Context: an optimization exercise on an open-source flow, tuned for small area, a short achievable clock period and few clock cycles per item. The choices shown serve that exercise and are no tape-out recipe. RTL that was checked went through simulation tests only; none was proved equivalent to the original. Some runs may be left out. An edit can pass the tests and still lose a function that they never use. No functional check of the RTL was part of runs 2 and 8 to 10.

Run 1, I/O nets highlighted:
Scale bar: 200 um.
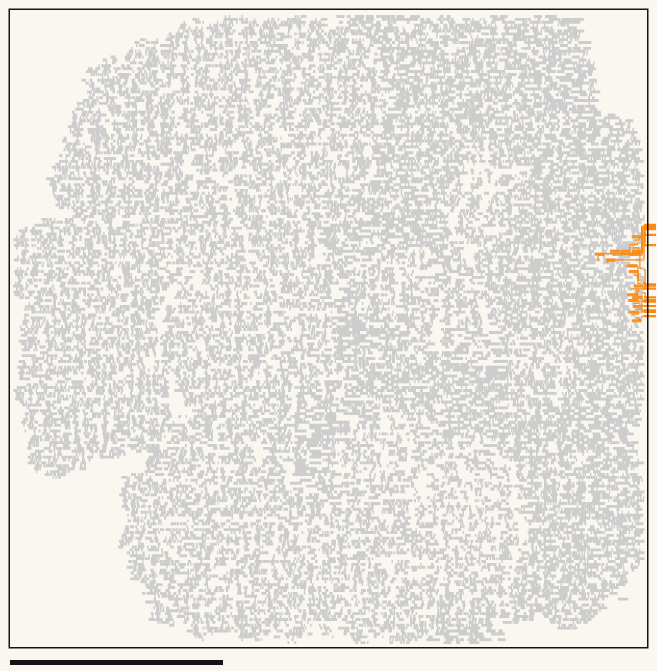
Run 1, placement view:
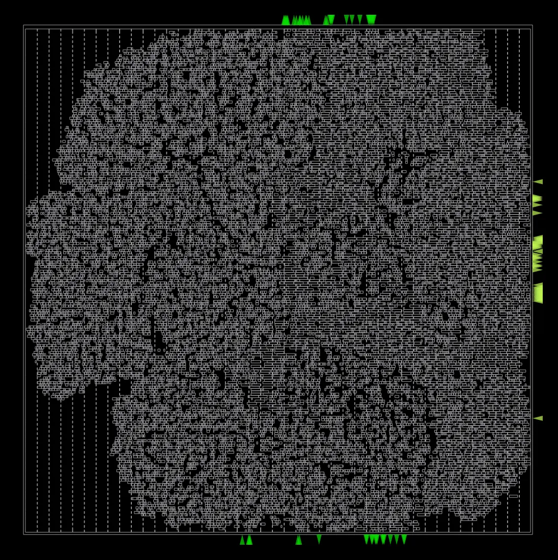
Run 1, close-up of the layout:
Window x 124 to 174, y 124 to 174 um. Cells in gray, sequential cells in the stronger gray; small squares are vias.
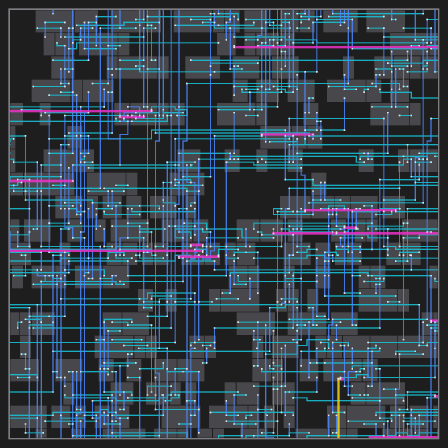
Run 1, wiring heat map:
Scale bar: 200 um. The die is cut into 30 by 30 equal tiles; white is low, dark blue is high, scaled to the fullest tile. Values are wire area over tile area, all layers added.
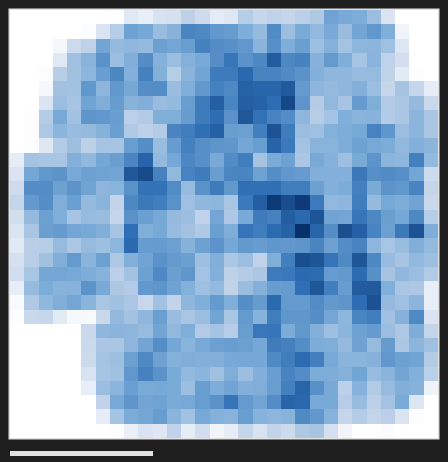
[flow/constraint.sdc]
create_clock -name core_clock -period 110.0 [get_ports {clk}]
set_input_delay 22.0000 -clock core_clock [delete_from_list [all_inputs] [get_ports {clk}]]
set_output_delay 22.0000 -clock core_clock [all_outputs]
set_load 0.01 [all_outputs]
[flow/config.mk]
export PLATFORM = sky130hd
export DESIGN_NAME = linear_equation_solver_3x3
export DESIGN_NICKNAME = linear_equation_solver_3x3
export VERILOG_FILES = /design/flow/design.v
export SDC_FILE = /design/flow/constraint.sdc
export NUM_CORES = 4
export LEC_CHECK = 0
export CAP_MARGIN = 20
export CORE_MARGIN = 2
export CORE_UTILIZATION = 45
export PLACE_DENSITY = 0.6
export SETUP_SLACK_MARGIN = 5
export SLEW_MARGIN = 20
[flow/design.v]
`timescale 1ns/1ps
module linear_equation_solver_3x3 #(
    parameter DATA_WIDTH = 16,
    parameter MAX_ITER = 40,
    parameter FRAC_BITS = 8             
)(
    input wire clk,
    input wire rst,
    input wire start,
    input wire [DATA_WIDTH-1:0] a_data,
    input wire [3:0] a_addr,
    input wire a_wen,
    input wire [DATA_WIDTH-1:0] b_data,
    input wire [1:0] b_addr,
    input wire b_wen,
    output reg [DATA_WIDTH-1:0] x0, x1, x2,
    output reg done
);
    reg [DATA_WIDTH-1:0] A [0:8];
    reg [DATA_WIDTH-1:0] b [0:2];
    reg [DATA_WIDTH-1:0] x [0:2];
    reg [5:0] iter;  
    reg [1:0] state;
    localparam S_IDLE=0, S_UPDATE=1, S_OUTPUT=2;
    integer i, j;
    reg signed [2*DATA_WIDTH-1:0] prod;
    reg signed [2*DATA_WIDTH-1:0] sum;    
    reg signed [2*DATA_WIDTH-1:0] num;    
    reg signed [DATA_WIDTH-1:0] denom;    
    always @(posedge clk or posedge rst) begin
        if (rst) begin
            state <= S_IDLE;
            iter <= 0; done <= 0;
            x0 <= 0; x1 <= 0; x2 <= 0;
            x[0] <= 0; x[1] <= 0; x[2] <= 0;
        end else begin
            case (state)
                S_IDLE: begin
                    if (start) begin
                        done <= 0;
                        x[0] <= 0; x[1] <= 0; x[2] <= 0;
                        iter <= 0;
                        state <= S_UPDATE;
                    end
                end
                S_UPDATE: begin
                    for (i = 0; i < 3; i = i + 1) begin
                        sum = 0;
                        for (j = 0; j < 3; j = j + 1) begin
                            if (j != i) begin
                                prod = $signed(A[i*3 + j]) * $signed(x[j]);
                                sum = sum + (prod >>> FRAC_BITS);
                            end
                        end
                        num = $signed(b[i]) - sum;       
                        denom = $signed(A[i*3 + i]);     
                        if (denom != 0)
                            x[i] <= ($signed(num) * (1 << FRAC_BITS)) / $signed(denom);
                        else
                            x[i] <= 0;
                    end
                    iter <= iter + 1;
                    if (iter == MAX_ITER - 1)
                        state <= S_OUTPUT;
                end
                S_OUTPUT: begin
                    x0 <= x[0];
                    x1 <= x[1];
                    x2 <= x[2];
                    done <= 1;
                    state <= S_IDLE;
                end
                default: state <= S_IDLE;
            endcase
        end
    end
    always @(posedge clk) begin
        if (a_wen)
            A[a_addr] <= a_data;
        if (b_wen)
            b[b_addr] <= b_data;
    end
endmodule
[flow/run.sh]
#!/bin/bash
# synth_recipe.tcl (not shown) runs the flow's synth.tcl, then flattens the netlist and writes it again
# the make line also repeats each setting of config.mk as NAME=value (left out here)
make -C /OpenROAD-flow-scripts/flow DESIGN_CONFIG=/design/flow/config.mk WORK_HOME=/design/flow/orfs CLKGATE_MAP_FILE= SYNTH_SCRIPT=/design/flow/synth_recipe.tcl finish
==> qor.csv, run 1 <==
stage,metric,value,unit
floorplanning,start_util,45.31,%
yosys,synth_commonest_cells,"2382 x inv_1, 2191 x ha_1, 2100 x nand2_1",
yosys,seq_area_frac_synth,5.292,%
yosys,synth_area_per_cell,7.814,sq um
place,dp.cells,25078,
layout,top_register,A,
sta,period_share,89.96,%
layout,multi_input_area,0.1418,sq mm
yosys,synth_top_cell_area_share,19.88,%
layout,area_growth,7.084,%
layout,nets,24360,
global_routing,grt_max_degree,50,
global_routing,antenna_found_initial,37,
worst_setup_path,reg2reg_depth,411,
place,place.gp.congestion,0.9706,
floorplanning,num_io_pins,92,
global_routing,grt_pass1_vias,142850,
worst_setup_path,worstSetupPathType,flop to flop,
sta,skew,77.92,ps
route,wl_met1,243800,um
sta,hold_viol_final,0,
run,maxCapViolCount,0,
floorplanning,die_w,597.7,um
yosys,ys.flop_type,edfxtp_1,
global_routing,met1_usage,41.65,%
layout,drive_gt1_share,5.873,%
yosys,synth_xor_area_share,7.194,%
clock_network,holdBufCountCts,0,
route,wl_met3,37010,um
floorplanning,rows,217,
route,ant_nets,0,
sta,rsz0062_at_grt,no,
clock_network,cts_buffers,43,
min_path,holdPathStages,2,
min_path,hp-class,flop to flop,
worst_setup_path,slowest_delay,810,ps
layout,postLayoutCellArea,0.1698,sq mm
sta,finalSetupViolations,0,
worst_setup_path,crit_fanout,36,
worst_setup_path,cpMostUsedCell,o21a_1,
yosys,synth-seq-cells,297,
clock_network,cts_tree,yes,
yosys,synth-adder-area-share,37.17,%
layout,final_common_cell,inv_1,
status,status,finished clean,
yosys,yosys.area_share.simple,19.71,%
floorplanning,dieArea,0.3572,sq mm
floorplanning,fp.dieH,597.7,um
yosys,synthTopCellsByArea,"fa_1 20%, ha_1 17%, inv_1 5.6%",
layout,final_cell_mix,"2375 x inv_1, 2191 x ha_1, 2094 x nand2_1",
sta,fin_crit,98950,ps
clock_network,cts_sinks,297,
global_routing,grt-ovfl-total,0,
worst_setup_path,timing.rr.start,x[2][13]$_DFFE_PP0P_,
yosys,yosysMostFrequentCell,inv_1,
yosys,yosysWarnings,2,
sta,fmax,10.11,MHz
global_routing,top_usage_layer,met2,
min_path,hold_path.startpoint,x[1][4]$_DFFE_PP0P_,
worst_setup_path,cp_top_family,compound AO/OA/AOI/OAI gates,
sta,slew_headroom,14.73,%
yosys,syn-cell-area,0.1586,sq mm
worst_setup_path,critPathSlowestCell,dfrtp_1,
sta,layout_setup_ws,11050,ps
worst_setup_path,worstReg2RegEnd,x[0][1]$_DFFE_PP0P_,
layout,largest_reg_flops,144,
layout,top_regs,"A (144), b (48), x (48)",
yosys,synth_edf_count,192,
clock_network,cts-root-buf,clkbuf_16,
sta,slew_violations,0,
place,port_buffers,91,
route,via_per_inst,5.813,
route,drt_iter0_drc,11751,
worst_setup_path,reg2reg_setup_slack,11050,ps
layout,instances_no_fill,25229,
yosys,synth_top_family_by_area,adder cells,
place,placed_cell_area,0.1676,sq mm
sta,hold_ws,497.7,ps
clock_network,clockBufferDepth,3,
Testbench counts for the RTL of run 1, summed over its fixed seeds: cycles 61,200, solves 1,200.
-- 'I/O nets highlighted' (at the start) --
legend:
  orange:
    port: x1
    direction: output
    end_cells: 16
    wire: 478 um

-- 'placement view' (at the start) --
final core utilization: 48.52%
Core Footprint: 0.3500 sq mm
Filler cells: 34976

-- 'close-up of the layout' (at the start) --
legend:
  magenta:
    layer: M3
  yellow:
    layer: M4
  cyan:
    layer: M1
  blue:
    layer: M2
most frequent: ha_1 (27), a21oi_1 (21), conb_1 (21)
sequential cells in the window: 0
cells with their middle in the window: 194

-- 'wiring heat map' (at the start) --
tiles over half the peak: 40%
mean over tiles: 0.25
nearly empty tiles: 11%
fullest tile: 0.58
vias: 146657
gr usage total: 30.41%
routed len/inst: 21.83 um
Total Wirelength: 550700 um

## run 1: area by class of cell
| type | instances | area share, % |
|---|---|---|
| multi-input cells | 17409 | 83.52 |
| inverters | 2385 | 5.281 |
| flip-flops and latches | 297 | 4.948 |
| well taps | 4599 | 3.388 |
| repair buffers | 413 | 1.953 |
| clock buffers | 49 | 0.6705 |
| clock inverters | 29 | 0.1695 |
| diodes | 46 | 0.06778 |
| repair inverters | 2 | 0.005894 |
## run 1: worst max path at each step
stage / startpoint / end
2_1_floorplan: x[1][6]$_DFFE_PP0P_ / x[0][12]$_DFFE_PP0P_
3_3_place_gp: x[2][6]$_DFFE_PP0P_ / x[0][1]$_DFFE_PP0P_
3_5_place_dp: x[1][2]$_DFFE_PP0P_ / x[0][1]$_DFFE_PP0P_
4_1_cts: x[2][13]$_DFFE_PP0P_ / x[0][1]$_DFFE_PP0P_
5_1_grt: x[1][1]$_DFFE_PP0P_ / x[0][1]$_DFFE_PP0P_
6_report: x[2][13]$_DFFE_PP0P_ / x[0][1]$_DFFE_PP0P_
## run 1: what timing repair did
action,CTS,global route
resized for setup,6,133
gates cloned,0,3
setup endpoints to repair,15,48
buffers inserted,0,24
pin swaps,0,5
## Run 2: files that changed since run 1, shown whole
==> flow/design.v <==
`timescale 1ns/1ps
module linear_equation_solver_3x3 #(
    parameter DATA_WIDTH = 16,
    parameter MAX_ITER = 40,
    parameter FRAC_BITS = 8
)(
    input wire clk,
    input wire rst,
    input wire start,
    input wire [DATA_WIDTH-1:0] a_data,
    input wire [3:0] a_addr,
    input wire a_wen,
    input wire [DATA_WIDTH-1:0] b_data,
    input wire [1:0] b_addr,
    input wire b_wen,
    output reg [DATA_WIDTH-1:0] x0, x1, x2,
    output reg done
);
    reg [15:0] A [0:8];
    reg [15:0] b [0:2];
    reg [15:0] xo0, xo1, xo2;           
    always @(posedge clk) begin
        if (a_wen)
            A[a_addr] <= a_data;
        if (b_wen)
            b[b_addr] <= b_data;
    end
    function [15:0] abs16;
        input [15:0] v;
        abs16 = v[15] ? (~v + 16'd1) : v;
    endfunction
    function [3:0] lzc16;
        input [15:0] v;
        integer n;
        begin
            lzc16 = 4'd0;
            for (n = 0; n < 16; n = n + 1)
                if (v[n]) lzc16 = 4'd15 - n[3:0];
        end
    endfunction
    reg  [2:0]  rvalid;
    reg  [17:0] rr0, rr1, rr2;
    reg  [3:0]  sr0, sr1, sr2;
    reg         eng_busy;
    reg  [1:0]  eng_row;
    reg  [1:0]  eng_cnt;
    reg  [15:0] eng_dn;
    reg  [15:0] eng_r;
    reg  [17:0] eng_q;
    wire [1:0] pick = !rvalid[0] ? 2'd0 : !rvalid[1] ? 2'd1 : 2'd2;
    wire       need = ~&rvalid;
    wire [15:0] pick_d = abs16(pick == 2'd0 ? A[0] : pick == 2'd1 ? A[4] : A[8]);
    wire [3:0]  pick_s = lzc16(pick_d);
    wire diag_wr  = a_wen && (a_addr == 4'd0 || a_addr == 4'd4 || a_addr == 4'd8);
    wire [1:0] diag_row = (a_addr == 4'd0) ? 2'd0 : (a_addr == 4'd4) ? 2'd1 : 2'd2;
    wire hit_busy = diag_wr && diag_row == eng_row;
    wire hit_pick = diag_wr && diag_row == pick;
    reg [15:0] st_r;
    reg [17:0] st_q;
    reg [16:0] st_t;
    integer k;
    always @* begin
        st_r = eng_r;
        st_q = eng_q;
        for (k = 0; k < 6; k = k + 1) begin
            st_t = {st_r, 1'b1};
            if (st_t >= {1'b0, eng_dn}) begin
                st_r = st_t[15:0] - eng_dn;
                st_q = {st_q[16:0], 1'b1};
            end else begin
                st_r = st_t[15:0];
                st_q = {st_q[16:0], 1'b0};
            end
        end
    end
    wire eng_fin = eng_busy && eng_cnt == 2'd2;
    always @(posedge clk or posedge rst) begin
        if (rst) begin
            rvalid <= 3'b000;
            eng_busy <= 1'b0;
        end else begin
            if (eng_busy) begin
                eng_r <= st_r;
                eng_q <= st_q;
                eng_cnt <= eng_cnt + 2'd1;
                if (hit_busy) begin
                    eng_busy <= 1'b0;
                end else if (eng_fin) begin
                    eng_busy <= 1'b0;
                    rvalid[eng_row] <= 1'b1;
                    case (eng_row)
                        2'd0: rr0 <= st_q;
                        2'd1: rr1 <= st_q;
                        default: rr2 <= st_q;
                    endcase
                end
            end else if (need && !hit_pick) begin
                eng_busy <= 1'b1;
                eng_row <= pick;
                eng_cnt <= 2'd0;
                eng_dn <= pick_d << pick_s;
                eng_r <= 16'h7fff;
                eng_q <= 18'd0;
                case (pick)
                    2'd0: sr0 <= pick_s;
                    2'd1: sr1 <= pick_s;
                    default: sr2 <= pick_s;
                endcase
            end
            if (diag_wr)
                rvalid[diag_row] <= 1'b0;
        end
    end
    reg        running;
    reg [5:0]  it;         
    reg [1:0]  pos;        
    reg [1:0]  row1;       
    reg        replay;     
    reg        v2, slow2, sgn2, zero2, par2, end2, last2, first2;
    reg [1:0]  row2, pos2;
    reg [18:0] t2;
    reg [16:0] ylo2;
    reg [7:0]  mlo2;
    reg [15:0] rhi;
    reg        acc1, acc2;
    wire rd_even = it[0];    
    wire [15:0] xr0 = rd_even ? x0 : xo0;
    wire [15:0] xr1 = rd_even ? x1 : xo1;
    wire [15:0] xr2 = rd_even ? x2 : xo2;
    wire [1:0]  r1 = replay ? row2 : row1;
    wire [15:0] opa1 = (row1 == 2'd0) ? A[1] : (row1 == 2'd1) ? A[3] : A[6];
    wire [15:0] opx1 = (row1 == 2'd0) ? xr1 : xr0;
    wire [15:0] opa2 = (row1 == 2'd0) ? A[2] : (row1 == 2'd1) ? A[5] : A[7];
    wire [15:0] opx2 = (row1 == 2'd2) ? xr1 : xr2;
    wire [15:0] bi   = (row1 == 2'd0) ? b[0] : (row1 == 2'd1) ? b[1] : b[2];
    wire [15:0] di   = (row1 == 2'd0) ? A[0] : (row1 == 2'd1) ? A[4] : A[8];
    wire signed [31:0] p1 = $signed(opa1) * $signed(opx1);
    wire signed [31:0] p2 = $signed(opa2) * $signed(opx2);
    wire [23:0] num = {{8{bi[15]}}, bi} - p1[31:8] - p2[31:8];
    wire        sgn_n = num[23];
    wire [23:0] mag = sgn_n ? (~num + 24'd1) : num;
    wire [15:0] dabs1 = abs16(di);
    wire        zero1 = (di == 16'd0);
    wire        fast1 = zero1 || (mag[23:8] < dabs1);
    wire [3:0]  s1 = (r1 == 2'd0) ? sr0 : (r1 == 2'd1) ? sr1 : sr2;
    wire [31:0] y1 = replay ? {rhi, mlo2, 8'd0} :
                     fast1  ? {mag, 8'd0} : {16'd0, mag[23:8]};
    wire [31:0] ys1 = y1 << s1;
    wire [18:0] t1 = ys1[31:13];
    wire rready = (row1 == 2'd0 ? rvalid[0] : row1 == 2'd1 ? rvalid[1] : rvalid[2]) ||
                  (eng_fin && eng_row == row1);
    wire [17:0] rc2 = (row2 == 2'd0) ? rr0 : (row2 == 2'd1) ? rr1 : rr2;
    wire [15:0] d2  = abs16((row2 == 2'd0) ? A[0] : (row2 == 2'd1) ? A[4] : A[8]);
    wire [36:0] prod2 = t2 * rc2;
    wire [16:0] q0 = prod2[36:20];
    wire [33:0] qd_full = q0 * d2;
    wire [16:0] r0 = ylo2 - qd_full[16:0];
    wire        ge = (r0 >= {1'b0, d2});
    wire [15:0] q  = q0[15:0] + {15'd0, ge};
    wire [16:0] rem = ge ? (r0 - {1'b0, d2}) : r0;
    wire [15:0] xn = zero2 ? 16'd0 : sgn2 ? (~q + 16'd1) : q;
    wire [15:0] x_same  = (row2 == 2'd0) ? (par2 ? xo0 : x0) :
                          (row2 == 2'd1) ? (par2 ? xo1 : x1) : (par2 ? xo2 : x2);
    wire [15:0] x_other = (row2 == 2'd0) ? (par2 ? x0 : xo0) :
                          (row2 == 2'd1) ? (par2 ? x1 : xo1) : (par2 ? x2 : xo2);
    wire eq1 = (xn == x_other);
    wire eq2 = (xn == x_same) && !first2;
    wire wb  = v2 && !slow2;
    wire fin = wb && end2 && ((acc1 && eq1) || (acc2 && eq2) || last2);
    wire issue = running && !replay && !(v2 && slow2) && rready && !fin;
    always @(posedge clk or posedge rst) begin
        if (rst) begin
            running <= 1'b0;
            done <= 1'b0;
            v2 <= 1'b0;
            replay <= 1'b0;
            x0 <= 16'd0; x1 <= 16'd0; x2 <= 16'd0;
            it <= 6'd1; pos <= 2'd0; row1 <= 2'd0;
        end else begin
            if (wb) begin
                if (par2) begin
                    case (row2)
                        2'd0: xo0 <= xn;
                        2'd1: xo1 <= xn;
                        default: xo2 <= xn;
                    endcase
                end else begin
                    case (row2)
                        2'd0: x0 <= xn;
                        2'd1: x1 <= xn;
                        default: x2 <= xn;
                    endcase
                end
                if (pos2 == 2'd0) begin
                    acc1 <= eq1; acc2 <= eq2;
                end else begin
                    acc1 <= acc1 & eq1; acc2 <= acc2 & eq2;
                end
            end
            if (replay) begin
                replay <= 1'b0;
                v2 <= 1'b1;
                slow2 <= 1'b0;
                t2 <= t1;
                ylo2 <= y1[16:0];
            end else if (v2 && slow2) begin
                replay <= 1'b1;
                v2 <= 1'b0;
                rhi <= rem[15:0];
            end else if (issue) begin
                v2 <= 1'b1;
                slow2 <= !fast1;
                row2 <= row1;
                pos2 <= pos;
                par2 <= it[0];
                end2 <= (pos == 2'd2);
                last2 <= (it == MAX_ITER);
                first2 <= (it == 6'd1);
                sgn2 <= sgn_n ^ di[15];
                zero2 <= zero1;
                t2 <= t1;
                ylo2 <= y1[16:0];
                mlo2 <= mag[7:0];
                if (pos == 2'd2) begin
                    pos <= 2'd0;
                    it <= it + 6'd1;
                end else begin
                    pos <= pos + 2'd1;
                    row1 <= (row1 == 2'd2) ? 2'd0 : row1 + 2'd1;
                end
            end else begin
                v2 <= 1'b0;
            end
            if (fin) begin
                running <= 1'b0;
                done <= 1'b1;
                v2 <= 1'b0;
            end
            if (!running && start) begin
                running <= 1'b1;
                done <= 1'b0;
                v2 <= 1'b0;
                replay <= 1'b0;
                it <= 6'd1;
                pos <= 2'd0;
                row1 <= 2'd0;
                x0 <= 16'd0; x1 <= 16'd0; x2 <= 16'd0;
            end
        end
    end
endmodule
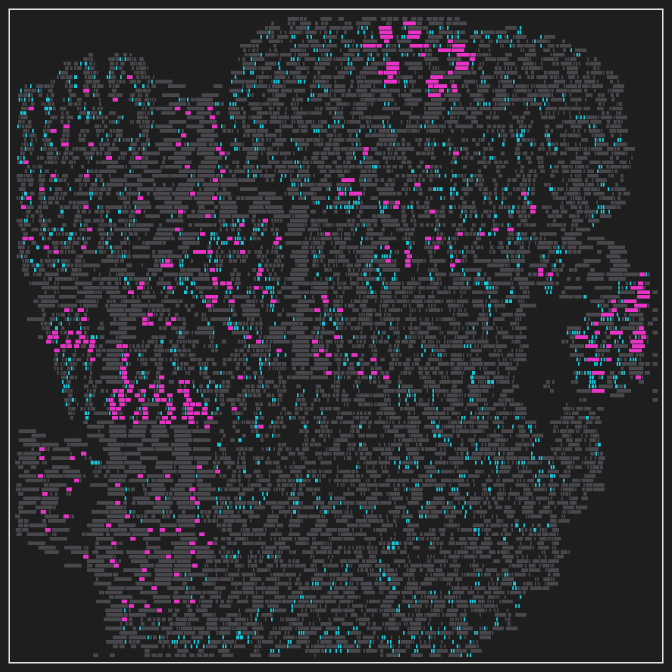
Run 2: selected gate families
legend:
  cyan:
    family: nand cells
    cells: 1256
    where: all over the die
  magenta:
    family: mux cells
    cells: 335
    where: all over the die
commonest non-fill, non-tap cell in the layout: inv_1
fraction of area in multi-input gates: 65.64%
Non-Filler Instances: 9608

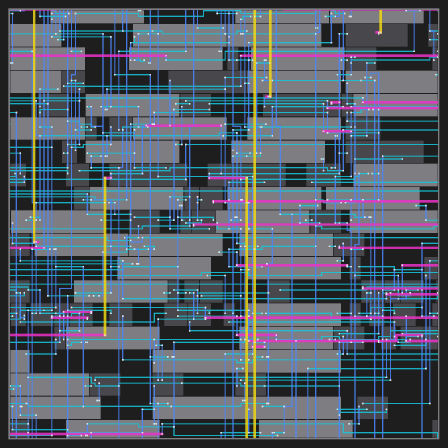
Run 2: close-up of the layout
Window x 74 to 124, y 74 to 124 um. Cells in gray, sequential cells in the stronger gray; small squares are vias.
legend:
  cyan:
    layer: M1
  magenta:
    layer: M3
  yellow:
    layer: M4
  blue:
    layer: M2
netlist names of flops here include: A (43)
most frequent: edfxtp_1 (43), mux2i_1 (12), buf_4 (10)
sequential cells in the window: 43
cells with their middle in the window: 101

==> qor.csv, run 2 <==
stage,metric,value,unit
route,drt_iter0_drc,4988,
yosys,seq_area_frac_synth,20.97,%
clock_network,postCtsSetupRepairBufs,0,
sta,fmax,41.12,MHz
clock_network,cts_sinks,493,
floorplanning,start_util,45.40,%
yosys,synth_edf_count,427,
layout,largest_reg_flops,144,
sta,finalSetupViolations,0,
layout,seqCellArea,0.01448,sq mm
route,ant_nets,0,
yosys,synth_cells,7518,
sta,slew_headroom,22.70,%
clock_network,cts-resized-gates,0,
yosys,yosysTopAreaCell,fa_1,
yosys,ys.flop_type,edfxtp_1,
place,place.gp.congestion,0.9697,
sta,fin_crit,24320,ps
layout,nets,8982,
yosys,async_flop_share,13.39,%
yosys,synth_area_per_cell,9.184,sq um
floorplanning,die_w,395.7,um
clock_network,cts_buffers,57,
min_path,holdPathStages,0,
min_path,hp-class,flop to flop,
sta,hold_viol_final,0,
clock_network,cts_tree,yes,
route,dr.pass1.iters,8,
yosys,synth_commonest_cells,"1227 x inv_1, 1047 x nand2_1, 933 x fa_1",
floorplanning,core_area,0.1521,sq mm
sta,rsz0062_at_grt,no,
floorplanning,dieArea,0.1566,sq mm
route,wire_per_inst,23.03,um
worst_setup_path,crit_chain,clkdlybuf4s50_1 > clkinv_2 > and3_1,
yosys,yosysMostFrequentCell,inv_1,
layout,drive_gt1_share,5.385,%
layout,inverters,1231,
worst_setup_path,critPathSlowestCell,clkdlybuf4s50_1,
yosys,yosys.area_share.simple,15.26,%
global_routing,grt_pass1_wl,337500,um
yosys,synthTopCellsByArea,"fa_1 27%, edfxtp_1 19%, ha_1 8.6%",
global_routing,grt_use_met2,43.35,%
yosys,synth-compound-area-share,10.41,%
floorplanning,n_tap_cell,2030,
layout,multi_input_area,0.04904,sq mm
layout,final_core_util,49.12,%
yosys,synth-adder-area-share,35.66,%
worst_setup_path,cp.required,110270,ps
layout,top_regs,"A (144), b (48), t2 (19)",
layout,final_cell_mix,"1226 x inv_1, 1047 x nand2_1, 933 x fa_1",
layout,largest_class,multi-input combinational cells,
layout,n_clock_buffer,71,
sta,worst_pin_slew,1154,ps
global_routing,antenna_found_initial,7,
sta,layout_setup_ws,85680,ps
sta,slew_violations,0,
global_routing,top_usage_layer,met2,
worst_setup_path,crit_fanout,26,
layout,num-nonclk-buffers,241,
yosys,syn-cell-area,0.06904,sq mm
layout,area_growth,8.204,%
global_routing,grt-ovfl-total,0,
status,status,finished clean,
worst_setup_path,reg2reg_depth,61,
run,maxCapViolCount,0,
yosys,synth_top_cell_area_share,27.05,%
layout,seq_area_share,19.39,%
sta,hold_ws,484.3,ps
route,wl_met1,94090,um
layout,n_sequential_cell,493,
layout,postLayoutCellArea,0.07471,sq mm
layout,comb.multi_input.count,5507,
global_routing,grt_pass1_vias,54723,
layout,clock_area_share,2.596,%
place,dpl.hpwl,177700,um
yosys,synth-seq-cells,493,
floorplanning,fp.dieH,395.7,um
yosys,yosysWarnings,1,
layout,buffer_area_share,2.785,%
clock_network,path_clk_slew,60,ps
place,port_buffers,91,
route,wl_met2,96830,um
clock_network,htreeDepth,2,
yosys,synth_xor_area_share,3.679,%
yosys,synth_top_family_by_area,adder cells,
global_routing,met1_usage,40.08,%
worst_setup_path,slowest_delay,1080,ps
global_routing,grt_max_degree,77,
layout,fillers,14365,
place,placed_cell_area,0.07270,sq mm
clock_network,cts-root-buf,clkbuf_16,
floorplanning,num_io_pins,92,
worst_setup_path,crit_path_end_kind,flop,
sta,period_share,22.11,%
layout,antennaDiodeCount,1,
place,dp.cells,9498,
worst_setup_path,worstSetupPathType,primary input to flop,
route,wl_met3,22680,um
clock_network,holdBufCountCts,0,
floorplanning,rows,143,
route,via_per_inst,5.708,
clock_network,clockBufferDepth,3,
layout,top_register,A,
sta,skew,94.89,ps
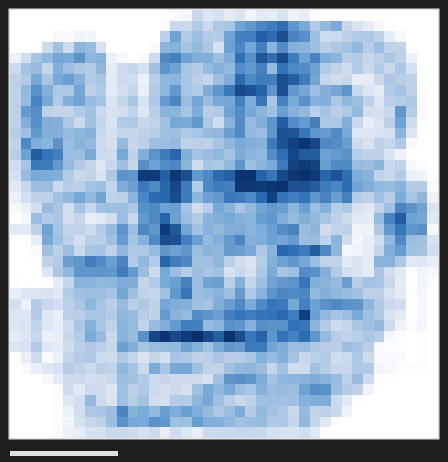
Run 2: wiring heat map
Scale bar: 100 um. The die is cut into 40 by 40 equal tiles; white is low, dark blue is high, scaled to the fullest tile. Values are wire area over tile area, all layers added.
fullest tile: 0.68
emptiest ninth of the die: bottom right
nearly empty tiles: 12%
tiles over half the peak: 24%
Total Wirelength: 221300 um
gr usage total: 28.37%
vias: 54844

==> run 2: changes by cell type after synthesis, sizes merged, moves of 551 or more <==
cell and change:
ha -1716, and2 -551, o21ai -736, nand2 -1053, nor2 -904, inv -1155, fa -642, xnor2 -666
a21oi -978
==> run 2: final timing paths <==
kind                                             to  slack [ps]              startpoint
min in group asynchronous        x1[11]$_DFFE_PP0P_       22440                     rst
max in group asynchronous       row1[0]$_DFFE_PP0P_       86370                     rst
worst min-delay path              rr1[12]$_DFFE_PP_         480  eng_q[6]$_SDFFCE_PN0P_
worst min register to register    rr1[12]$_DFFE_PP_         480  eng_q[6]$_SDFFCE_PN0P_
worst max-delay path               rr1[9]$_DFFE_PP_       85680                     rst
worst max register to register    row2[0]$_DFFE_PP_       88530       row2[1]$_DFFE_PP_
==> run 2: worst max-delay path, delay by kind of cell <==
family | cells | cell delay, ps
buf+inv | 2 | 1850
simple gates | 1 | 720
==> run 3: a larger rewrite; changed files in full <==
==> flow/design.v <==
`timescale 1ns/1ps
module linear_equation_solver_3x3 #(
    parameter DATA_WIDTH = 16,
    parameter MAX_ITER = 40,
    parameter FRAC_BITS = 8
)(
    input wire clk,
    input wire rst,
    input wire start,
    input wire [DATA_WIDTH-1:0] a_data,
    input wire [3:0] a_addr,
    input wire a_wen,
    input wire [DATA_WIDTH-1:0] b_data,
    input wire [1:0] b_addr,
    input wire b_wen,
    output reg [DATA_WIDTH-1:0] x0, x1, x2,
    output reg done
);
    reg [15:0] A [0:8];
    reg [15:0] b [0:2];
    reg [15:0] xo0, xo1, xo2;           
    always @(posedge clk) begin
        if (a_wen)
            A[a_addr] <= a_data;
        if (b_wen)
            b[b_addr] <= b_data;
    end
    function [15:0] abs16;
        input [15:0] v;
        abs16 = v[15] ? (~v + 16'd1) : v;
    endfunction
    function [3:0] lzc16;
        input [15:0] v;
        integer n;
        begin
            lzc16 = 4'd0;
            for (n = 0; n < 16; n = n + 1)
                if (v[n]) lzc16 = 4'd15 - n[3:0];
        end
    endfunction
    reg  [2:0]  rvalid;
    reg  [17:0] rr0, rr1, rr2;
    reg  [3:0]  sr0, sr1, sr2;
    reg         eng_busy;
    reg  [1:0]  eng_row;
    reg  [1:0]  eng_cnt;
    reg  [15:0] eng_dn;
    reg  [15:0] eng_r;
    reg  [17:0] eng_q;
    reg       dw_q;
    reg [1:0] dw_row;
    always @(posedge clk) begin
        dw_q   <= a_wen && (a_addr == 4'd0 || a_addr == 4'd4 || a_addr == 4'd8);
        dw_row <= (a_addr == 4'd0) ? 2'd0 : (a_addr == 4'd4) ? 2'd1 : 2'd2;
    end
    wire [1:0] pick = dw_q ? dw_row : !rvalid[0] ? 2'd0 : !rvalid[1] ? 2'd1 : 2'd2;
    wire       need = dw_q || ~&rvalid;
    wire [15:0] pick_d = abs16(pick == 2'd0 ? A[0] : pick == 2'd1 ? A[4] : A[8]);
    wire [3:0]  pick_s = lzc16(pick_d);
    wire dw_hit = dw_q && dw_row == eng_row;
    reg [15:0] st_r;
    reg [17:0] st_q;
    reg [16:0] st_t;
    integer k;
    always @* begin
        st_r = eng_r;
        st_q = eng_q;
        for (k = 0; k < 6; k = k + 1) begin
            st_t = {st_r, 1'b1};
            if (st_t >= {1'b0, eng_dn}) begin
                st_r = st_t[15:0] - eng_dn;
                st_q = {st_q[16:0], 1'b1};
            end else begin
                st_r = st_t[15:0];
                st_q = {st_q[16:0], 1'b0};
            end
        end
    end
    wire eng_fin  = eng_busy && eng_cnt == 2'd2;
    wire eng_load = !eng_busy && need;
    always @(posedge clk or posedge rst) begin
        if (rst) begin
            rvalid <= 3'b000;
            eng_busy <= 1'b0;
        end else begin
            if (eng_busy) begin
                if (dw_hit || eng_fin)
                    eng_busy <= 1'b0;
                if (eng_fin && !dw_hit)
                    rvalid[eng_row] <= 1'b1;
            end else if (need) begin
                eng_busy <= 1'b1;
            end
            if (dw_q)
                rvalid[dw_row] <= 1'b0;
        end
    end
    always @(posedge clk) begin
        if (eng_busy) begin
            eng_r <= st_r;
            eng_q <= st_q;
            eng_cnt <= eng_cnt + 2'd1;
            if (eng_fin) begin
                case (eng_row)
                    2'd0: rr0 <= st_q;
                    2'd1: rr1 <= st_q;
                    default: rr2 <= st_q;
                endcase
            end
        end else begin
            eng_row <= pick;
            eng_cnt <= 2'd0;
            eng_dn <= pick_d << pick_s;
            eng_r <= 16'h7fff;
            eng_q <= 18'd0;
            if (need) begin
                case (pick)
                    2'd0: sr0 <= pick_s;
                    2'd1: sr1 <= pick_s;
                    default: sr2 <= pick_s;
                endcase
            end
        end
    end
    reg        running;
    reg [5:0]  it;         
    reg [1:0]  pos;        
    reg [1:0]  row1;       
    reg        replay;     
    reg        v2, slow2, sgn2, zero2, par2, end2, last2, first2;
    reg [1:0]  row2, pos2;
    reg [18:0] t2;
    reg [16:0] ylo2;
    reg [7:0]  mlo2;
    reg [15:0] rhi;
    reg        acc1, acc2;
    wire rd_even = it[0];    
    wire [15:0] xr0 = rd_even ? x0 : xo0;
    wire [15:0] xr1 = rd_even ? x1 : xo1;
    wire [15:0] xr2 = rd_even ? x2 : xo2;
    wire [1:0]  r1 = replay ? row2 : row1;
    wire [15:0] opa1 = (row1 == 2'd0) ? A[1] : (row1 == 2'd1) ? A[3] : A[6];
    wire [15:0] opx1 = (row1 == 2'd0) ? xr1 : xr0;
    wire [15:0] opa2 = (row1 == 2'd0) ? A[2] : (row1 == 2'd1) ? A[5] : A[7];
    wire [15:0] opx2 = (row1 == 2'd2) ? xr1 : xr2;
    wire [15:0] bi   = (row1 == 2'd0) ? b[0] : (row1 == 2'd1) ? b[1] : b[2];
    wire [15:0] di   = (row1 == 2'd0) ? A[0] : (row1 == 2'd1) ? A[4] : A[8];
    wire signed [31:0] p1 = $signed(opa1) * $signed(opx1);
    wire signed [31:0] p2 = $signed(opa2) * $signed(opx2);
    wire [23:0] num = {{8{bi[15]}}, bi} - p1[31:8] - p2[31:8];
    wire        sgn_n = num[23];
    wire [23:0] mag = sgn_n ? (~num + 24'd1) : num;
    wire [15:0] dabs1 = abs16(di);
    wire        zero1 = (di == 16'd0);
    wire        fast1 = zero1 || (mag[23:8] < dabs1);
    wire [3:0]  s1 = (r1 == 2'd0) ? sr0 : (r1 == 2'd1) ? sr1 : sr2;
    wire [31:0] y1 = replay ? {rhi, mlo2, 8'd0} :
                     fast1  ? {mag, 8'd0} : {16'd0, mag[23:8]};
    wire [31:0] ys1 = y1 << s1;
    wire [18:0] t1 = ys1[31:13];
    wire rready = (row1 == 2'd0 ? rvalid[0] : row1 == 2'd1 ? rvalid[1] : rvalid[2]) ||
                  (eng_fin && eng_row == row1);
    wire [17:0] rc2 = (row2 == 2'd0) ? rr0 : (row2 == 2'd1) ? rr1 : rr2;
    wire [15:0] d2  = abs16((row2 == 2'd0) ? A[0] : (row2 == 2'd1) ? A[4] : A[8]);
    reg [36:0] prod2;
    integer pi;
    always @* begin
        prod2 = 37'd0;
        for (pi = 0; pi < 19; pi = pi + 1)
            prod2 = prod2 + ((t2[pi] ? ({19'd0, rc2} << pi) : 37'd0) & ~37'h3fff);
    end
    wire [16:0] q0 = prod2[36:20];
    wire [33:0] qd_full = q0 * d2;
    wire [16:0] r0 = ylo2 - qd_full[16:0];
    wire        ge = (r0 >= {1'b0, d2});
    wire [15:0] q  = q0[15:0] + {15'd0, ge};
    wire [16:0] rem = ge ? (r0 - {1'b0, d2}) : r0;
    wire [15:0] xn = zero2 ? 16'd0 : sgn2 ? (~q + 16'd1) : q;
    wire [15:0] x_same  = (row2 == 2'd0) ? (par2 ? xo0 : x0) :
                          (row2 == 2'd1) ? (par2 ? xo1 : x1) : (par2 ? xo2 : x2);
    wire [15:0] x_other = (row2 == 2'd0) ? (par2 ? x0 : xo0) :
                          (row2 == 2'd1) ? (par2 ? x1 : xo1) : (par2 ? x2 : xo2);
    wire eq1 = (xn == x_other);
    wire eq2 = (xn == x_same) && !first2;
    wire wb  = v2 && !slow2;
    wire fin = wb && end2 && ((acc1 && eq1) || (acc2 && eq2) || last2);
    wire issue = running && !replay && !(v2 && slow2) && rready;
    always @(posedge clk or posedge rst) begin
        if (rst) begin
            running <= 1'b0;
            done <= 1'b0;
            v2 <= 1'b0;
            replay <= 1'b0;
            x0 <= 16'd0; x1 <= 16'd0; x2 <= 16'd0;
        end else begin
            if (wb && !par2) begin
                case (row2)
                    2'd0: x0 <= xn;
                    2'd1: x1 <= xn;
                    default: x2 <= xn;
                endcase
            end
            if (replay)
                replay <= 1'b0;
            else if (v2 && slow2)
                replay <= 1'b1;
            if (replay)
                v2 <= 1'b1;
            else if (v2 && slow2)
                v2 <= 1'b0;
            else
                v2 <= issue;
            if (fin) begin
                running <= 1'b0;
                done <= 1'b1;
                v2 <= 1'b0;
            end
            if (!running && start) begin
                running <= 1'b1;
                done <= 1'b0;
                v2 <= 1'b0;
                replay <= 1'b0;
                x0 <= 16'd0; x1 <= 16'd0; x2 <= 16'd0;
            end
        end
    end
    always @(posedge clk) begin
        if (wb && par2) begin
            case (row2)
                2'd0: xo0 <= xn;
                2'd1: xo1 <= xn;
                default: xo2 <= xn;
            endcase
        end
        if (wb) begin
            if (pos2 == 2'd0) begin
                acc1 <= eq1; acc2 <= eq2;
            end else begin
                acc1 <= acc1 & eq1; acc2 <= acc2 & eq2;
            end
        end
        if (replay) begin
            slow2 <= 1'b0;
            t2 <= t1;
            ylo2 <= y1[16:0];
        end else if (v2 && slow2) begin
            rhi <= rem[15:0];
        end else if (issue) begin
            slow2 <= !fast1;
            row2 <= row1;
            pos2 <= pos;
            par2 <= it[0];
            end2 <= (pos == 2'd2);
            last2 <= (it == MAX_ITER);
            first2 <= (it == 6'd1);
            sgn2 <= sgn_n ^ di[15];
            zero2 <= zero1;
            t2 <= t1;
            ylo2 <= y1[16:0];
            mlo2 <= mag[7:0];
            if (pos == 2'd2) begin
                pos <= 2'd0;
                it <= it + 6'd1;
            end else begin
                pos <= pos + 2'd1;
                row1 <= (row1 == 2'd2) ? 2'd0 : row1 + 2'd1;
            end
        end
        if (!running && start) begin
            it <= 6'd1;
            pos <= 2'd0;
            row1 <= 2'd0;
        end
    end
endmodule
==> flow/config.mk <==
export PLATFORM = sky130hd
export DESIGN_NAME = linear_equation_solver_3x3
export DESIGN_NICKNAME = linear_equation_solver_3x3
export VERILOG_FILES = /design/flow/design.v
export SDC_FILE = /design/flow/constraint.sdc
export NUM_CORES = 4
export LEC_CHECK = 0
export ABC_AREA = 1
export CAP_MARGIN = 20
export CORE_MARGIN = 2
export CORE_UTILIZATION = 45
export PLACE_DENSITY = 0.6
export SETUP_SLACK_MARGIN = 5
export SLEW_MARGIN = 20
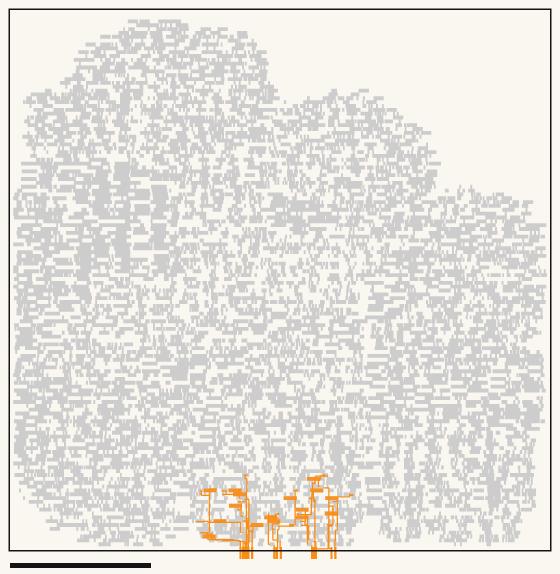
Run 3: I/O nets highlighted
Scale bar: 100 um.
legend:
  orange:
    port: x1
    direction: output
    end_cells: 16
    wire: 858 um
Port Buffers: 91
num ports: 92

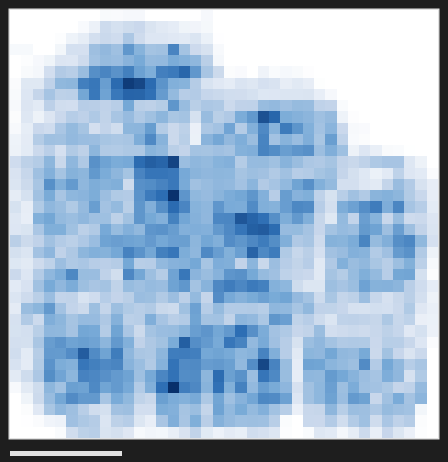
Run 3: wiring heat map
Scale bar: 100 um. The die is cut into 38 by 38 equal tiles; white is low, dark blue is high, scaled to the fullest tile. Values are wire area over tile area, all layers added.
mean over tiles: 0.23
tiles over half the peak: 19%
emptiest ninth of the die: top right
nearly empty tiles: 15%
densest ninth of the die: middle
routed len/inst: 20.81 um
vias: 52879

==> qor.csv, run 3 <==
stage,metric,value,unit
yosys,synth-adder-area-share,34.98,%
sta,hold_viol_final,0,
yosys,yosys.area_share.simple,19.00,%
floorplanning,die_w,382.1,um
floorplanning,rows,138,
yosys,yosysTopAreaCell,fa_1,
worst_setup_path,worstReg2RegEnd,eng_r[5]$_SDFF_PN1_,
global_routing,grt_usage,28.05,%
route,dr.pass1.iters,7,
clock_network,postCtsSetupRepairBufs,0,
min_path,hold_path.startpoint,eng_cnt[0]$_SDFF_PN0_,
global_routing,top_usage_layer,met2,
min_path,min_to,eng_cnt[0]$_SDFF_PN0_,
worst_setup_path,cp_top_family,buffers and inverters,
clock_network,holdBufCountCts,0,
layout,final_common_cell,nand2_1,
place,place.gp.congestion,0.9571,
global_routing,grt_use_met2,46.38,%
route,via_per_inst,5.413,
yosys,synth-seq-cells,496,
yosys,synthTopCellsByArea,"fa_1 27%, edfxtp_1 18%, nand2_1 9.2%",
route,ant_nets,0,
sta,skew,38.41,ps
yosys,async_flop_share,11.29,%
global_routing,grt_max_degree,68,
clock_network,cts_sinks,496,
place,dpl.hpwl,162600,um
status,status,finished clean,
yosys,synth_cells,7802,
clock_network,htreeDepth,2,
worst_setup_path,critPathCapture,x1[1]$_DFFE_PP0P_,
sta,finalSetupViolations,0,
worst_setup_path,reg2reg_depth,89,
sta,worst_pin_slew,1136,ps
worst_setup_path,critPathSlowestCell,nand2_1,
layout,final_cell_mix,"1583 x nand2_1, 1568 x inv_1, 854 x fa_1",
global_routing,antenna_found_initial,9,
worst_setup_path,cp_num_cells,9,
yosys,yosysWarnings,1,
min_path,holdPathStages,1,
worst_setup_path,cp-startpoint,start,
sta,fmax,41.54,MHz
layout,nets,9159,
floorplanning,fp.dieH,382.1,um
clock_network,cts-root-buf,clkbuf_16,
route,drt_iter0_drc,4937,
global_routing,grt_pass1_wl,313200,um
worst_setup_path,cp_num_buf_inv,5,
yosys,syn-cell-area,0.06432,sq mm
yosys,synth_top_family_by_area,adder cells,
layout,largest_reg_flops,144,
yosys,synth_xor_area_share,3.920,%
route,wl_met1,82900,um
yosys,ys.flop_type,edfxtp_1,
layout,top_register,A,
sta,rsz0062_at_grt,no,
run,maxCapViolCount,0,
floorplanning,dieArea,0.1460,sq mm
global_routing,met1_usage,36.92,%
global_routing,grt-ovfl-total,0,
worst_setup_path,cp.required,110520,ps
yosys,synth-compound-area-share,9.077,%
yosys,synth_top_cell_area_share,26.58,%
yosys,yosysMostFrequentCell,nand2_1,
layout,area_growth,7.797,%
clock_network,clockBufferDepth,3,
yosys,synth_area_per_cell,8.244,sq um
sta,slew_headroom,24.24,%
Testbench counts for the RTL of run 3, summed over its fixed seeds: cycles 35,813, solves 1,200.
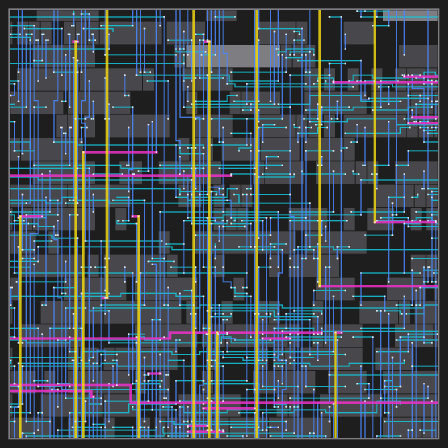
Run 3: close-up of the layout
Window x 71 to 121, y 71 to 121 um. Cells in gray, sequential cells in the stronger gray; small squares are vias.
legend:
  magenta:
    layer: M3
  cyan:
    layer: M1
  yellow:
    layer: M4
  blue:
    layer: M2
cells with their middle in the window: 163
netlist names of flops here include: b (1)
most frequent: inv_1 (44), fa_1 (37), nor2_1 (31)
sequential cells in the window: 1

-- run 3: metrics by stage --
stage                     std cells  instance area, sq um  utilization [%]
after floorplan                7802                 64320                -
after global placement         9663                 67540            47.64
after detailed placement       9663                 67540            47.64
after CTS                      9760                 69300            48.89
after global routing           9767                 69330            48.91
final                          9768                 69340            48.91
-- run 3: cell type report --
class | instances | area, sq um
inverters | 1606 | 6032
clock inverters | 27 | 325.3
clock buffers | 70 | 1441
flip-flops and latches | 496 | 14180
diodes | 7 | 17.52
well taps | 1890 | 2365
repair buffers | 205 | 1774
multi-input cells | 5467 | 43200
fillers | 13710 | 72420
-- run 3: worst register-to-register path: cells and delay by family (launching register included) --
kind / cells / cell delay, ps
adders and majority gates: 8 / 3000
AOI/OAI and AO/OA: 30 / 7000
DFF: 1 / 550
and+or+nand+nor: 40 / 4650
buffers and inverters: 11 / 2880
==> run 4: changes to the inputs <==
--- a/flow/config.mk
+++ b/flow/config.mk
@@ -7,3 +7,2 @@
 export LEC_CHECK = 0
-export ABC_AREA = 1
 export CAP_MARGIN = 20
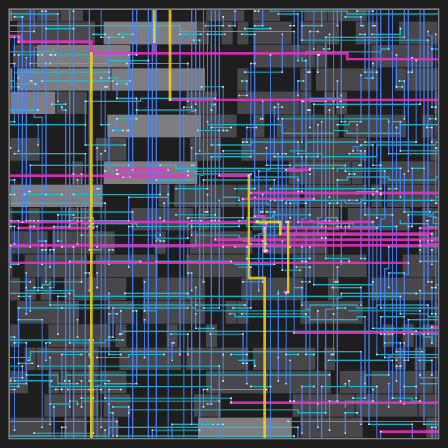
Run 4: close-up of the layout
Window x 71 to 121, y 71 to 121 um. Cells in gray, sequential cells in the stronger gray; small squares are vias.
legend:
  blue:
    layer: M2
  yellow:
    layer: M4
  cyan:
    layer: M1
  magenta:
    layer: M3
cells with their middle in the window: 123
sequential cells in the window: 8
netlist names of flops here include: A (8)
most frequent: fa_1 (47), inv_1 (29), nand2_1 (12)

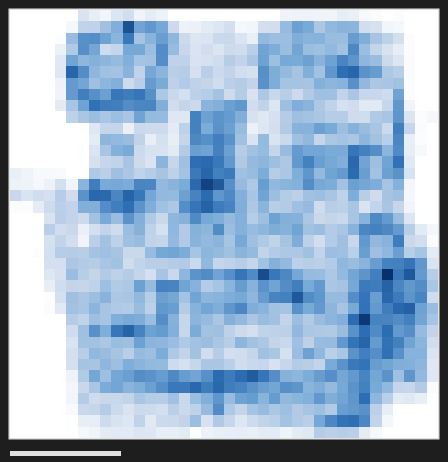
Run 4: wiring heat map
Scale bar: 100 um. The die is cut into 38 by 38 equal tiles; white is low, dark blue is high, scaled to the fullest tile. Values are wire area over tile area, all layers added.
nearly empty tiles: 16%
mean over tiles: 0.22
tiles over half the peak: 23%

==> qor.csv, run 4 <==
stage,metric,value,unit
floorplanning,rows,139,
route,dr.pass1.iters,8,
worst_setup_path,slowest_delay,680,ps
min_path,hp-class,flop to flop,
yosys,synth_top_cell_area_share,26.22,%
sta,fmax,42.07,MHz
layout,largest_reg_flops,144,
clock_network,htreeDepth,2,
route,wire_per_inst,21.96,um
layout,final_common_cell,inv_1,
yosys,ys.flop_type,edfxtp_1,
route,ant_nets,0,
yosys,yosysMostFrequentCell,inv_1,
worst_setup_path,cp.required,88000,ps
layout,postLayoutCellArea,0.07034,sq mm
clock_network,cts_sinks,496,
layout,top_register,A,
sta,rsz0062_at_grt,no,
sta,skew,39.72,ps
route,via_per_inst,5.694,
route,vias,51216,
route,wl_met3,14580,um
place,placed_cell_area,0.06849,sq mm
layout,final_cell_mix,"1054 x inv_1, 957 x nand2_1, 854 x fa_1",
worst_setup_path,reg2reg_setup_slack,88260,ps
min_path,min_to,eng_cnt[0]$_SDFF_PN0_,
floorplanning,fp.dieH,384.7,um
sta,fin_crit,23770,ps
sta,slew_headroom,20.47,%
route,wl_met1,87030,um
sta,hold_viol_final,0,
min_path,hold_path.startpoint,eng_cnt[0]$_SDFF_PN0_,
run,maxCapViolCount,0,
clock_network,holdBufCountCts,0,
yosys,synth_area_per_cell,9.258,sq um
sta,slew_violations,0,
global_routing,grt_pass1_vias,51034,
global_routing,antenna_found_initial,2,
global_routing,grt_usage,26.95,%
global_routing,grt-ovfl-total,0,
global_routing,met1_usage,38.42,%
worst_setup_path,crit_fanout,6,
clock_network,cts-root-buf,clkbuf_16,
layout,final_core_util,48.96,%
worst_setup_path,critPathSlowestCell,clkdlybuf4s50_1,
status,status,finished clean,
yosys,synth_commonest_cells,"1056 x inv_1, 957 x nand2_1, 854 x fa_1",
sta,layout_setup_ws,86230,ps
place,port_buffers,91,
clock_network,postCtsSetupRepairBufs,0,
sta,period_share,21.61,%
yosys,yosysTopAreaCell,fa_1,
yosys,syn-cell-area,0.06521,sq mm
yosys,synth-seq-cells,496,
global_routing,top_usage_layer,met2,
yosys,yosysWarnings,1,
worst_setup_path,reg2reg_depth,84,
yosys,synthTopCellsByArea,"fa_1 26%, edfxtp_1 18%, ha_1 8.3%",
worst_setup_path,cp_num_buf_inv,1,
sta,hold_ws,410.3,ps
route,wirelength,197500,um
clock_network,cts_tree,yes,
clock_network,clockBufferDepth,3,
global_routing,grt_max_degree,74,
worst_setup_path,worstReg2RegEnd,eng_r[1]$_SDFF_PN1_,
sta,worst_pin_slew,1184,ps
floorplanning,start_util,45.40,%
worst_setup_path,worstSetupPathType,flop to primary output,
yosys,seq_area_frac_synth,21.73,%
yosys,synth_cells,7044,
place,dp.cells,8893,
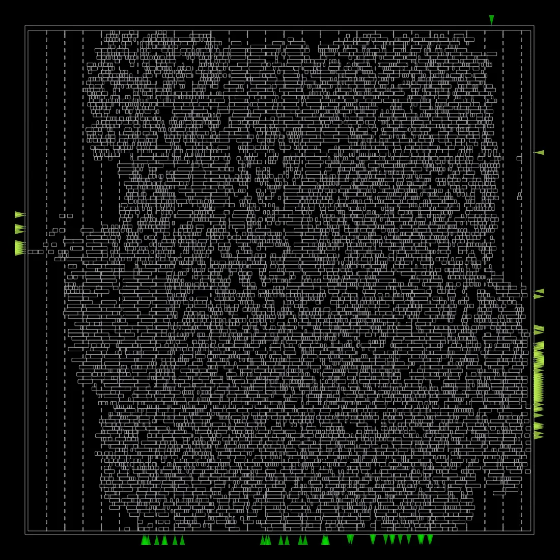
Run 4: placement view
Core Footprint: 0.1437 sq mm
Tap Cells: 1903
Filler cells: 13571

run 4: layout make-up:
cell class / instances / area [sq um]
clock buffer: 73 / 1514
clock inverter: 28 / 315.3
fill: 13571 / 73320
inverter: 1064 / 3994
multi-input combinational: 5223 / 46160
sequential: 496 / 14180
tap: 1903 / 2381
timing repair buffer: 208 / 1787
run 4: how the worst max path moves through the flow:
stage	start	to	slack (ps)	depth (start not counted)
3_5_place_dp	b_addr[1]	b[1][4]$_DFFE_PP_	86170	2
5_1_grt	x1[15]$_DFFE_PP0P_	x1[15]	86170	1
3_3_place_gp	b_addr[1]	b[1][4]$_DFFE_PP_	86180	2
4_1_cts	x1[15]$_DFFE_PP0P_	x1[15]	86200	1
2_1_floorplan	a_addr[1]	A[8][0]$_DFFE_PP_	86190	3
6_report	x1[3]$_DFFE_PP0P_	x1[3]	86230	1
run 4: cell families (layout without fill, tap and decap cells):
group | count (synthesis) | in the layout | synth area share (%)
compound gates | 1069 | 1069 | 10.44
xor+xnor | 313 | 313 | 4.348
fa+ha+maj | 1286 | 1286 | 34.50
buf+inv | 1325 | 1373 | 7.740
flops | 496 | 496 | 21.73
mux | 313 | 313 | 5.723
other cells | 1 | 1 | 0.005750
simple gates | 2241 | 2241 | 15.51
==> run 5: changes to the inputs <==
--- a/flow/design.v
+++ b/flow/design.v
@@ -48,3 +48,2 @@
     reg  [15:0] eng_r;
-    reg  [17:0] eng_q;
     reg       dw_q;
@@ -60,2 +59,3 @@
     wire dw_hit = dw_q && dw_row == eng_row;
+    wire [17:0] eng_q = (eng_row == 2'd0) ? rr0 : (eng_row == 2'd1) ? rr1 : rr2;
     reg [15:0] st_r;
@@ -100,11 +100,8 @@
             eng_r <= st_r;
-            eng_q <= st_q;
             eng_cnt <= eng_cnt + 2'd1;
-            if (eng_fin) begin
-                case (eng_row)
-                    2'd0: rr0 <= st_q;
-                    2'd1: rr1 <= st_q;
-                    default: rr2 <= st_q;
-                endcase
-            end
+            case (eng_row)
+                2'd0: rr0 <= st_q;
+                2'd1: rr1 <= st_q;
+                default: rr2 <= st_q;
+            endcase
         end else begin
@@ -114,3 +111,2 @@
             eng_r <= 16'h7fff;
-            eng_q <= 18'd0;
             if (need) begin
@@ -129,2 +125,4 @@
     reg        replay;     
+    reg        first1;     
+    reg        zero_x;     
     reg        v2, slow2, sgn2, zero2, par2, end2, last2, first2;
@@ -142,5 +140,5 @@
     wire [15:0] opa1 = (row1 == 2'd0) ? A[1] : (row1 == 2'd1) ? A[3] : A[6];
-    wire [15:0] opx1 = (row1 == 2'd0) ? xr1 : xr0;
+    wire [15:0] opx1 = first1 ? 16'd0 : (row1 == 2'd0) ? xr1 : xr0;
     wire [15:0] opa2 = (row1 == 2'd0) ? A[2] : (row1 == 2'd1) ? A[5] : A[7];
-    wire [15:0] opx2 = (row1 == 2'd2) ? xr1 : xr2;
+    wire [15:0] opx2 = first1 ? 16'd0 : (row1 == 2'd2) ? xr1 : xr2;
     wire [15:0] bi   = (row1 == 2'd0) ? b[0] : (row1 == 2'd1) ? b[1] : b[2];
@@ -217,2 +215,5 @@
             end
+            if (zero_x) begin
+                x0 <= 16'd0; x1 <= 16'd0; x2 <= 16'd0;
+            end
             if (!running && start) begin
@@ -222,3 +223,2 @@
                 replay <= 1'b0;
-                x0 <= 16'd0; x1 <= 16'd0; x2 <= 16'd0;
             end
@@ -268,2 +268,5 @@
         end
+        zero_x <= !running && start;
+        if (issue && pos == 2'd2)
+            first1 <= 1'b0;
         if (!running && start) begin
@@ -272,2 +275,3 @@
             row1 <= 2'd0;
+            first1 <= 1'b1;
         end
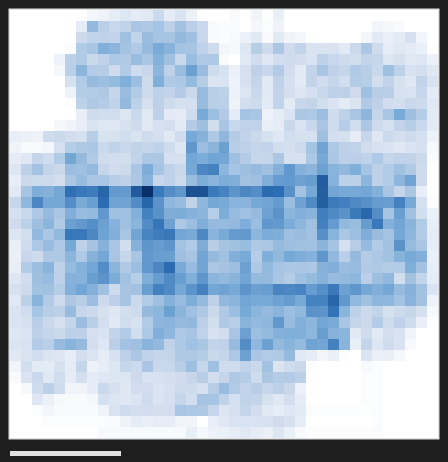
Run 5: wiring heat map
Scale bar: 100 um. The die is cut into 39 by 39 equal tiles; white is low, dark blue is high, scaled to the fullest tile. Values are wire area over tile area, all layers added.
emptiest ninth of the die: bottom right
fullest tile: 0.89
densest ninth of the die: middle
mean over tiles: 0.24
tiles over half the peak: 12%
gr usage total: 28.59%
Total Wirelength: 211900 um
routed len/inst: 23.46 um
vias: 51712

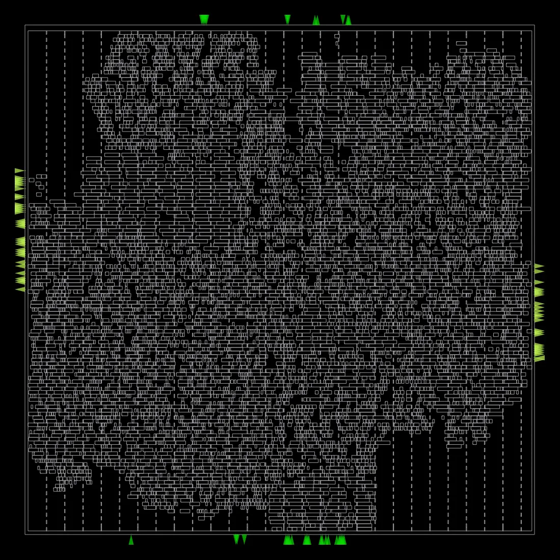
Run 5: placement view
sequential cell area share: 19.72%
Non-Filler Instances: 9033
Filler cells: 13487
Core Footprint: 0.1440 sq mm
Site Rows: 139

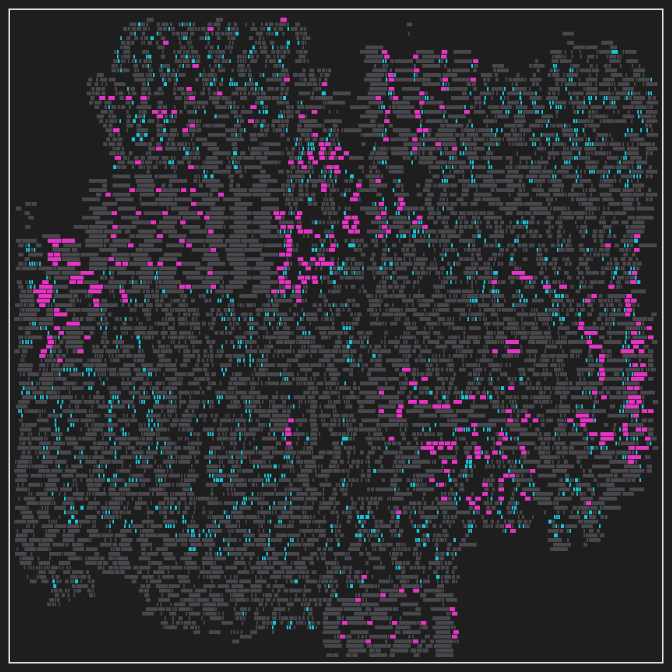
Run 5: selected gate families
legend:
  magenta:
    family: mux cells
    cells: 383
  cyan:
    family: nand cells
    cells: 1093
    where: all over the die
fraction of area in multi-input gates: 65.60%

==> qor.csv, run 5 <==
stage,metric,value,unit
yosys,synth-seq-cells,486,
route,wl_met3,19930,um
floorplanning,n_tap_cell,1903,
worst_setup_path,cp_num_buf_inv,1,
yosys,yosysTopAreaCell,fa_1,
global_routing,top_usage_layer,met2,
place,port_buffers,91,
layout,buffer_area_share,2.833,%
global_routing,grt_use_met2,43.86,%
sta,hold_viol_final,0,
layout,area_growth,8.458,%
sta,finalSetupViolations,0,
global_routing,grt_pass1_vias,51452,
clock_network,clockBufferDepth,3,
route,ant_nets,0,
place,dpl.hpwl,171500,um
yosys,synthTopCellsByArea,"fa_1 26%, edfxtp_1 18%, ha_1 8.2%",
route,dr.pass1.iters,6,
global_routing,met1_usage,38.94,%
layout,multi_input_area,0.04653,sq mm
layout,final_common_cell,inv_1,
layout,antennaDiodeCount,3,
worst_setup_path,cp.required,88000,ps
clock_network,cts_sinks,486,
route,wl_met1,88960,um
layout,largest_reg_flops,144,
layout,largest_class,multi-input combinational cells,
layout,seqCellArea,0.01398,sq mm
status,status,finished clean,
yosys,yosysWarnings,1,
yosys,seq_area_frac_synth,21.37,%
worst_setup_path,crit_chain,clkdlybuf4s50_1,
sta,slew_headroom,18.26,%
clock_network,htreeDepth,2,
floorplanning,die_w,385.2,um
clock_network,cts-resized-gates,0,
worst_setup_path,crit_path_end_kind,primary output,
sta,hold_ws,411.9,ps
layout,drive_gt1_share,6.454,%
layout,n_clock_buffer,74,
worst_setup_path,cp_num_cells,1,
global_routing,grt-ovfl-total,0,
sta,skew,41.71,ps
sta,period_share,21.68,%
clock_network,cts-root-buf,clkbuf_16,
layout,comb.multi_input.count,5214,
clock_network,cts_tree,yes,
sta,slew_violations,0,
yosys,synth_area_per_cell,9.280,sq um
clock_network,path_clk_slew,60,ps
floorplanning,start_util,45.41,%
floorplanning,num_io_pins,92,
place,placed_cell_area,0.06894,sq mm
run,maxCapViolCount,0,
min_path,hp-class,flop to flop,
yosys,synth_commonest_cells,"1073 x inv_1, 908 x nand2_1, 856 x fa_1",
yosys,async_flop_share,11.52,%
sta,fmax,41.92,MHz
sta,worst_pin_slew,1217,ps
floorplanning,dieArea,0.1484,sq mm
layout,postLayoutCellArea,0.07092,sq mm
worst_setup_path,worstSetupPathType,flop to primary output,
place,place.gp.congestion,0.9879,
layout,top_register,A,
yosys,synth_top_cell_area_share,26.21,%
clock_network,cts_buffers,59,
route,via_per_inst,5.725,
layout,final_cell_mix,"1072 x inv_1, 908 x nand2_1, 856 x fa_1",
sta,rsz0062_at_grt,no,
layout,clock_area_share,2.754,%
worst_setup_path,reg2reg_depth,79,
min_path,holdPathStages,1,
global_routing,grt_pass1_wl,317700,um
yosys,yosysMostFrequentCell,inv_1,
route,drt_iter0_drc,4779,
global_routing,grt_max_degree,94,
Testbench counts for the RTL of run 5, summed over its fixed seeds: cycles 35,813, solves 1,200.
-- run 5: cell count changes after synthesis, moves of 16 or more --
cell	before	now
nand3_1	91	64
mux2_2	55	76
nand2_1	957	908
mux2i_1	209	260
nor2_1	586	617
a21oi_1	305	288
a21o_1	79	63
nor2b_1	54	36
a211oi_1	23	51
inv_1	1056	1073
-- run 5: final timing paths --
check,slack [ps],startpoint,end
setup / recovery,86150,x1[4]$_DFFE_PP0P_,x1[4]
hold / removal,410,eng_cnt[0]$_SDFF_PN0_,eng_cnt[0]$_SDFF_PN0_
setup reg to reg,89000,eng_dn[2]$_SDFFCE_PP0N_,eng_r[13]$_SDFF_PN1_
hold reg to reg,410,eng_cnt[0]$_SDFF_PN0_,eng_cnt[0]$_SDFF_PN0_
max in group asynchronous,87270,rst,replay$_DFF_PP0_
min in group asynchronous,22000,rst,eng_busy$_DFF_PP0_
-- run 5: cells by family after synthesis --
| logic type | share of synthesized area (%) |
|---|---|
| buf+inv | 7.851 |
| simple gates | 14.68 |
| flops | 21.37 |
| xor+xnor | 4.380 |
| other cells | 0.005735 |
| compound gates | 10.55 |
| mux | 6.730 |
| fa+ha+maj | 34.43 |
==> run 6: changes to the inputs <==
--- a/flow/config.mk
+++ b/flow/config.mk
@@ -7,6 +7,7 @@
 export LEC_CHECK = 0
+export ABC_AREA = 1
 export CAP_MARGIN = 20
 export CORE_MARGIN = 2
-export CORE_UTILIZATION = 45
-export PLACE_DENSITY = 0.6
+export CORE_UTILIZATION = 60
+export PLACE_DENSITY = 0.7
 export SETUP_SLACK_MARGIN = 5
==> qor.csv, run 6 <==
stage,metric,value,unit
status,status,finished clean,
layout,postLayoutCellArea,0.06847,sq mm
layout,largest_reg_flops,144,
layout,fillers,9287,
layout,seqCellArea,0.01398,sq mm
global_routing,grt-ovfl-total,0,
clock_network,cts_buffers,53,
layout,area_growth,6.374,%
worst_setup_path,crit_chain,clkdlybuf4s50_1,
route,ant_nets,0,
place,dp.cells,9176,
sta,skew,40.71,ps
route,vias,53878,
yosys,async_flop_share,11.52,%
yosys,seq_area_frac_synth,21.71,%
layout,top_register,A,
yosys,yosysMostFrequentCell,inv_1,
worst_setup_path,crit_path_end_kind,primary output,
min_path,hp-class,flop to flop,
floorplanning,rows,120,
route,wl_met1,78200,um
sta,slew_violations,0,
sta,rsz0062_at_grt,no,
place,dpl.hpwl,159800,um
yosys,yosysWarnings,1,
floorplanning,num_io_pins,92,
sta,fin_crit,23690,ps
route,wire_per_inst,21.47,um
min_path,holdPathStages,1,
sta,fmax,42.21,MHz
route,wl_met3,20140,um
sta,worst_pin_slew,1249,ps
worst_setup_path,crit_fanout,5,
yosys,ys.flop_type,edfxtp_1,
sta,hold_ws,415.8,ps
sta,finalSetupViolations,0,
yosys,synth_edf_count,396,
worst_setup_path,cp_num_cells,1,
clock_network,holdBufCountCts,0,
clock_network,htreeDepth,2,
yosys,synthTopCellsByArea,"fa_1 27%, edfxtp_1 18%, inv_1 9.1%",
floorplanning,start_util,60.29,%
clock_network,cts-resized-gates,0,
yosys,synth_area_per_cell,8.214,sq um
floorplanning,fp.dieH,331.5,um
run 6: final cells by class:
cell class	instances	share of cell area, %
multi-input cells	5501	63.40
flip-flops and latches	486	20.41
inverters	1614	8.856
well taps	1403	2.564
repair buffers	172	2.218
clock buffers	68	2.175
clock inverters	32	0.3746
diodes	1	0.003655
run 6: cell families after synthesis:
family / Yosys count / synth area share [%]
buf+inv: 1849 / 10.98
mux: 3 / 0.05054
other cells: 1 / 0.005826
simple gates: 2924 / 18.96
xor+xnor: 273 / 3.761
fa+ha+maj: 1286 / 34.98
compound gates: 1014 / 9.556
flops: 486 / 21.71
run 6: path summary, 6_finish.rpt:
| check | startpoint | to |
|---|---|---|
| max in group asynchronous | rst | x2[8]$_DFFE_PP0P_ |
| max reg2reg | eng_dn[2]$_SDFFCE_PP0N_ | eng_r[14]$_SDFF_PN1_ |
| min in group asynchronous | rst | rvalid[1]$_DFF_PP0_ |
| min reg2reg | eng_cnt[0]$_SDFF_PN0_ | eng_cnt[0]$_SDFF_PN0_ |
| max | x1[0]$_DFFE_PP0P_ | x1[0] |
| min | eng_cnt[0]$_SDFF_PN0_ | eng_cnt[0]$_SDFF_PN0_ |
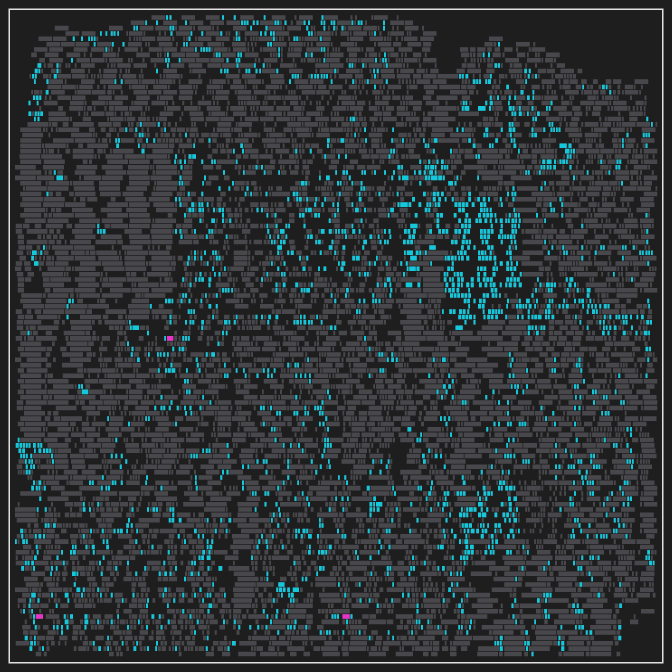
Run 6: selected gate families
legend:
  magenta:
    family: mux cells
    cells: 3
  cyan:
    family: nand cells
    cells: 2031
    where: all over the die
fraction of area in multi-input gates: 63.40%
Non-Filler Instances: 9277

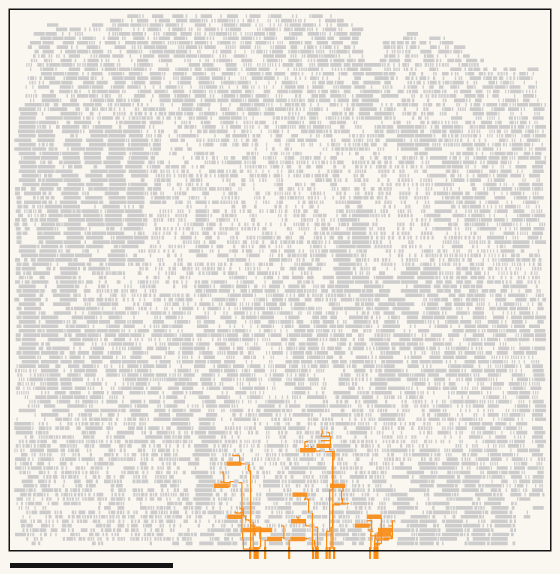
Run 6: I/O nets highlighted
Scale bar: 100 um.
legend:
  orange:
    port: x1
    direction: output
    end_cells: 16
    wire: 669 um

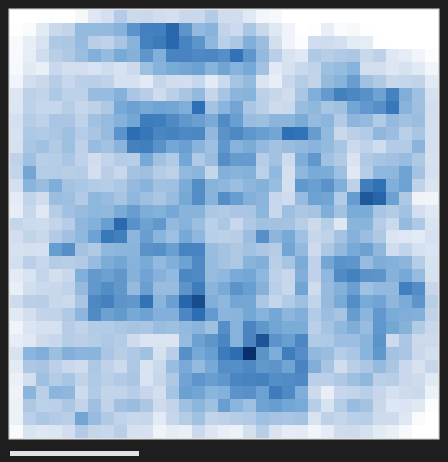
Run 6: wiring heat map
Scale bar: 100 um. The die is cut into 33 by 33 equal tiles; white is low, dark blue is high, scaled to the fullest tile. Values are wire area over tile area, all layers added.
mean over tiles: 0.31
nearly empty tiles: 3.3%
tiles over half the peak: 21%
fullest tile: 0.86
emptiest ninth of the die: top right

Run 6, placement view:
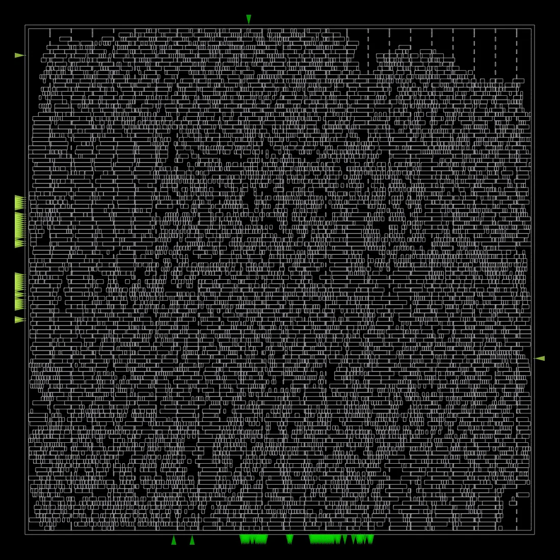

==> run 7: changes to the inputs <==
--- a/flow/config.mk
+++ b/flow/config.mk
@@ -10,4 +10,4 @@
 export CORE_MARGIN = 2
-export CORE_UTILIZATION = 60
-export PLACE_DENSITY = 0.7
+export CORE_UTILIZATION = 75
+export PLACE_DENSITY = 0.85
 export SETUP_SLACK_MARGIN = 5
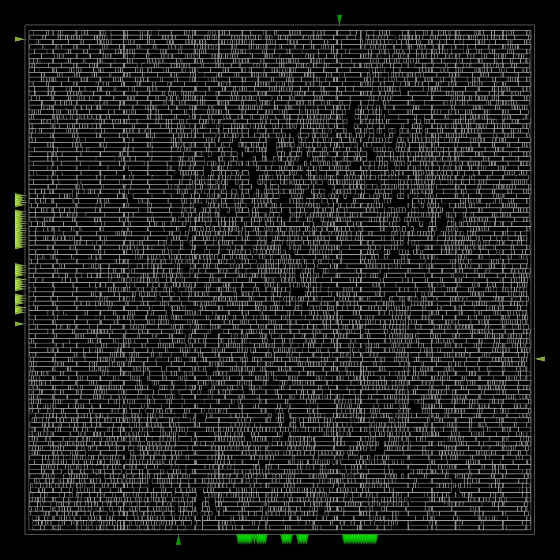
Run 7: placement view
Filler cells: 5604
Site Rows: 107

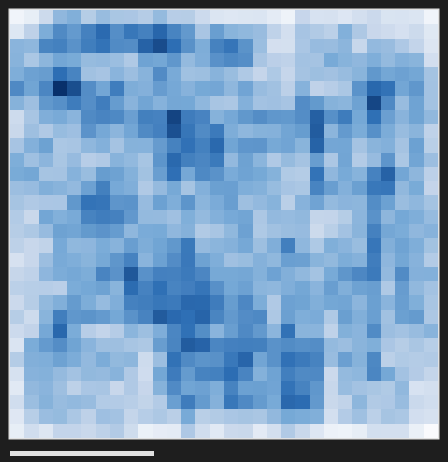
Run 7: wiring heat map
Scale bar: 100 um. The die is cut into 30 by 30 equal tiles; white is low, dark blue is high, scaled to the fullest tile. Values are wire area over tile area, all layers added.
tiles over half the peak: 39%
densest ninth of the die: bottom middle
fullest tile: 0.93
mean over tiles: 0.43
vias: 56898
Total Wirelength: 207300 um
gr usage total: 47.02%

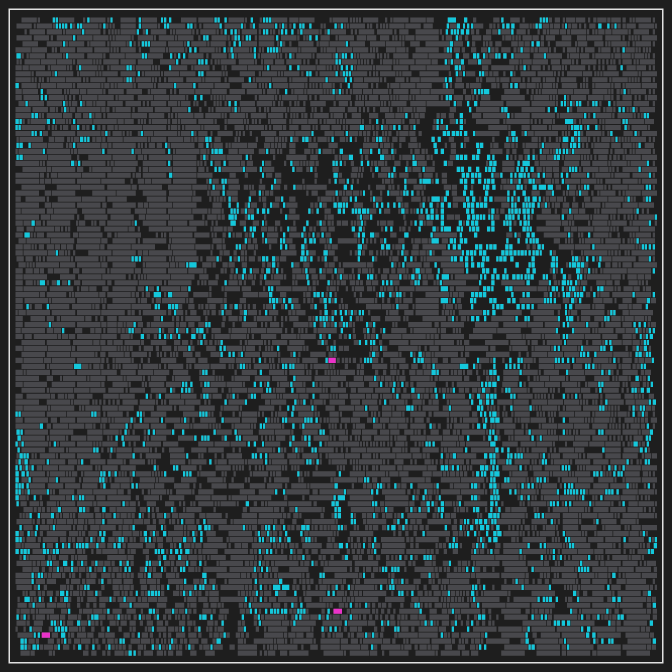
Run 7: selected gate families
legend:
  cyan:
    family: nand cells
    cells: 2031
    where: all over the die
  magenta:
    family: mux cells
    cells: 3
Non-Filler Instances: 9012
fraction of area in multi-input gates: 63.78%

==> qor.csv, run 7 <==
stage,metric,value,unit
status,status,finished clean,
place,pre_cts_slack,85950,ps
worst_setup_path,cp-startpoint,x2[9]$_DFFE_PP0P_,
clock_network,holdBufCountCts,0,
route,wl_met3,28550,um
global_routing,grt_use_met2,72.67,%
yosys,synth_top_cell_area_share,26.62,%
sta,worst_pin_slew,1327,ps
layout,area_growth,5.717,%
sta,fmax,42.26,MHz
place,place.gp.congestion,1.038,
sta,hold_viol_final,0,
floorplanning,dieArea,0.08818,sq mm
clock_network,cts-resized-gates,0,
layout,final_common_cell,inv_1,
yosys,synth_cells,7836,
worst_setup_path,critPathSlowestCell,clkdlybuf4s50_1,
route,drt_iter0_drc,6937,
sta,period_share,21.51,%
layout,final_cell_mix,"1566 x inv_1, 1550 x nand2_1, 856 x fa_1",
clock_network,htreeDepth,2,
layout,nets,9157,
floorplanning,start_util,75.59,%
sta,slew_headroom,10.62,%
layout,postLayoutCellArea,0.06805,sq mm
sta,fin_crit,23660,ps
layout,top_register,A,
worst_setup_path,crit_chain,clkdlybuf4s50_1,
worst_setup_path,timing.rr.start,eng_dn[2]$_SDFFCE_PP0N_,
clock_network,path_clk_slew,60,ps
route,ant_nets,0,
route,wl_met2,91720,um
sta,layout_setup_ws,86340,ps
min_path,hold_path.startpoint,eng_cnt[0]$_SDFF_PN0_,
route,via_per_inst,6.314,
min_path,min_to,eng_cnt[0]$_SDFF_PN0_,
floorplanning,die_w,297.0,um
clock_network,cts_tree,yes,
sta,hold_ws,424.2,ps
yosys,yosysTopAreaCell,fa_1,
yosys,synth_edf_count,396,
clock_network,cts_sinks,486,
route,dr.pass1.iters,8,
floorplanning,num_io_pins,92,
worst_setup_path,worstSetupPathType,flop to primary output,
worst_setup_path,critPathCapture,x2[9],
global_routing,grt_pass1_vias,57860,
place,dp.cells,8918,
global_routing,grt_max_degree,83,
worst_setup_path,cp_num_buf_inv,1,
yosys,synth_commonest_cells,"1568 x inv_1, 1550 x nand2_1, 856 x fa_1",
worst_setup_path,crit_fanout,5,
sta,finalSetupViolations,0,
yosys,async_flop_share,11.52,%
yosys,synth-seq-cells,486,
global_routing,grt-ovfl-total,0,
run,maxCapViolCount,0,
yosys,syn-cell-area,0.06437,sq mm
global_routing,top_usage_layer,met2,
worst_setup_path,start_kind,flop,
worst_setup_path,slowest_delay,630,ps
yosys,yosysWarnings,1,
clock_network,cts-root-buf,clkbuf_16,
yosys,synth_area_per_cell,8.214,sq um
clock_network,postCtsSetupRepairBufs,0,
global_routing,met1_usage,56.83,%
yosys,synthTopCellsByArea,"fa_1 27%, edfxtp_1 18%, inv_1 9.1%",
clock_network,clockBufferDepth,3,
layout,final_core_util,79.92,%
yosys,seq_area_frac_synth,21.71,%
worst_setup_path,reg2reg_depth,87,
global_routing,grt_pass1_wl,318400,um
worst_setup_path,cp.required,88000,ps
yosys,ys.flop_type,edfxtp_1,
yosys,synth_cell_type_count,81,
worst_setup_path,cp_top_family,buffers and inverters,
worst_setup_path,cp_num_cells,1,
layout,drive_gt1_share,4.450,%
global_routing,antenna_found_initial,4,
min_path,hp-class,flop to flop,
floorplanning,fp.dieH,297.0,um
clock_network,cts_buffers,51,
layout,largest_reg_flops,144,
place,placed_cell_area,0.06639,sq mm
sta,skew,46.92,ps
sta,slew_violations,0,
place,port_buffers,91,
worst_setup_path,reg2reg_setup_slack,90010,ps
min_path,holdPathStages,1,
worst_setup_path,worstReg2RegEnd,eng_r[4]$_SDFF_PN1_,
route,wl_met1,69300,um
floorplanning,core_area,0.08515,sq mm
route,wire_per_inst,23.00,um
yosys,yosysMostFrequentCell,inv_1,
worst_setup_path,crit_path_end_kind,primary output,
place,dpl.hpwl,160600,um
sta,rsz0062_at_grt,no,
layout,top_regs,"A (144), b (48), t2 (19)",
[run 7: logic make-up (layout without fill, tap and decap cells)]
family | Yosys count | count (layout) | synth area share [%]
DFF | 486 | 486 | 21.71
muxes | 3 | 3 | 0.05054
AOI/OAI and AO/OA | 1014 | 1014 | 9.556
and+or+nand+nor | 2924 | 2924 | 18.96
other | 1 | 3 | 0.005826
xor gates and xnor gates | 273 | 273 | 3.761
adders and majority gates | 1286 | 1286 | 34.98
buffers and inverters | 1849 | 1879 | 10.98
[run 7: area by class of cell]
| cell class | count | area [sq um] |
|---|---|---|
| diodes | 2 | 5.005 |
| flip-flops and latches | 486 | 13980 |
| multi-input cells | 5501 | 43400 |
| inverters | 1614 | 6063 |
| clock buffers | 59 | 1328 |
| well taps | 1144 | 1431 |
| fillers | 5604 | 17100 |
| clock inverters | 32 | 291.5 |
| repair buffers | 174 | 1551 |
==> run 8: changes to the inputs <==
--- a/flow/design.v
+++ b/flow/design.v
@@ -62,3 +62,3 @@
     reg [17:0] st_q;
-    reg [16:0] st_t;
+    reg [17:0] st_d;
     integer k;
@@ -68,10 +68,5 @@
         for (k = 0; k < 6; k = k + 1) begin
-            st_t = {st_r, 1'b1};
-            if (st_t >= {1'b0, eng_dn}) begin
-                st_r = st_t[15:0] - eng_dn;
-                st_q = {st_q[16:0], 1'b1};
-            end else begin
-                st_r = st_t[15:0];
-                st_q = {st_q[16:0], 1'b0};
-            end
+            st_d = {1'b0, st_r, 1'b1} - {2'b00, eng_dn};
+            st_q = {st_q[16:0], !st_d[17]};
+            st_r = st_d[17] ? {st_r[14:0], 1'b1} : st_d[15:0];
         end
--- a/flow/config.mk
+++ b/flow/config.mk
@@ -10,4 +10,4 @@
 export CORE_MARGIN = 2
-export CORE_UTILIZATION = 75
-export PLACE_DENSITY = 0.85
+export CORE_UTILIZATION = 60
+export PLACE_DENSITY = 0.7
 export SETUP_SLACK_MARGIN = 5
==> qor.csv, run 8 <==
stage,metric,value,unit
min_path,hp-class,flop to flop,
clock_network,path_clk_slew,60,ps
layout,inverters,1652,
sta,layout_setup_ws,86310,ps
sta,slew_violations,0,
floorplanning,fp.dieH,331.4,um
sta,skew,47.32,ps
status,status,finished clean,
place,pre_cts_slack,86040,ps
clock_network,htreeDepth,2,
worst_setup_path,worstReg2RegEnd,eng_r[6]$_SDFF_PN1_,
layout,comb.multi_input.count,5449,
global_routing,grt_pass1_wl,304300,um
worst_setup_path,crit_fanout,5,
route,wire_per_inst,21.01,um
floorplanning,start_util,60.31,%
layout,fillers,9323,
floorplanning,n_tap_cell,1403,
clock_network,clockBufferDepth,3,
layout,nets,9153,
global_routing,grt_max_degree,103,
clock_network,postCtsSetupRepairBufs,0,
worst_setup_path,worstSetupPathType,flop to primary output,
layout,multi_input_area,0.04315,sq mm
worst_setup_path,reg2reg_setup_slack,90750,ps
route,ant_nets,0,
layout,top_regs,"A (144), b (48), t2 (19)",
yosys,yosysTopAreaCell,fa_1,
yosys,seq_area_frac_synth,21.73,%
worst_setup_path,cp.required,88000,ps
worst_setup_path,cp-startpoint,x1[14]$_DFFE_PP0P_,
sta,slew_headroom,11.06,%
worst_setup_path,slowest_delay,640,ps
yosys,async_flop_share,11.52,%
run,maxCapViolCount,0,
place,place.gp.congestion,0.9985,
sta,rsz0062_at_grt,no,
layout,seqCellArea,0.01398,sq mm
worst_setup_path,cp_num_buf_inv,1,
layout,largest_reg_flops,144,
clock_network,holdBufCountCts,0,
worst_setup_path,cp_top_family,buffers and inverters,
worst_setup_path,crit_path_end_kind,primary output,
clock_network,cts_buffers,54,
worst_setup_path,crit_chain,clkdlybuf4s50_1,
yosys,synth-seq-cells,486,
sta,finalSetupViolations,0,
worst_setup_path,start_kind,flop,
layout,largest_class,multi-input combinational cells,
worst_setup_path,reg2reg_depth,106,
yosys,yosysWarnings,1,
min_path,min_to,eng_cnt[0]$_SDFF_PN0_,
sta,period_share,21.53,%
yosys,yosysMostFrequentCell,inv_1,
sta,worst_pin_slew,1327,ps
sta,hold_viol_final,0,
place,port_buffers,91,
yosys,synth_top_cell_area_share,26.65,%
layout,n_clock_buffer,60,
layout,final_cell_mix,"1598 x inv_1, 1554 x nand2_1, 856 x fa_1",
floorplanning,num_io_pins,92,
yosys,synth_edf_count,396,
global_routing,grt_pass1_vias,53329,
layout,multi_input_area_share,62.97,%
route,wirelength,194800,um
place,dp.cells,9171,
min_path,holdPathStages,1,
route,dr.pass1.iters,6,
clock_network,cts_sinks,486,
sta,hold_ws,421.6,ps
yosys,ys.flop_type,edfxtp_1,
worst_setup_path,critPathSlowestCell,clkdlybuf4s50_1,
layout,seq_area_share,20.39,%
yosys,syn-cell-area,0.06430,sq mm
layout,top_register,A,
sta,fin_crit,23690,ps
==> run 8: through the flow <==
| step | utilization (%) | instance area, sq um |
|---|---|---|
| 5_1_grt | 64.28 | 68530 |
| 3_3_place_gp | 62.54 | 66670 |
| 6_report | 64.28 | 68530 |
| 2_1_floorplan | - | 64300 |
| 3_5_place_dp | 62.54 | 66670 |
| 4_1_cts | 64.28 | 68530 |
==> run 8: cells by family after synthesis <==
group | share of synthesized area [%]
compound gates | 9.055
xor+xnor | 3.795
fa+ha+maj | 35.02
buf+inv | 11.26
flops | 21.73
mux | 0.03114
other cells | 0.005832
simple gates | 19.10
==> run 8: per-layer routing <==
| metal | global-route usage, % | up-vias | share of wire, % |
|---|---|---|---|
| met5 | 0 | - | 0 |
| met4 | 15.47 | 0 | 5.0 |
| met3 | 6.706 | 469 | 9.7 |
| met2 | 56.96 | 2557 | 45 |
| met1 | 48.69 | 25935 | 40 |
| li1 | - | 24517 | - |
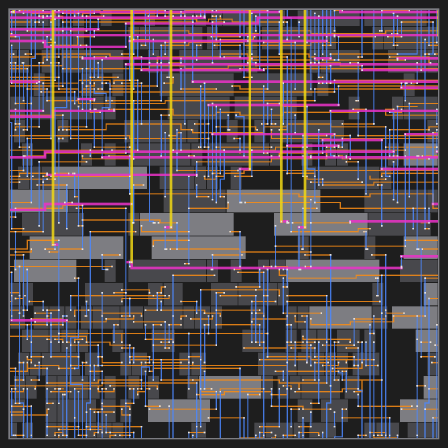
Run 8: close-up of the layout
Window x 58 to 108, y 58 to 108 um. Cells in gray, sequential cells in the stronger gray; small squares are vias.
legend:
  magenta:
    layer: M3
  yellow:
    layer: M4
  orange:
    layer: M1
  blue:
    layer: M2
most frequent: nand2_1 (48), inv_1 (41), nor2_1 (25)
sequential cells in the window: 14
cells with their middle in the window: 197
netlist names of flops here include: eng_dn (8), eng_r (6)

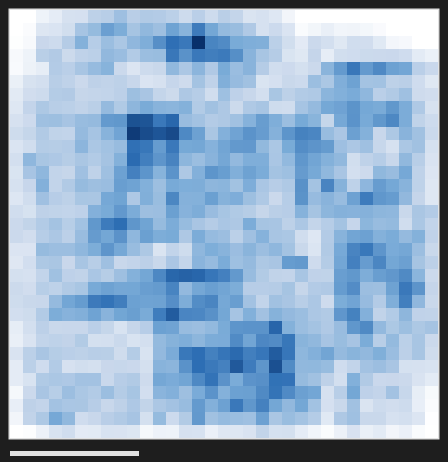
Run 8: wiring heat map
Scale bar: 100 um. The die is cut into 33 by 33 equal tiles; white is low, dark blue is high, scaled to the fullest tile. Values are wire area over tile area, all layers added.
nearly empty tiles: 2.3%
mean over tiles: 0.30
fullest tile: 0.81

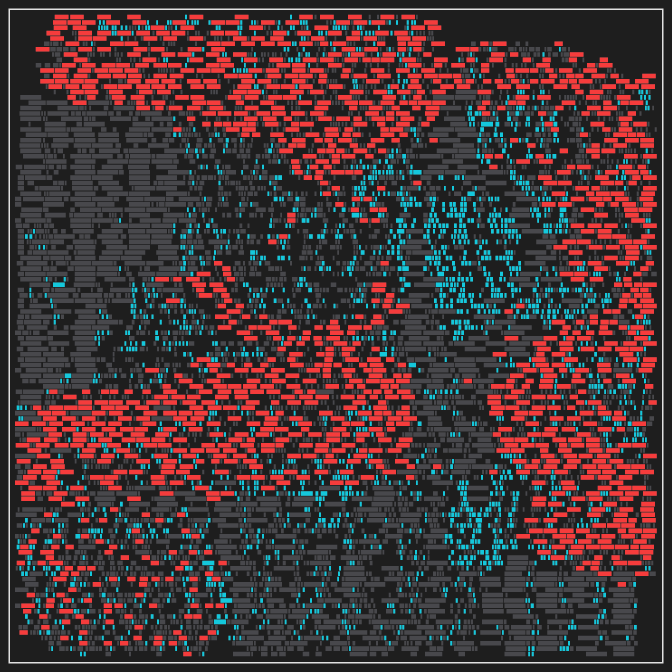
Run 8: selected gate families
legend:
  red:
    family: fa/ha/maj cells
    cells: 1286
    where: all over the die
  cyan:
    family: nand cells
    cells: 2066
    where: all over the die

Run 8, I/O nets highlighted:
Scale bar: 100 um.
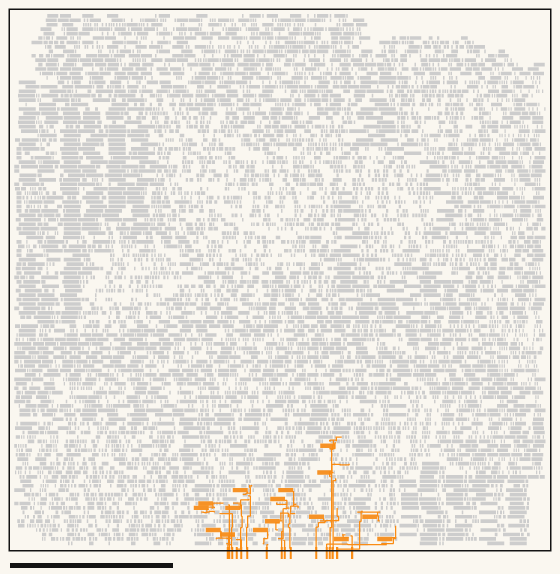

==> run 9: changes to the inputs <==
--- a/flow/design.v
+++ b/flow/design.v
@@ -58,2 +58,6 @@
     wire [3:0]  pick_s = lzc16(pick_d);
+    wire [15:0] pick_m = pick_d | (pick_d >> 1) | (pick_d >> 2) | (pick_d >> 3) |
+                         (pick_d >> 4) | (pick_d >> 5) | (pick_d >> 6) | (pick_d >> 7) |
+                         (pick_d >> 8) | (pick_d >> 9) | (pick_d >> 10) | (pick_d >> 11) |
+                         (pick_d >> 12) | (pick_d >> 13) | (pick_d >> 14) | (pick_d >> 15);
     wire dw_hit = dw_q && dw_row == eng_row;
@@ -104,4 +108,4 @@
             eng_cnt <= 2'd0;
-            eng_dn <= pick_d << pick_s;
-            eng_r <= 16'h7fff;
+            eng_dn <= pick_d;
+            eng_r <= pick_m >> 1;
             if (need) begin
@@ -127,3 +131,2 @@
     reg [7:0]  mlo2;
-    reg [15:0] rhi;
     reg        acc1, acc2;
@@ -149,3 +152,3 @@
     wire [3:0]  s1 = (r1 == 2'd0) ? sr0 : (r1 == 2'd1) ? sr1 : sr2;
-    wire [31:0] y1 = replay ? {rhi, mlo2, 8'd0} :
+    wire [31:0] y1 = replay ? {ylo2[15:0], mlo2, 8'd0} :
                      fast1  ? {mag, 8'd0} : {16'd0, mag[23:8]};
@@ -241,3 +244,3 @@
         end else if (v2 && slow2) begin
-            rhi <= rem[15:0];
+            ylo2 <= rem;        
         end else if (issue) begin
==> flow/flow/run.sh (new file) <==
#!/bin/bash
# Standard layout, with two changes:
#  - after global placement, the port buffers inserted by buffer_ports are
#    re-mastered from the slow default cell to a plain buffer;
#  - the later timing repairs aim for more setup slack than the default
#    5 ns margin (same clock and constraints).
set -euo pipefail
RES=$PWD/orfs/results/$FLOW_PLATFORM/linear_equation_solver_3x3/base
bash standard.sh $RES/3_3_place_gp.odb > flow_to_gp.log 2>&1
cat > port_buffers.tcl <<EOS
read_db $RES/3_3_place_gp.odb
set n 0
set buf [[ord::get_db] findMaster sky130_fd_sc_hd__buf_4]
foreach inst [[ord::get_db_block] getInsts] {
  set name [\$inst getName]
  set master [[\$inst getMaster] getName]
  if {[regexp {^(input|output)[0-9]+\$} \$name] && [string match sky130_fd_sc_hd__clkdlybuf* \$master]} {
    \$inst swapMaster \$buf
    incr n
  }
}
puts "re-mastered \$n port buffers"
write_db $RES/3_3_place_gp.odb
EOS
openroad -no_splash -exit port_buffers.tcl > port_buffers.log 2>&1
bash standard.sh SETUP_SLACK_MARGIN=${SLACK_MARGIN:-86} finish > flow_finish.log 2>&1
==> flow/standard.sh (new file) <==
#!/bin/bash
# synth_recipe.tcl (not shown) runs the flow's synth.tcl, then flattens the netlist and writes it again
# the make line also repeats each setting of config.mk as NAME=value (left out here)
make -C /OpenROAD-flow-scripts/flow DESIGN_CONFIG=/design/flow/config.mk WORK_HOME=/design/flow/orfs CLKGATE_MAP_FILE= SYNTH_SCRIPT=/design/flow/synth_recipe.tcl "${@:-finish}"
removed: flow/run.sh
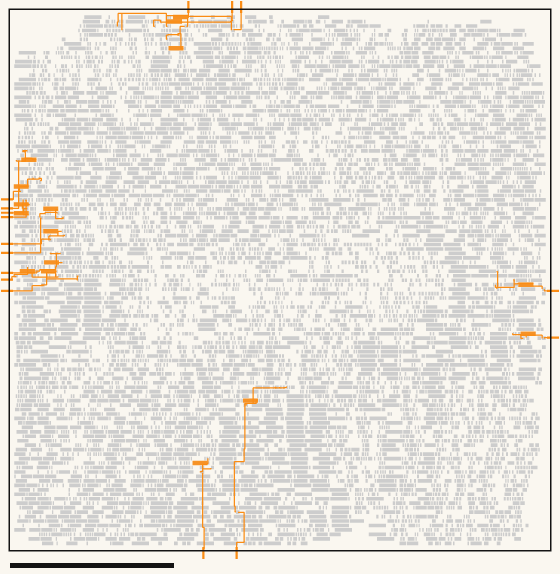
Run 9: I/O nets highlighted
Scale bar: 100 um.
legend:
  orange:
    port: x1
    direction: output
    end_cells: 16
    wire: 935 um

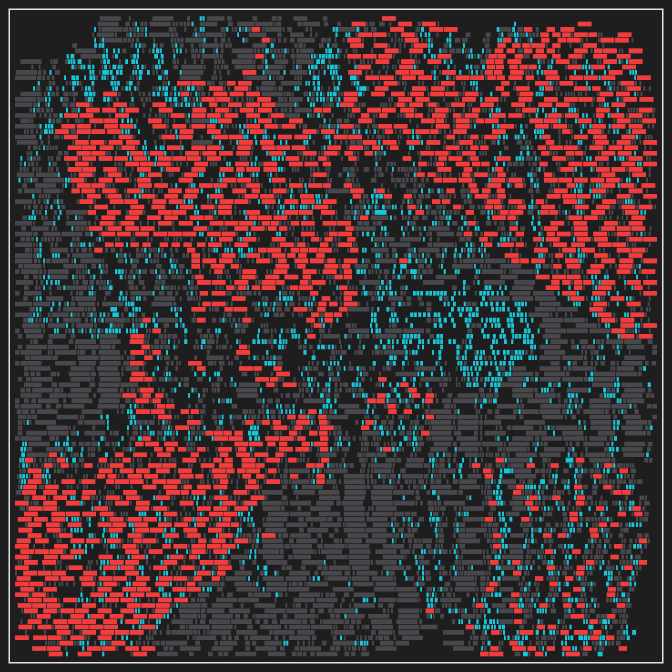
Run 9: selected gate families
legend:
  cyan:
    family: nand cells
    cells: 2107
    where: all over the die
  red:
    family: fa/ha/maj cells
    cells: 1286
    where: all over the die

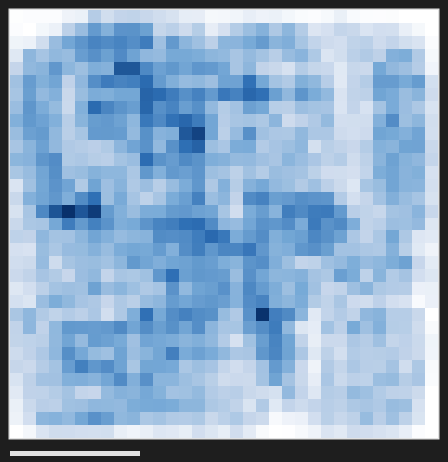
Run 9: wiring heat map
Scale bar: 100 um. The die is cut into 33 by 33 equal tiles; white is low, dark blue is high, scaled to the fullest tile. Values are wire area over tile area, all layers added.
tiles over half the peak: 28%
emptiest ninth of the die: bottom right
mean over tiles: 0.32
fullest tile: 0.82

==> qor.csv, run 9 <==
stage,metric,value,unit
clock_network,cts-root-buf,clkbuf_16,
layout,largest_class,multi-input combinational cells,
global_routing,top_usage_layer,met2,
floorplanning,die_w,329.4,um
route,wire_per_inst,21.72,um
worst_setup_path,cp-startpoint,x1[3]$_DFFE_PP0P_,
place,dp.cells,9185,
layout,clock_area_share,2.792,%
layout,buffer_area_share,2.226,%
layout,multi_input_area_share,63.44,%
layout,largest_reg_flops,144,
place,port_buffers,91,
worst_setup_path,crit_path_end_kind,primary output,
yosys,yosysWarnings,1,
yosys,synth_commonest_cells,"1612 x nand2_1, 1601 x inv_1, 856 x fa_1",
worst_setup_path,crit_chain,buf_4,
worst_setup_path,worstSetupPathType,flop to primary output,
layout,seqCellArea,0.01350,sq mm
layout,n_sequential_cell,470,
yosys,synth_edf_count,380,
global_routing,grt_max_degree,60,
worst_setup_path,critPathSlowestCell,dfrtp_1,
global_routing,antenna_found_initial,3,
yosys,yosysTopAreaCell,fa_1,
clock_network,postCtsSetupRepairBufs,0,
sta,finalSetupViolations,0,
layout,drive_gt1_share,5.549,%
clock_network,path_clk_slew,60,ps
worst_setup_path,reg2reg_setup_slack,90950,ps
clock_network,cts_tree,yes,
layout,num-nonclk-buffers,201,
layout,comb.multi_input.count,5486,
yosys,synth-seq-cells,470,
yosys,synth_top_cell_area_share,26.98,%
worst_setup_path,start_kind,flop,
layout,multi_input_area,0.04301,sq mm
layout,nets,9178,
layout,fillers,9206,
run,maxCapViolCount,0,
yosys,synth_cells,7825,
clock_network,cts_buffers,53,
layout,inverters,1637,
layout,top_register,A,
yosys,syn-cell-area,0.06352,sq mm
sta,slew_headroom,22.56,%
global_routing,grt_usage,38.17,%
global_routing,grt_use_met2,61.22,%
min_path,hp-class,flop to flop,
status,status,finished clean,
floorplanning,rows,119,
global_routing,grt_pass1_vias,54451,
floorplanning,core_area,0.1051,sq mm
floorplanning,num_io_pins,92,
min_path,holdPathStages,1,
clock_network,holdBufCountCts,0,
layout,final_core_util,64.49,%
clock_network,cts_sinks,470,
global_routing,met1_usage,47.74,%
layout,final_cell_mix,"1612 x nand2_1, 1598 x inv_1, 856 x fa_1",
layout,final_common_cell,nand2_1,
sta,rsz0062_at_grt,no,
route,wirelength,201700,um
sta,fin_crit,23370,ps
sta,skew,34.85,ps
yosys,seq_area_frac_synth,21.24,%
layout,area_growth,6.729,%
sta,hold_ws,412.2,ps
sta,hold_viol_final,0,
global_routing,grt-ovfl-total,0,
yosys,yosysMostFrequentCell,nand2_1,
route,drt_iter0_drc,5354,
layout,n_clock_buffer,66,
layout,antennaDiodeCount,1,
worst_setup_path,cp_num_cells,1,
floorplanning,start_util,60.43,%
floorplanning,n_tap_cell,1391,
worst_setup_path,cp.required,88000,ps
place,pre_cts_slack,86670,ps
run 9: cell types whose count changed in the layout (fill, tap and decap cells not counted), sizes merged, moves of 16 or more:
cell,before,now
buf,90,201
clkdlybuf4s50,91,0
nand2,1577,1622
nand4,83,46
nand3,397,431
o21ai,342,317
clkinv,56,37
edfxtp,396,380
run 9: cells by family (layout without fill, tap and decap cells):
| family | Yosys count | in the layout | synth area share [%] |
|---|---|---|---|
| AOI/OAI and AO/OA | 956 | 956 | 9.079 |
| xor gates and xnor gates | 274 | 274 | 3.814 |
| adders and majority gates | 1286 | 1286 | 35.45 |
| buffers and inverters | 1869 | 1938 | 11.15 |
| DFF | 470 | 470 | 21.24 |
| other | 0 | 1 | 0 |
| and+or+nand+nor | 2970 | 2970 | 19.26 |
run 9: layer usage:
layer	vias up	wire length [um]
met3	625	18050
met5	-	0
met2	2536	91880
met1	26230	76360
li1	24563	-
met4	0	15440
Run 9, placement view:
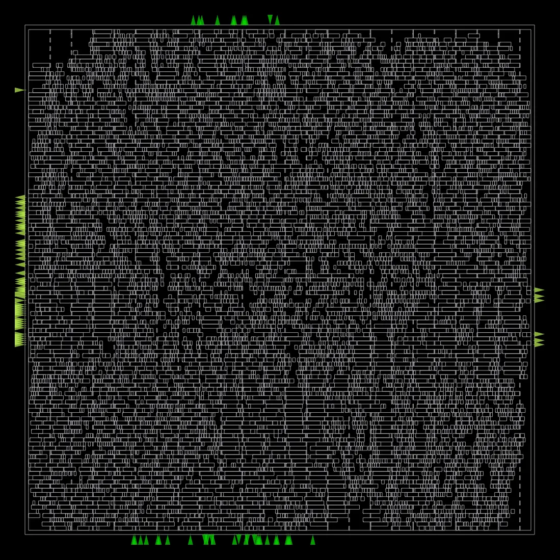

==> run 10: changes to the inputs <==
--- a/flow/flow/run.sh
+++ b/flow/flow/run.sh
@@ -25,2 +25,2 @@
 openroad -no_splash -exit port_buffers.tcl > port_buffers.log 2>&1
-bash standard.sh SETUP_SLACK_MARGIN=${SLACK_MARGIN:-86} finish > flow_finish.log 2>&1
+bash standard.sh SETUP_SLACK_MARGIN=${SLACK_MARGIN:-88} finish > flow_finish.log 2>&1
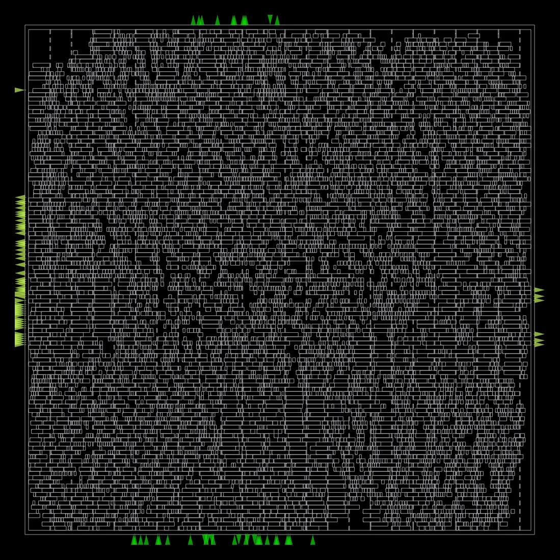
Run 10: placement view
Core Footprint: 0.1051 sq mm
Tap Cells: 1391

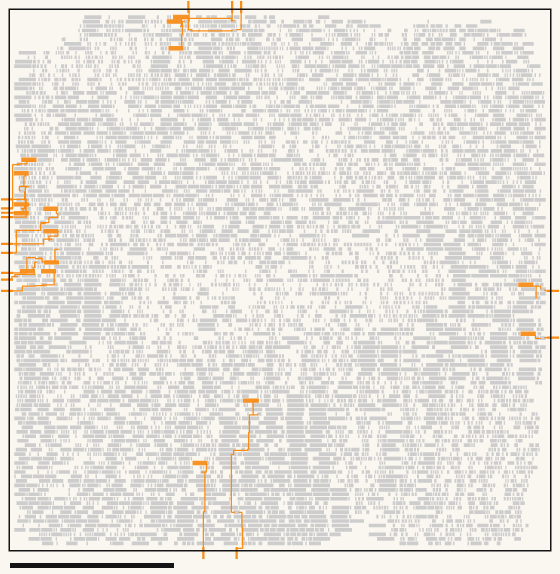
Run 10: I/O nets highlighted
Scale bar: 100 um.
legend:
  orange:
    port: x1
    direction: output
    end_cells: 16
    wire: 679 um

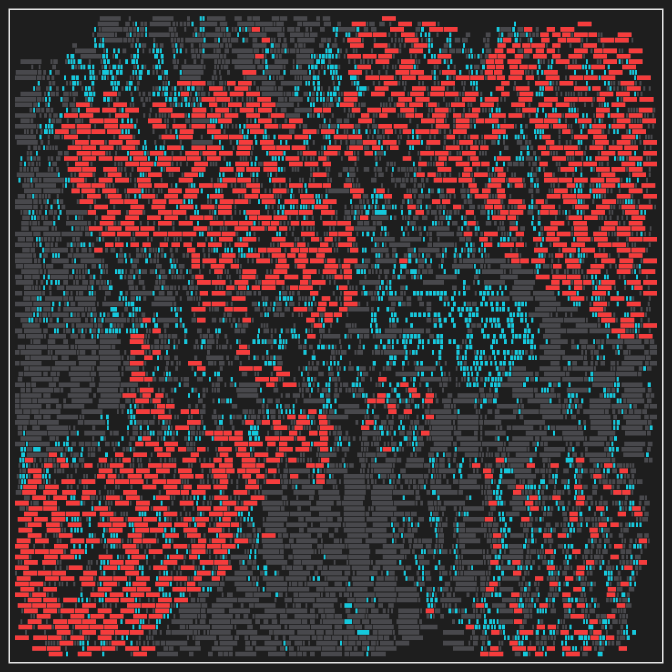
Run 10: selected gate families
legend:
  red:
    family: fa/ha/maj cells
    cells: 1286
    where: all over the die
  cyan:
    family: nand cells
    cells: 2107
    where: all over the die

==> qor.csv, run 10 <==
stage,metric,value,unit
yosys,synthTopCellsByArea,"fa_1 27%, edfxtp_1 18%, nand2_1 9.5%",
yosys,synth_top_family_by_area,adder cells,
yosys,yosysMostFrequentCell,nand2_1,
clock_network,cts_tree,yes,
sta,slew_headroom,23.17,%
worst_setup_path,cp_num_cells,1,
min_path,hp-class,flop to flop,
worst_setup_path,cp_top_family,flip-flops,
yosys,synth_area_per_cell,8.118,sq um
yosys,syn-cell-area,0.06352,sq mm
worst_setup_path,critPathCapture,x1[3],
route,wirelength,204400,um
worst_setup_path,cp-startpoint,x1[3]$_DFFE_PP0P_,
clock_network,cts_buffers,53,
layout,drive_gt1_share,6.792,%
yosys,synth-compound-area-share,9.079,%
layout,final_core_util,65.57,%
worst_setup_path,reg2reg_depth,73,
yosys,synth_commonest_cells,"1612 x nand2_1, 1601 x inv_1, 856 x fa_1",
place,place.gp.congestion,1.015,
global_routing,grt_max_degree,60,
layout,fillers,9026,
yosys,ys.flop_type,edfxtp_1,
global_routing,grt_pass1_vias,54891,
route,wl_met1,76340,um
layout,top_regs,"A (144), b (48), t2 (19)",
yosys,yosysWarnings,1,
global_routing,met1_usage,48.11,%
yosys,synth_edf_count,380,
global_routing,grt_use_met2,61.96,%
worst_setup_path,start_kind,flop,
layout,n_sequential_cell,470,
floorplanning,rows,119,
layout,largest_class,multi-input combinational cells,
sta,worst_pin_slew,1148,ps
layout,multi_input_area_share,62.66,%
layout,largest_reg_flops,144,
global_routing,met3_usage,7.437,%
sta,slew_violations,0,
yosys,async_flop_share,11.91,%
sta,hold_viol_final,0,
worst_setup_path,crit_path_end_kind,primary output,
min_path,min_to,eng_cnt[0]$_SDFF_PN0_,
layout,antennaDiodeCount,1,
floorplanning,start_util,60.43,%
yosys,yosysTopAreaCell,fa_1,
sta,fin_crit,23270,ps
status,status,finished clean,
sta,period_share,21.16,%
route,wl_met3,19280,um
route,ant_nets,0,
layout,area_growth,8.506,%
place,dpl.hpwl,163300,um
sta,rsz0062_at_grt,yes,
layout,comb.multi_input.count,5486,
worst_setup_path,worstSetupPathType,flop to primary output,
yosys,seq_area_frac_synth,21.24,%
worst_setup_path,reg2reg_setup_slack,90860,ps
clock_network,clockBufferDepth,3,
clock_network,htreeDepth,2,
layout,inverters,1638,
sta,skew,39.37,ps
layout,final_common_cell,nand2_1,
global_routing,grt_usage,38.55,%
clock_network,cts-root-buf,clkbuf_16,
clock_network,cts_sinks,470,
yosys,synth-adder-area-share,35.45,%
worst_setup_path,worstReg2RegEnd,v2$_DFF_PP0_,
yosys,yosys.area_share.simple,19.26,%
layout,num-nonclk-buffers,271,
worst_setup_path,crit_fanout,2,
sta,fmax,42.97,MHz
min_path,holdPathStages,1,
worst_setup_path,crit_chain,buf_6,
worst_setup_path,critPathSlowestCell,dfrtp_2,
route,via_per_inst,5.817,
run,maxCapViolCount,0,
floorplanning,die_w,329.4,um
layout,seq_area_share,19.59,%
global_routing,grt-ovfl-total,0,
layout,seqCellArea,0.01350,sq mm
sta,finalSetupViolations,0,
floorplanning,fp.dieH,329.4,um
yosys,synth_cell_type_count,72,
yosys,synth-seq-cells,470,
layout,final_cell_mix,"1608 x nand2_1, 1593 x inv_1, 856 x fa_1",
worst_setup_path,cp_num_buf_inv,1,
layout,n_clock_buffer,66,
==> run 10: cell types whose count changed in the layout (fill, tap and decap cells not counted), sizes merged <==
cell and delta:
buf +70, clkinv +1
==> run 10: through the flow <==
| step | worst slack, ps | area, sq um | hold slack, ps | instances |
|---|---|---|---|---|
| floorplan | 85790 | 63520 | 392.5 | 7825 |
| global placement | 86370 | 66120 | 402.7 | 9185 |
| detailed placement | 86670 | 65900 | 405.0 | 9185 |
| CTS | 86710 | 68760 | 413.7 | 9344 |
| global route | 86720 | 68920 | 429.2 | 9356 |
| finish | 86730 | 68920 | 412.4 | 9357 |
==> run 10: cell families after synthesis <==
group | after synthesis
and+or+nand+nor | 2970
buffers and inverters | 1869
xor gates and xnor gates | 274
DFF | 470
AOI/OAI and AO/OA | 956
adders and majority gates | 1286
==> run 10: repair_timing <==
item / 4_1_cts / 5_1_grt
buffers inserted: 46 / 12
cloned: 13 / 0
pin swaps: 11 / 11
setup endpoints to repair: 307 / 268
resized for setup: 161 / 21
==> run 11: changes to the inputs <==
--- a/flow/design.v
+++ b/flow/design.v
@@ -58,6 +58,2 @@
     wire [3:0]  pick_s = lzc16(pick_d);
-    wire [15:0] pick_m = pick_d | (pick_d >> 1) | (pick_d >> 2) | (pick_d >> 3) |
-                         (pick_d >> 4) | (pick_d >> 5) | (pick_d >> 6) | (pick_d >> 7) |
-                         (pick_d >> 8) | (pick_d >> 9) | (pick_d >> 10) | (pick_d >> 11) |
-                         (pick_d >> 12) | (pick_d >> 13) | (pick_d >> 14) | (pick_d >> 15);
     wire dw_hit = dw_q && dw_row == eng_row;
@@ -66,3 +62,3 @@
     reg [17:0] st_q;
-    reg [17:0] st_d;
+    reg [16:0] st_t;
     integer k;
@@ -72,5 +68,10 @@
         for (k = 0; k < 6; k = k + 1) begin
-            st_d = {1'b0, st_r, 1'b1} - {2'b00, eng_dn};
-            st_q = {st_q[16:0], !st_d[17]};
-            st_r = st_d[17] ? {st_r[14:0], 1'b1} : st_d[15:0];
+            st_t = {st_r, 1'b1};
+            if (st_t >= {1'b0, eng_dn}) begin
+                st_r = st_t[15:0] - eng_dn;
+                st_q = {st_q[16:0], 1'b1};
+            end else begin
+                st_r = st_t[15:0];
+                st_q = {st_q[16:0], 1'b0};
+            end
         end
@@ -108,4 +109,4 @@
             eng_cnt <= 2'd0;
-            eng_dn <= pick_d;
-            eng_r <= pick_m >> 1;
+            eng_dn <= pick_d << pick_s;
+            eng_r <= 16'h7fff;
             if (need) begin
@@ -131,2 +132,3 @@
     reg [7:0]  mlo2;
+    reg [15:0] rhi;
     reg        acc1, acc2;
@@ -152,3 +154,3 @@
     wire [3:0]  s1 = (r1 == 2'd0) ? sr0 : (r1 == 2'd1) ? sr1 : sr2;
-    wire [31:0] y1 = replay ? {ylo2[15:0], mlo2, 8'd0} :
+    wire [31:0] y1 = replay ? {rhi, mlo2, 8'd0} :
                      fast1  ? {mag, 8'd0} : {16'd0, mag[23:8]};
@@ -244,3 +246,3 @@
         end else if (v2 && slow2) begin
-            ylo2 <= rem;        
+            rhi <= rem[15:0];
         end else if (issue) begin
--- a/flow/flow/run.sh
+++ b/flow/flow/run.sh
@@ -25,2 +25,2 @@
 openroad -no_splash -exit port_buffers.tcl > port_buffers.log 2>&1
-bash standard.sh SETUP_SLACK_MARGIN=${SLACK_MARGIN:-88} finish > flow_finish.log 2>&1
+bash standard.sh SETUP_SLACK_MARGIN=${SLACK_MARGIN:-86} finish > flow_finish.log 2>&1
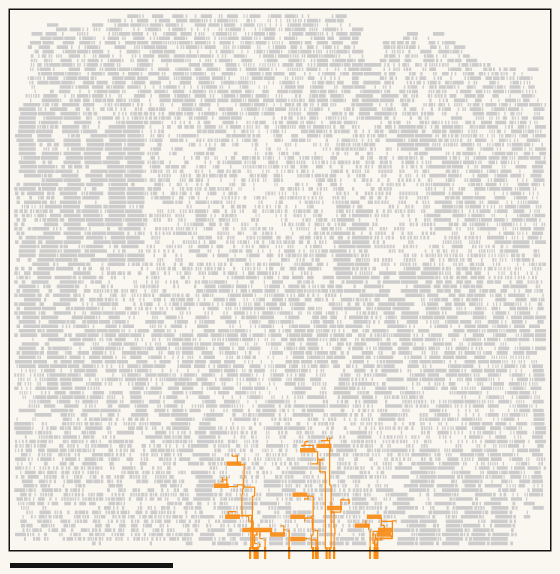
Run 11: I/O nets highlighted
Scale bar: 100 um.
legend:
  orange:
    port: x1
    direction: output
    end_cells: 16
    wire: 666 um

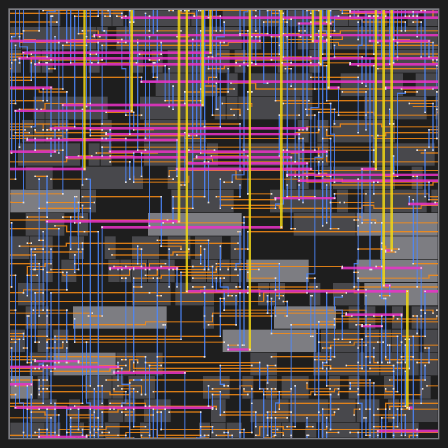
Run 11: close-up of the layout
Window x 58 to 108, y 58 to 108 um. Cells in gray, sequential cells in the stronger gray; small squares are vias.
legend:
  magenta:
    layer: M3
  blue:
    layer: M2
  orange:
    layer: M1
  yellow:
    layer: M4
netlist names of flops here include: eng_dn (8), eng_r (3)
most frequent: nand2_1 (35), inv_1 (35), fa_1 (30)
cells with their middle in the window: 187
sequential cells in the window: 11

==> qor.csv, run 11 <==
stage,metric,value,unit
yosys,synth_cell_type_count,81,
yosys,synth-adder-area-share,34.98,%
sta,rsz0062_at_grt,no,
place,place.gp.congestion,1.010,
yosys,synth-compound-area-share,9.556,%
yosys,synth_top_family_by_area,adder cells,
floorplanning,num_io_pins,92,
route,via_per_inst,5.823,
floorplanning,core_area,0.1068,sq mm
yosys,yosysWarnings,1,
yosys,synthMuxAreaShare,0.05054,%
worst_setup_path,cp_top_family,flip-flops,
status,status,finished clean,
yosys,synthTopCellsByArea,"fa_1 27%, edfxtp_1 18%, inv_1 9.1%",
layout,nets,9157,
place,dpl.hpwl,159800,um
global_routing,grt_max_degree,83,
clock_network,cts-resized-gates,0,
sta,period_share,21.14,%
route,vias,54029,
global_routing,met1_usage,48.46,%
min_path,hp-class,flop to flop,
worst_setup_path,start_kind,flop,
route,wl_met3,20160,um
clock_network,postCtsSetupRepairBufs,0,
clock_network,clockBufferDepth,3,
layout,final_cell_mix,"1566 x inv_1, 1550 x nand2_1, 856 x fa_1",
yosys,synth_top_cell_area_share,26.62,%
global_routing,met3_usage,7.454,%
route,wl_met2,89330,um
sta,slew_headroom,20.73,%
yosys,async_flop_share,11.52,%
clock_network,cts_tree,yes,
global_routing,antenna_found_initial,1,
route,ant_nets,0,
route,highest_layer,met4,
floorplanning,fp.dieH,331.5,um
Testbench counts for the RTL of run 11, summed over its fixed seeds: cycles 35,813, solves 1,200.
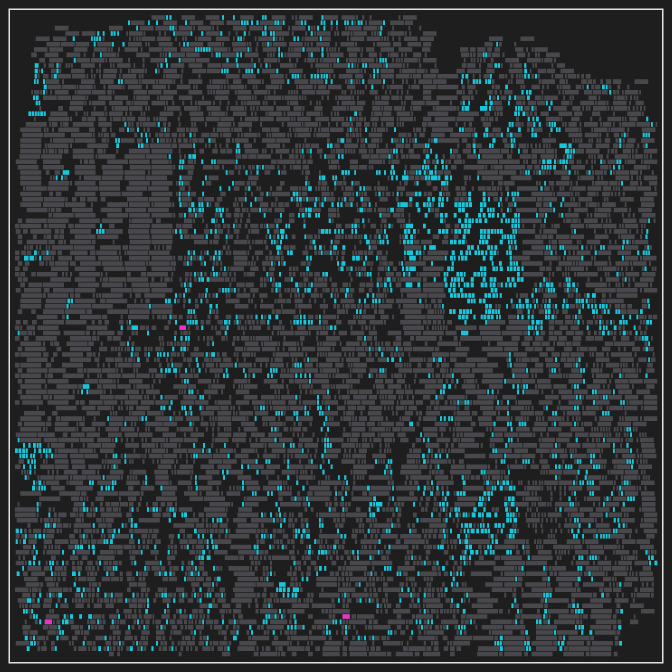
Run 11: selected gate families
legend:
  magenta:
    family: mux cells
    cells: 3
  cyan:
    family: nand cells
    cells: 2031
    where: all over the die

[run 11: cell types whose count changed in the layout (fill, tap and decap cells not counted), sizes merged, moves of 16 or more]
cell	before	now
buf	271	172
nand2	1622	1567
a21oi	308	350
o21ai	317	353
inv	1621	1592
nand3	431	412
nor3	50	67
edfxtp	380	396
[run 11: final cells by class]
class | count | area share [%]
diodes | 3 | 0.01101
clock buffers | 66 | 2.093
clock inverters | 34 | 0.3999
inverters | 1614 | 8.889
multi-input cells | 5501 | 63.65
flip-flops and latches | 486 | 20.49
well taps | 1403 | 2.574
repair buffers | 172 | 1.893
[run 11: path summary, 6_finish.rpt]
path	from	endpoint	slack (ps)	depth (start not counted)
max	done$_DFFE_PP0P_	done	86750	1
min	eng_cnt[0]$_SDFF_PN0_	eng_cnt[0]$_SDFF_PN0_	420	1
max reg2reg	eng_dn[2]$_SDFFCE_PP0N_	eng_r[3]$_SDFF_PN1_	90530	92
min reg2reg	eng_cnt[0]$_SDFF_PN0_	eng_cnt[0]$_SDFF_PN0_	420	1
max in group asynchronous	rst	x0[2]$_DFFE_PP0P_	87700	3
min in group asynchronous	rst	rvalid[0]$_DFF_PP0_	21700	3
==> run 12: changes to the inputs <==
--- a/flow/design.v
+++ b/flow/design.v
@@ -58,2 +58,6 @@
     wire [3:0]  pick_s = lzc16(pick_d);
+    wire [15:0] pick_m = pick_d | (pick_d >> 1) | (pick_d >> 2) | (pick_d >> 3) |
+                         (pick_d >> 4) | (pick_d >> 5) | (pick_d >> 6) | (pick_d >> 7) |
+                         (pick_d >> 8) | (pick_d >> 9) | (pick_d >> 10) | (pick_d >> 11) |
+                         (pick_d >> 12) | (pick_d >> 13) | (pick_d >> 14) | (pick_d >> 15);
     wire dw_hit = dw_q && dw_row == eng_row;
@@ -62,3 +66,3 @@
     reg [17:0] st_q;
-    reg [16:0] st_t;
+    reg [17:0] st_d;
     integer k;
@@ -68,10 +72,5 @@
         for (k = 0; k < 6; k = k + 1) begin
-            st_t = {st_r, 1'b1};
-            if (st_t >= {1'b0, eng_dn}) begin
-                st_r = st_t[15:0] - eng_dn;
-                st_q = {st_q[16:0], 1'b1};
-            end else begin
-                st_r = st_t[15:0];
-                st_q = {st_q[16:0], 1'b0};
-            end
+            st_d = {1'b0, st_r, 1'b1} - {2'b00, eng_dn};
+            st_q = {st_q[16:0], !st_d[17]};
+            st_r = st_d[17] ? {st_r[14:0], 1'b1} : st_d[15:0];
         end
@@ -109,4 +108,4 @@
             eng_cnt <= 2'd0;
-            eng_dn <= pick_d << pick_s;
-            eng_r <= 16'h7fff;
+            eng_dn <= pick_d;
+            eng_r <= pick_m >> 1;
             if (need) begin
@@ -124,3 +123,2 @@
     reg [1:0]  row1;       
-    reg        replay;     
     reg        first1;     
@@ -129,6 +127,3 @@
     reg [1:0]  row2, pos2;
-    reg [18:0] t2;
-    reg [16:0] ylo2;
-    reg [7:0]  mlo2;
-    reg [15:0] rhi;
+    reg [23:0] mag2;
     reg        acc1, acc2;
@@ -138,3 +133,2 @@
     wire [15:0] xr2 = rd_even ? x2 : xo2;
-    wire [1:0]  r1 = replay ? row2 : row1;
     wire [15:0] opa1 = (row1 == 2'd0) ? A[1] : (row1 == 2'd1) ? A[3] : A[6];
@@ -152,10 +146,9 @@
     wire        zero1 = (di == 16'd0);
-    wire        fast1 = zero1 || (mag[23:8] < dabs1);
-    wire [3:0]  s1 = (r1 == 2'd0) ? sr0 : (r1 == 2'd1) ? sr1 : sr2;
-    wire [31:0] y1 = replay ? {rhi, mlo2, 8'd0} :
-                     fast1  ? {mag, 8'd0} : {16'd0, mag[23:8]};
-    wire [31:0] ys1 = y1 << s1;
-    wire [18:0] t1 = ys1[31:13];
+    wire        slow1 = !zero1 && !(mag[23:8] < dabs1);
     wire rready = (row1 == 2'd0 ? rvalid[0] : row1 == 2'd1 ? rvalid[1] : rvalid[2]) ||
                   (eng_fin && eng_row == row1);
+    wire [3:0]  s2  = (row2 == 2'd0) ? sr0 : (row2 == 2'd1) ? sr1 : sr2;
+    wire [31:0] y2  = slow2 ? {16'd0, mag2[23:8]} : {mag2, 8'd0};
+    wire [31:0] ys2 = y2 << s2;
+    wire [18:0] t2  = ys2[31:13];
     wire [17:0] rc2 = (row2 == 2'd0) ? rr0 : (row2 == 2'd1) ? rr1 : rr2;
@@ -171,3 +164,3 @@
     wire [33:0] qd_full = q0 * d2;
-    wire [16:0] r0 = ylo2 - qd_full[16:0];
+    wire [16:0] r0 = y2[16:0] - qd_full[16:0];
     wire        ge = (r0 >= {1'b0, d2});
@@ -184,3 +177,3 @@
     wire fin = wb && end2 && ((acc1 && eq1) || (acc2 && eq2) || last2);
-    wire issue = running && !replay && !(v2 && slow2) && rready;
+    wire issue = running && !(v2 && slow2) && rready;
     always @(posedge clk or posedge rst) begin
@@ -190,3 +183,2 @@
             v2 <= 1'b0;
-            replay <= 1'b0;
             x0 <= 16'd0; x1 <= 16'd0; x2 <= 16'd0;
@@ -200,11 +192,3 @@
             end
-            if (replay)
-                replay <= 1'b0;
-            else if (v2 && slow2)
-                replay <= 1'b1;
-            if (replay)
-                v2 <= 1'b1;
-            else if (v2 && slow2)
-                v2 <= 1'b0;
-            else
+            if (!(v2 && slow2))
                 v2 <= issue;
@@ -222,3 +206,2 @@
                 v2 <= 1'b0;
-                replay <= 1'b0;
             end
@@ -241,10 +224,7 @@
         end
-        if (replay) begin
+        if (v2 && slow2) begin
             slow2 <= 1'b0;
-            t2 <= t1;
-            ylo2 <= y1[16:0];
-        end else if (v2 && slow2) begin
-            rhi <= rem[15:0];
+            mag2[23:8] <= rem[15:0];
         end else if (issue) begin
-            slow2 <= !fast1;
+            slow2 <= slow1;
             row2 <= row1;
@@ -257,5 +237,3 @@
             zero2 <= zero1;
-            t2 <= t1;
-            ylo2 <= y1[16:0];
-            mlo2 <= mag[7:0];
+            mag2 <= mag;
             if (pos == 2'd2) begin
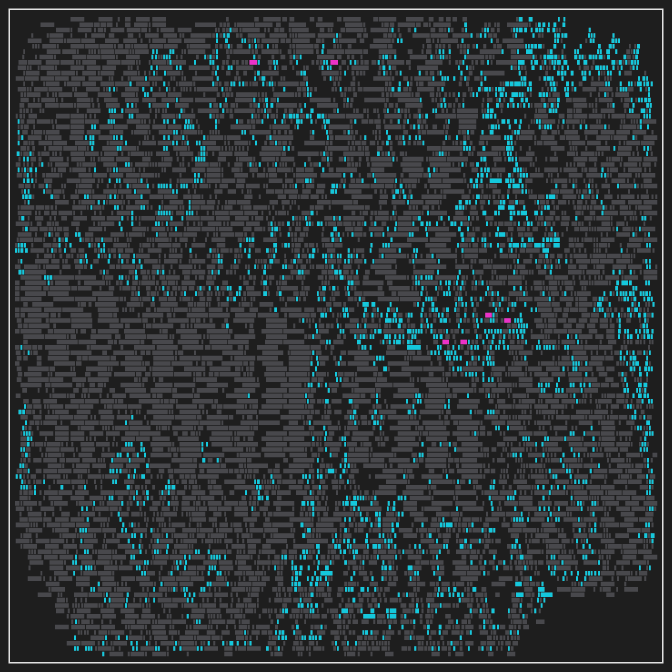
Run 12: selected gate families
legend:
  magenta:
    family: mux cells
    cells: 6
  cyan:
    family: nand cells
    cells: 2151
    where: all over the die
commonest non-fill, non-tap cell in the layout: nand2_1
Non-Filler Instances: 9355
fraction of area in multi-input gates: 64.48%

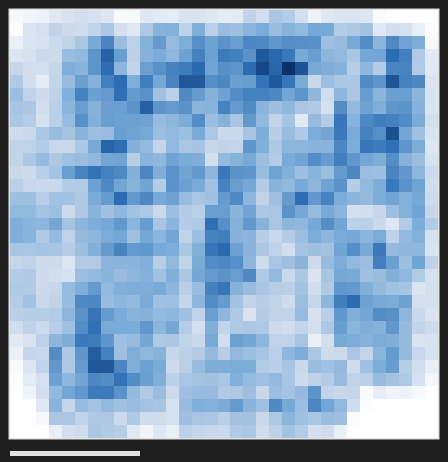
Run 12: wiring heat map
Scale bar: 100 um. The die is cut into 33 by 33 equal tiles; white is low, dark blue is high, scaled to the fullest tile. Values are wire area over tile area, all layers added.
mean over tiles: 0.29
emptiest ninth of the die: bottom right
densest ninth of the die: top middle

==> qor.csv, run 12 <==
stage,metric,value,unit
worst_setup_path,cp_num_cells,1,
worst_setup_path,worstSetupPathType,flop to primary output,
layout,clock_area_share,2.438,%
clock_network,cts_tree,yes,
worst_setup_path,cp_top_family,flip-flops,
worst_setup_path,crit_fanout,5,
layout,antennaDiodeCount,7,
worst_setup_path,reg2reg_depth,78,
worst_setup_path,reg2reg_setup_slack,89310,ps
place,dpl.hpwl,152200,um
route,wirelength,188200,um
yosys,yosysMostFrequentCell,nand2_1,
min_path,hp-class,flop to flop,
floorplanning,n_tap_cell,1391,
yosys,async_flop_share,12.25,%
yosys,synth_top_cell_area_share,26.91,%
yosys,synth-adder-area-share,35.33,%
floorplanning,fp.dieH,329.8,um
global_routing,grt-ovfl-total,0,
worst_setup_path,cp-startpoint,x1[4]$_DFFE_PP0P_,
yosys,synth_area_per_cell,8.038,sq um
yosys,ys.flop_type,edfxtp_1,
worst_setup_path,critPathCapture,x1[4],
global_routing,met3_usage,5.615,%
global_routing,top_usage_layer,met2,
clock_network,cts-root-buf,clkbuf_16,
yosys,syn-cell-area,0.06367,sq mm
sta,fin_crit,23220,ps
worst_setup_path,crit_chain,buf_4,
worst_setup_path,cp.required,88000,ps
yosys,yosys.area_share.simple,19.23,%
yosys,synth_xor_area_share,3.681,%
min_path,holdPathStages,1,
yosys,seq_area_frac_synth,20.21,%
worst_setup_path,critPathSlowestCell,dfrtp_1,
status,status,finished clean,
layout,comb.multi_input.count,5546,
layout,largest_reg_flops,144,
global_routing,grt_pass1_vias,53129,
route,wl_met1,76600,um
yosys,synth_cells,7921,
Testbench counts for the RTL of run 12, summed over its fixed seeds: cycles 35,813, solves 1,200.
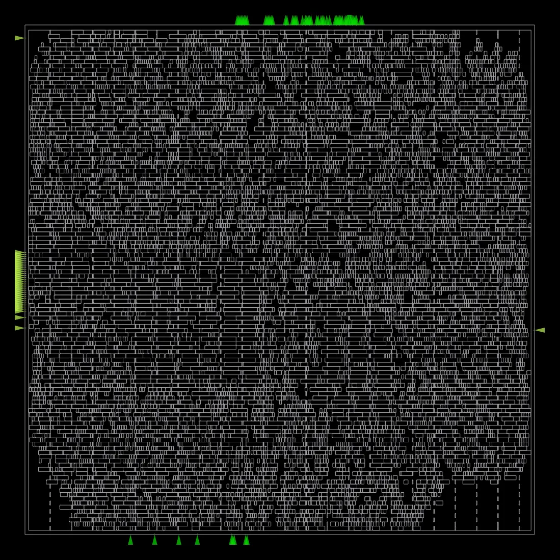
Run 12: placement view
Site Rows: 119
final core utilization: 64.10%
Filler cells: 9254
sequential cell area share: 19.07%

==> run 12: cell count changes after synthesis, sizes merged, moves of 15 or more <==
cell | before | now
nor3 | 67 | 44
o221ai | 48 | 63
a221oi | 26 | 45
edfxtp | 396 | 360
or2 | 69 | 31
inv | 1587 | 1676
nand2 | 1567 | 1757
nand4 | 40 | 61
a21oi | 350 | 311
nor2 | 733 | 716
nand3 | 412 | 325
o21ai | 353 | 383
==> run 12: metrics by stage <==
| step | utilization [%] | hold slack, ps | area, sq um | setup WS, ps |
|---|---|---|---|---|
| after global placement | 62.72 | 402.8 | 66020 | 86480 |
| after CTS | 64.07 | 424.1 | 67440 | 86760 |
| after global routing | 64.09 | 439.3 | 67470 | 86750 |
| after floorplan | - | 392.5 | 63670 | 85800 |
| after detailed placement | 62.50 | 410.3 | 65790 | 86860 |
| final | 64.10 | 425.3 | 67470 | 86780 |
==> run 12: logic make-up after synthesis <==
group,after synthesis
AOI/OAI and AO/OA,1028
adders and majority gates,1284
DFF,449
xor gates and xnor gates,265
muxes,6
buffers and inverters,1926
and+or+nand+nor,2963

-- static timing again, ports no longer ideal --
No port has a modelled driver above. Below, the same layouts with a new extraction and two added sets of constraints.
Step 1: set_driving_cell puts a clkbuf_16 on clk and a buf_2 on each other input, an assumption about the parent block.
Step 2 also shifts input and output timing later by t, the mid clock arrival at the registers, as if the neighbouring blocks saw the same clock.
Slacks: ideal ports / drivers / drivers and shift; pairs: ideal ports / drivers.
run | t (ns) | setup slack, ns | worst hold slack (ns) | worst setup path after step 2
run 1 | 0.744 | 11.046 / 11.046 / 11.046 | 0.498 / 0.498 / 0.498 | register to register
run 2 | 0.762 | 85.680 / 85.640 / 84.878 | 0.484 / 0.484 / 0.484 | input to register
run 3 | 0.738 | 85.924 / 85.977 / 85.240 | 0.417 / 0.417 / 0.417 | input to register
run 4 | 0.740 | 86.227 / 86.145 / 86.171 | 0.410 / 0.410 / 0.410 | input to register
run 5 | 0.735 | 86.148 / 86.079 / 86.351 | 0.412 / 0.412 / 0.412 | input to register
run 6 | 0.703 | 86.308 / 86.231 / 86.078 | 0.416 / 0.416 / 0.416 | input to register
run 7 | 0.691 | 86.335 / 86.262 / 85.796 | 0.424 / 0.424 / 0.424 | input to register
run 8 | 0.708 | 86.312 / 86.230 / 86.036 | 0.422 / 0.422 / 0.422 | input to register
run 9 | 0.744 | 86.628 / 86.550 / 86.719 | 0.412 / 0.412 / 0.412 | input, reset recovery
run 10 | 0.745 | 86.729 / 86.651 / 86.922 | 0.412 / 0.412 / 0.412 | input to register
run 11 | 0.701 | 86.748 / 86.670 / 86.488 | 0.415 / 0.415 / 0.415 | input to register
run 12 | 0.675 | 86.783 / 86.712 / 86.789 | 0.425 / 0.425 / 0.425 | input to register
After both steps setup and hold are still met in every run listed. The setup slack of run 2, which loses most, moves by -0.040 ns with the drivers and by -0.802 ns with both steps. The worst setup slack also covers recovery checks on asynchronous resets.
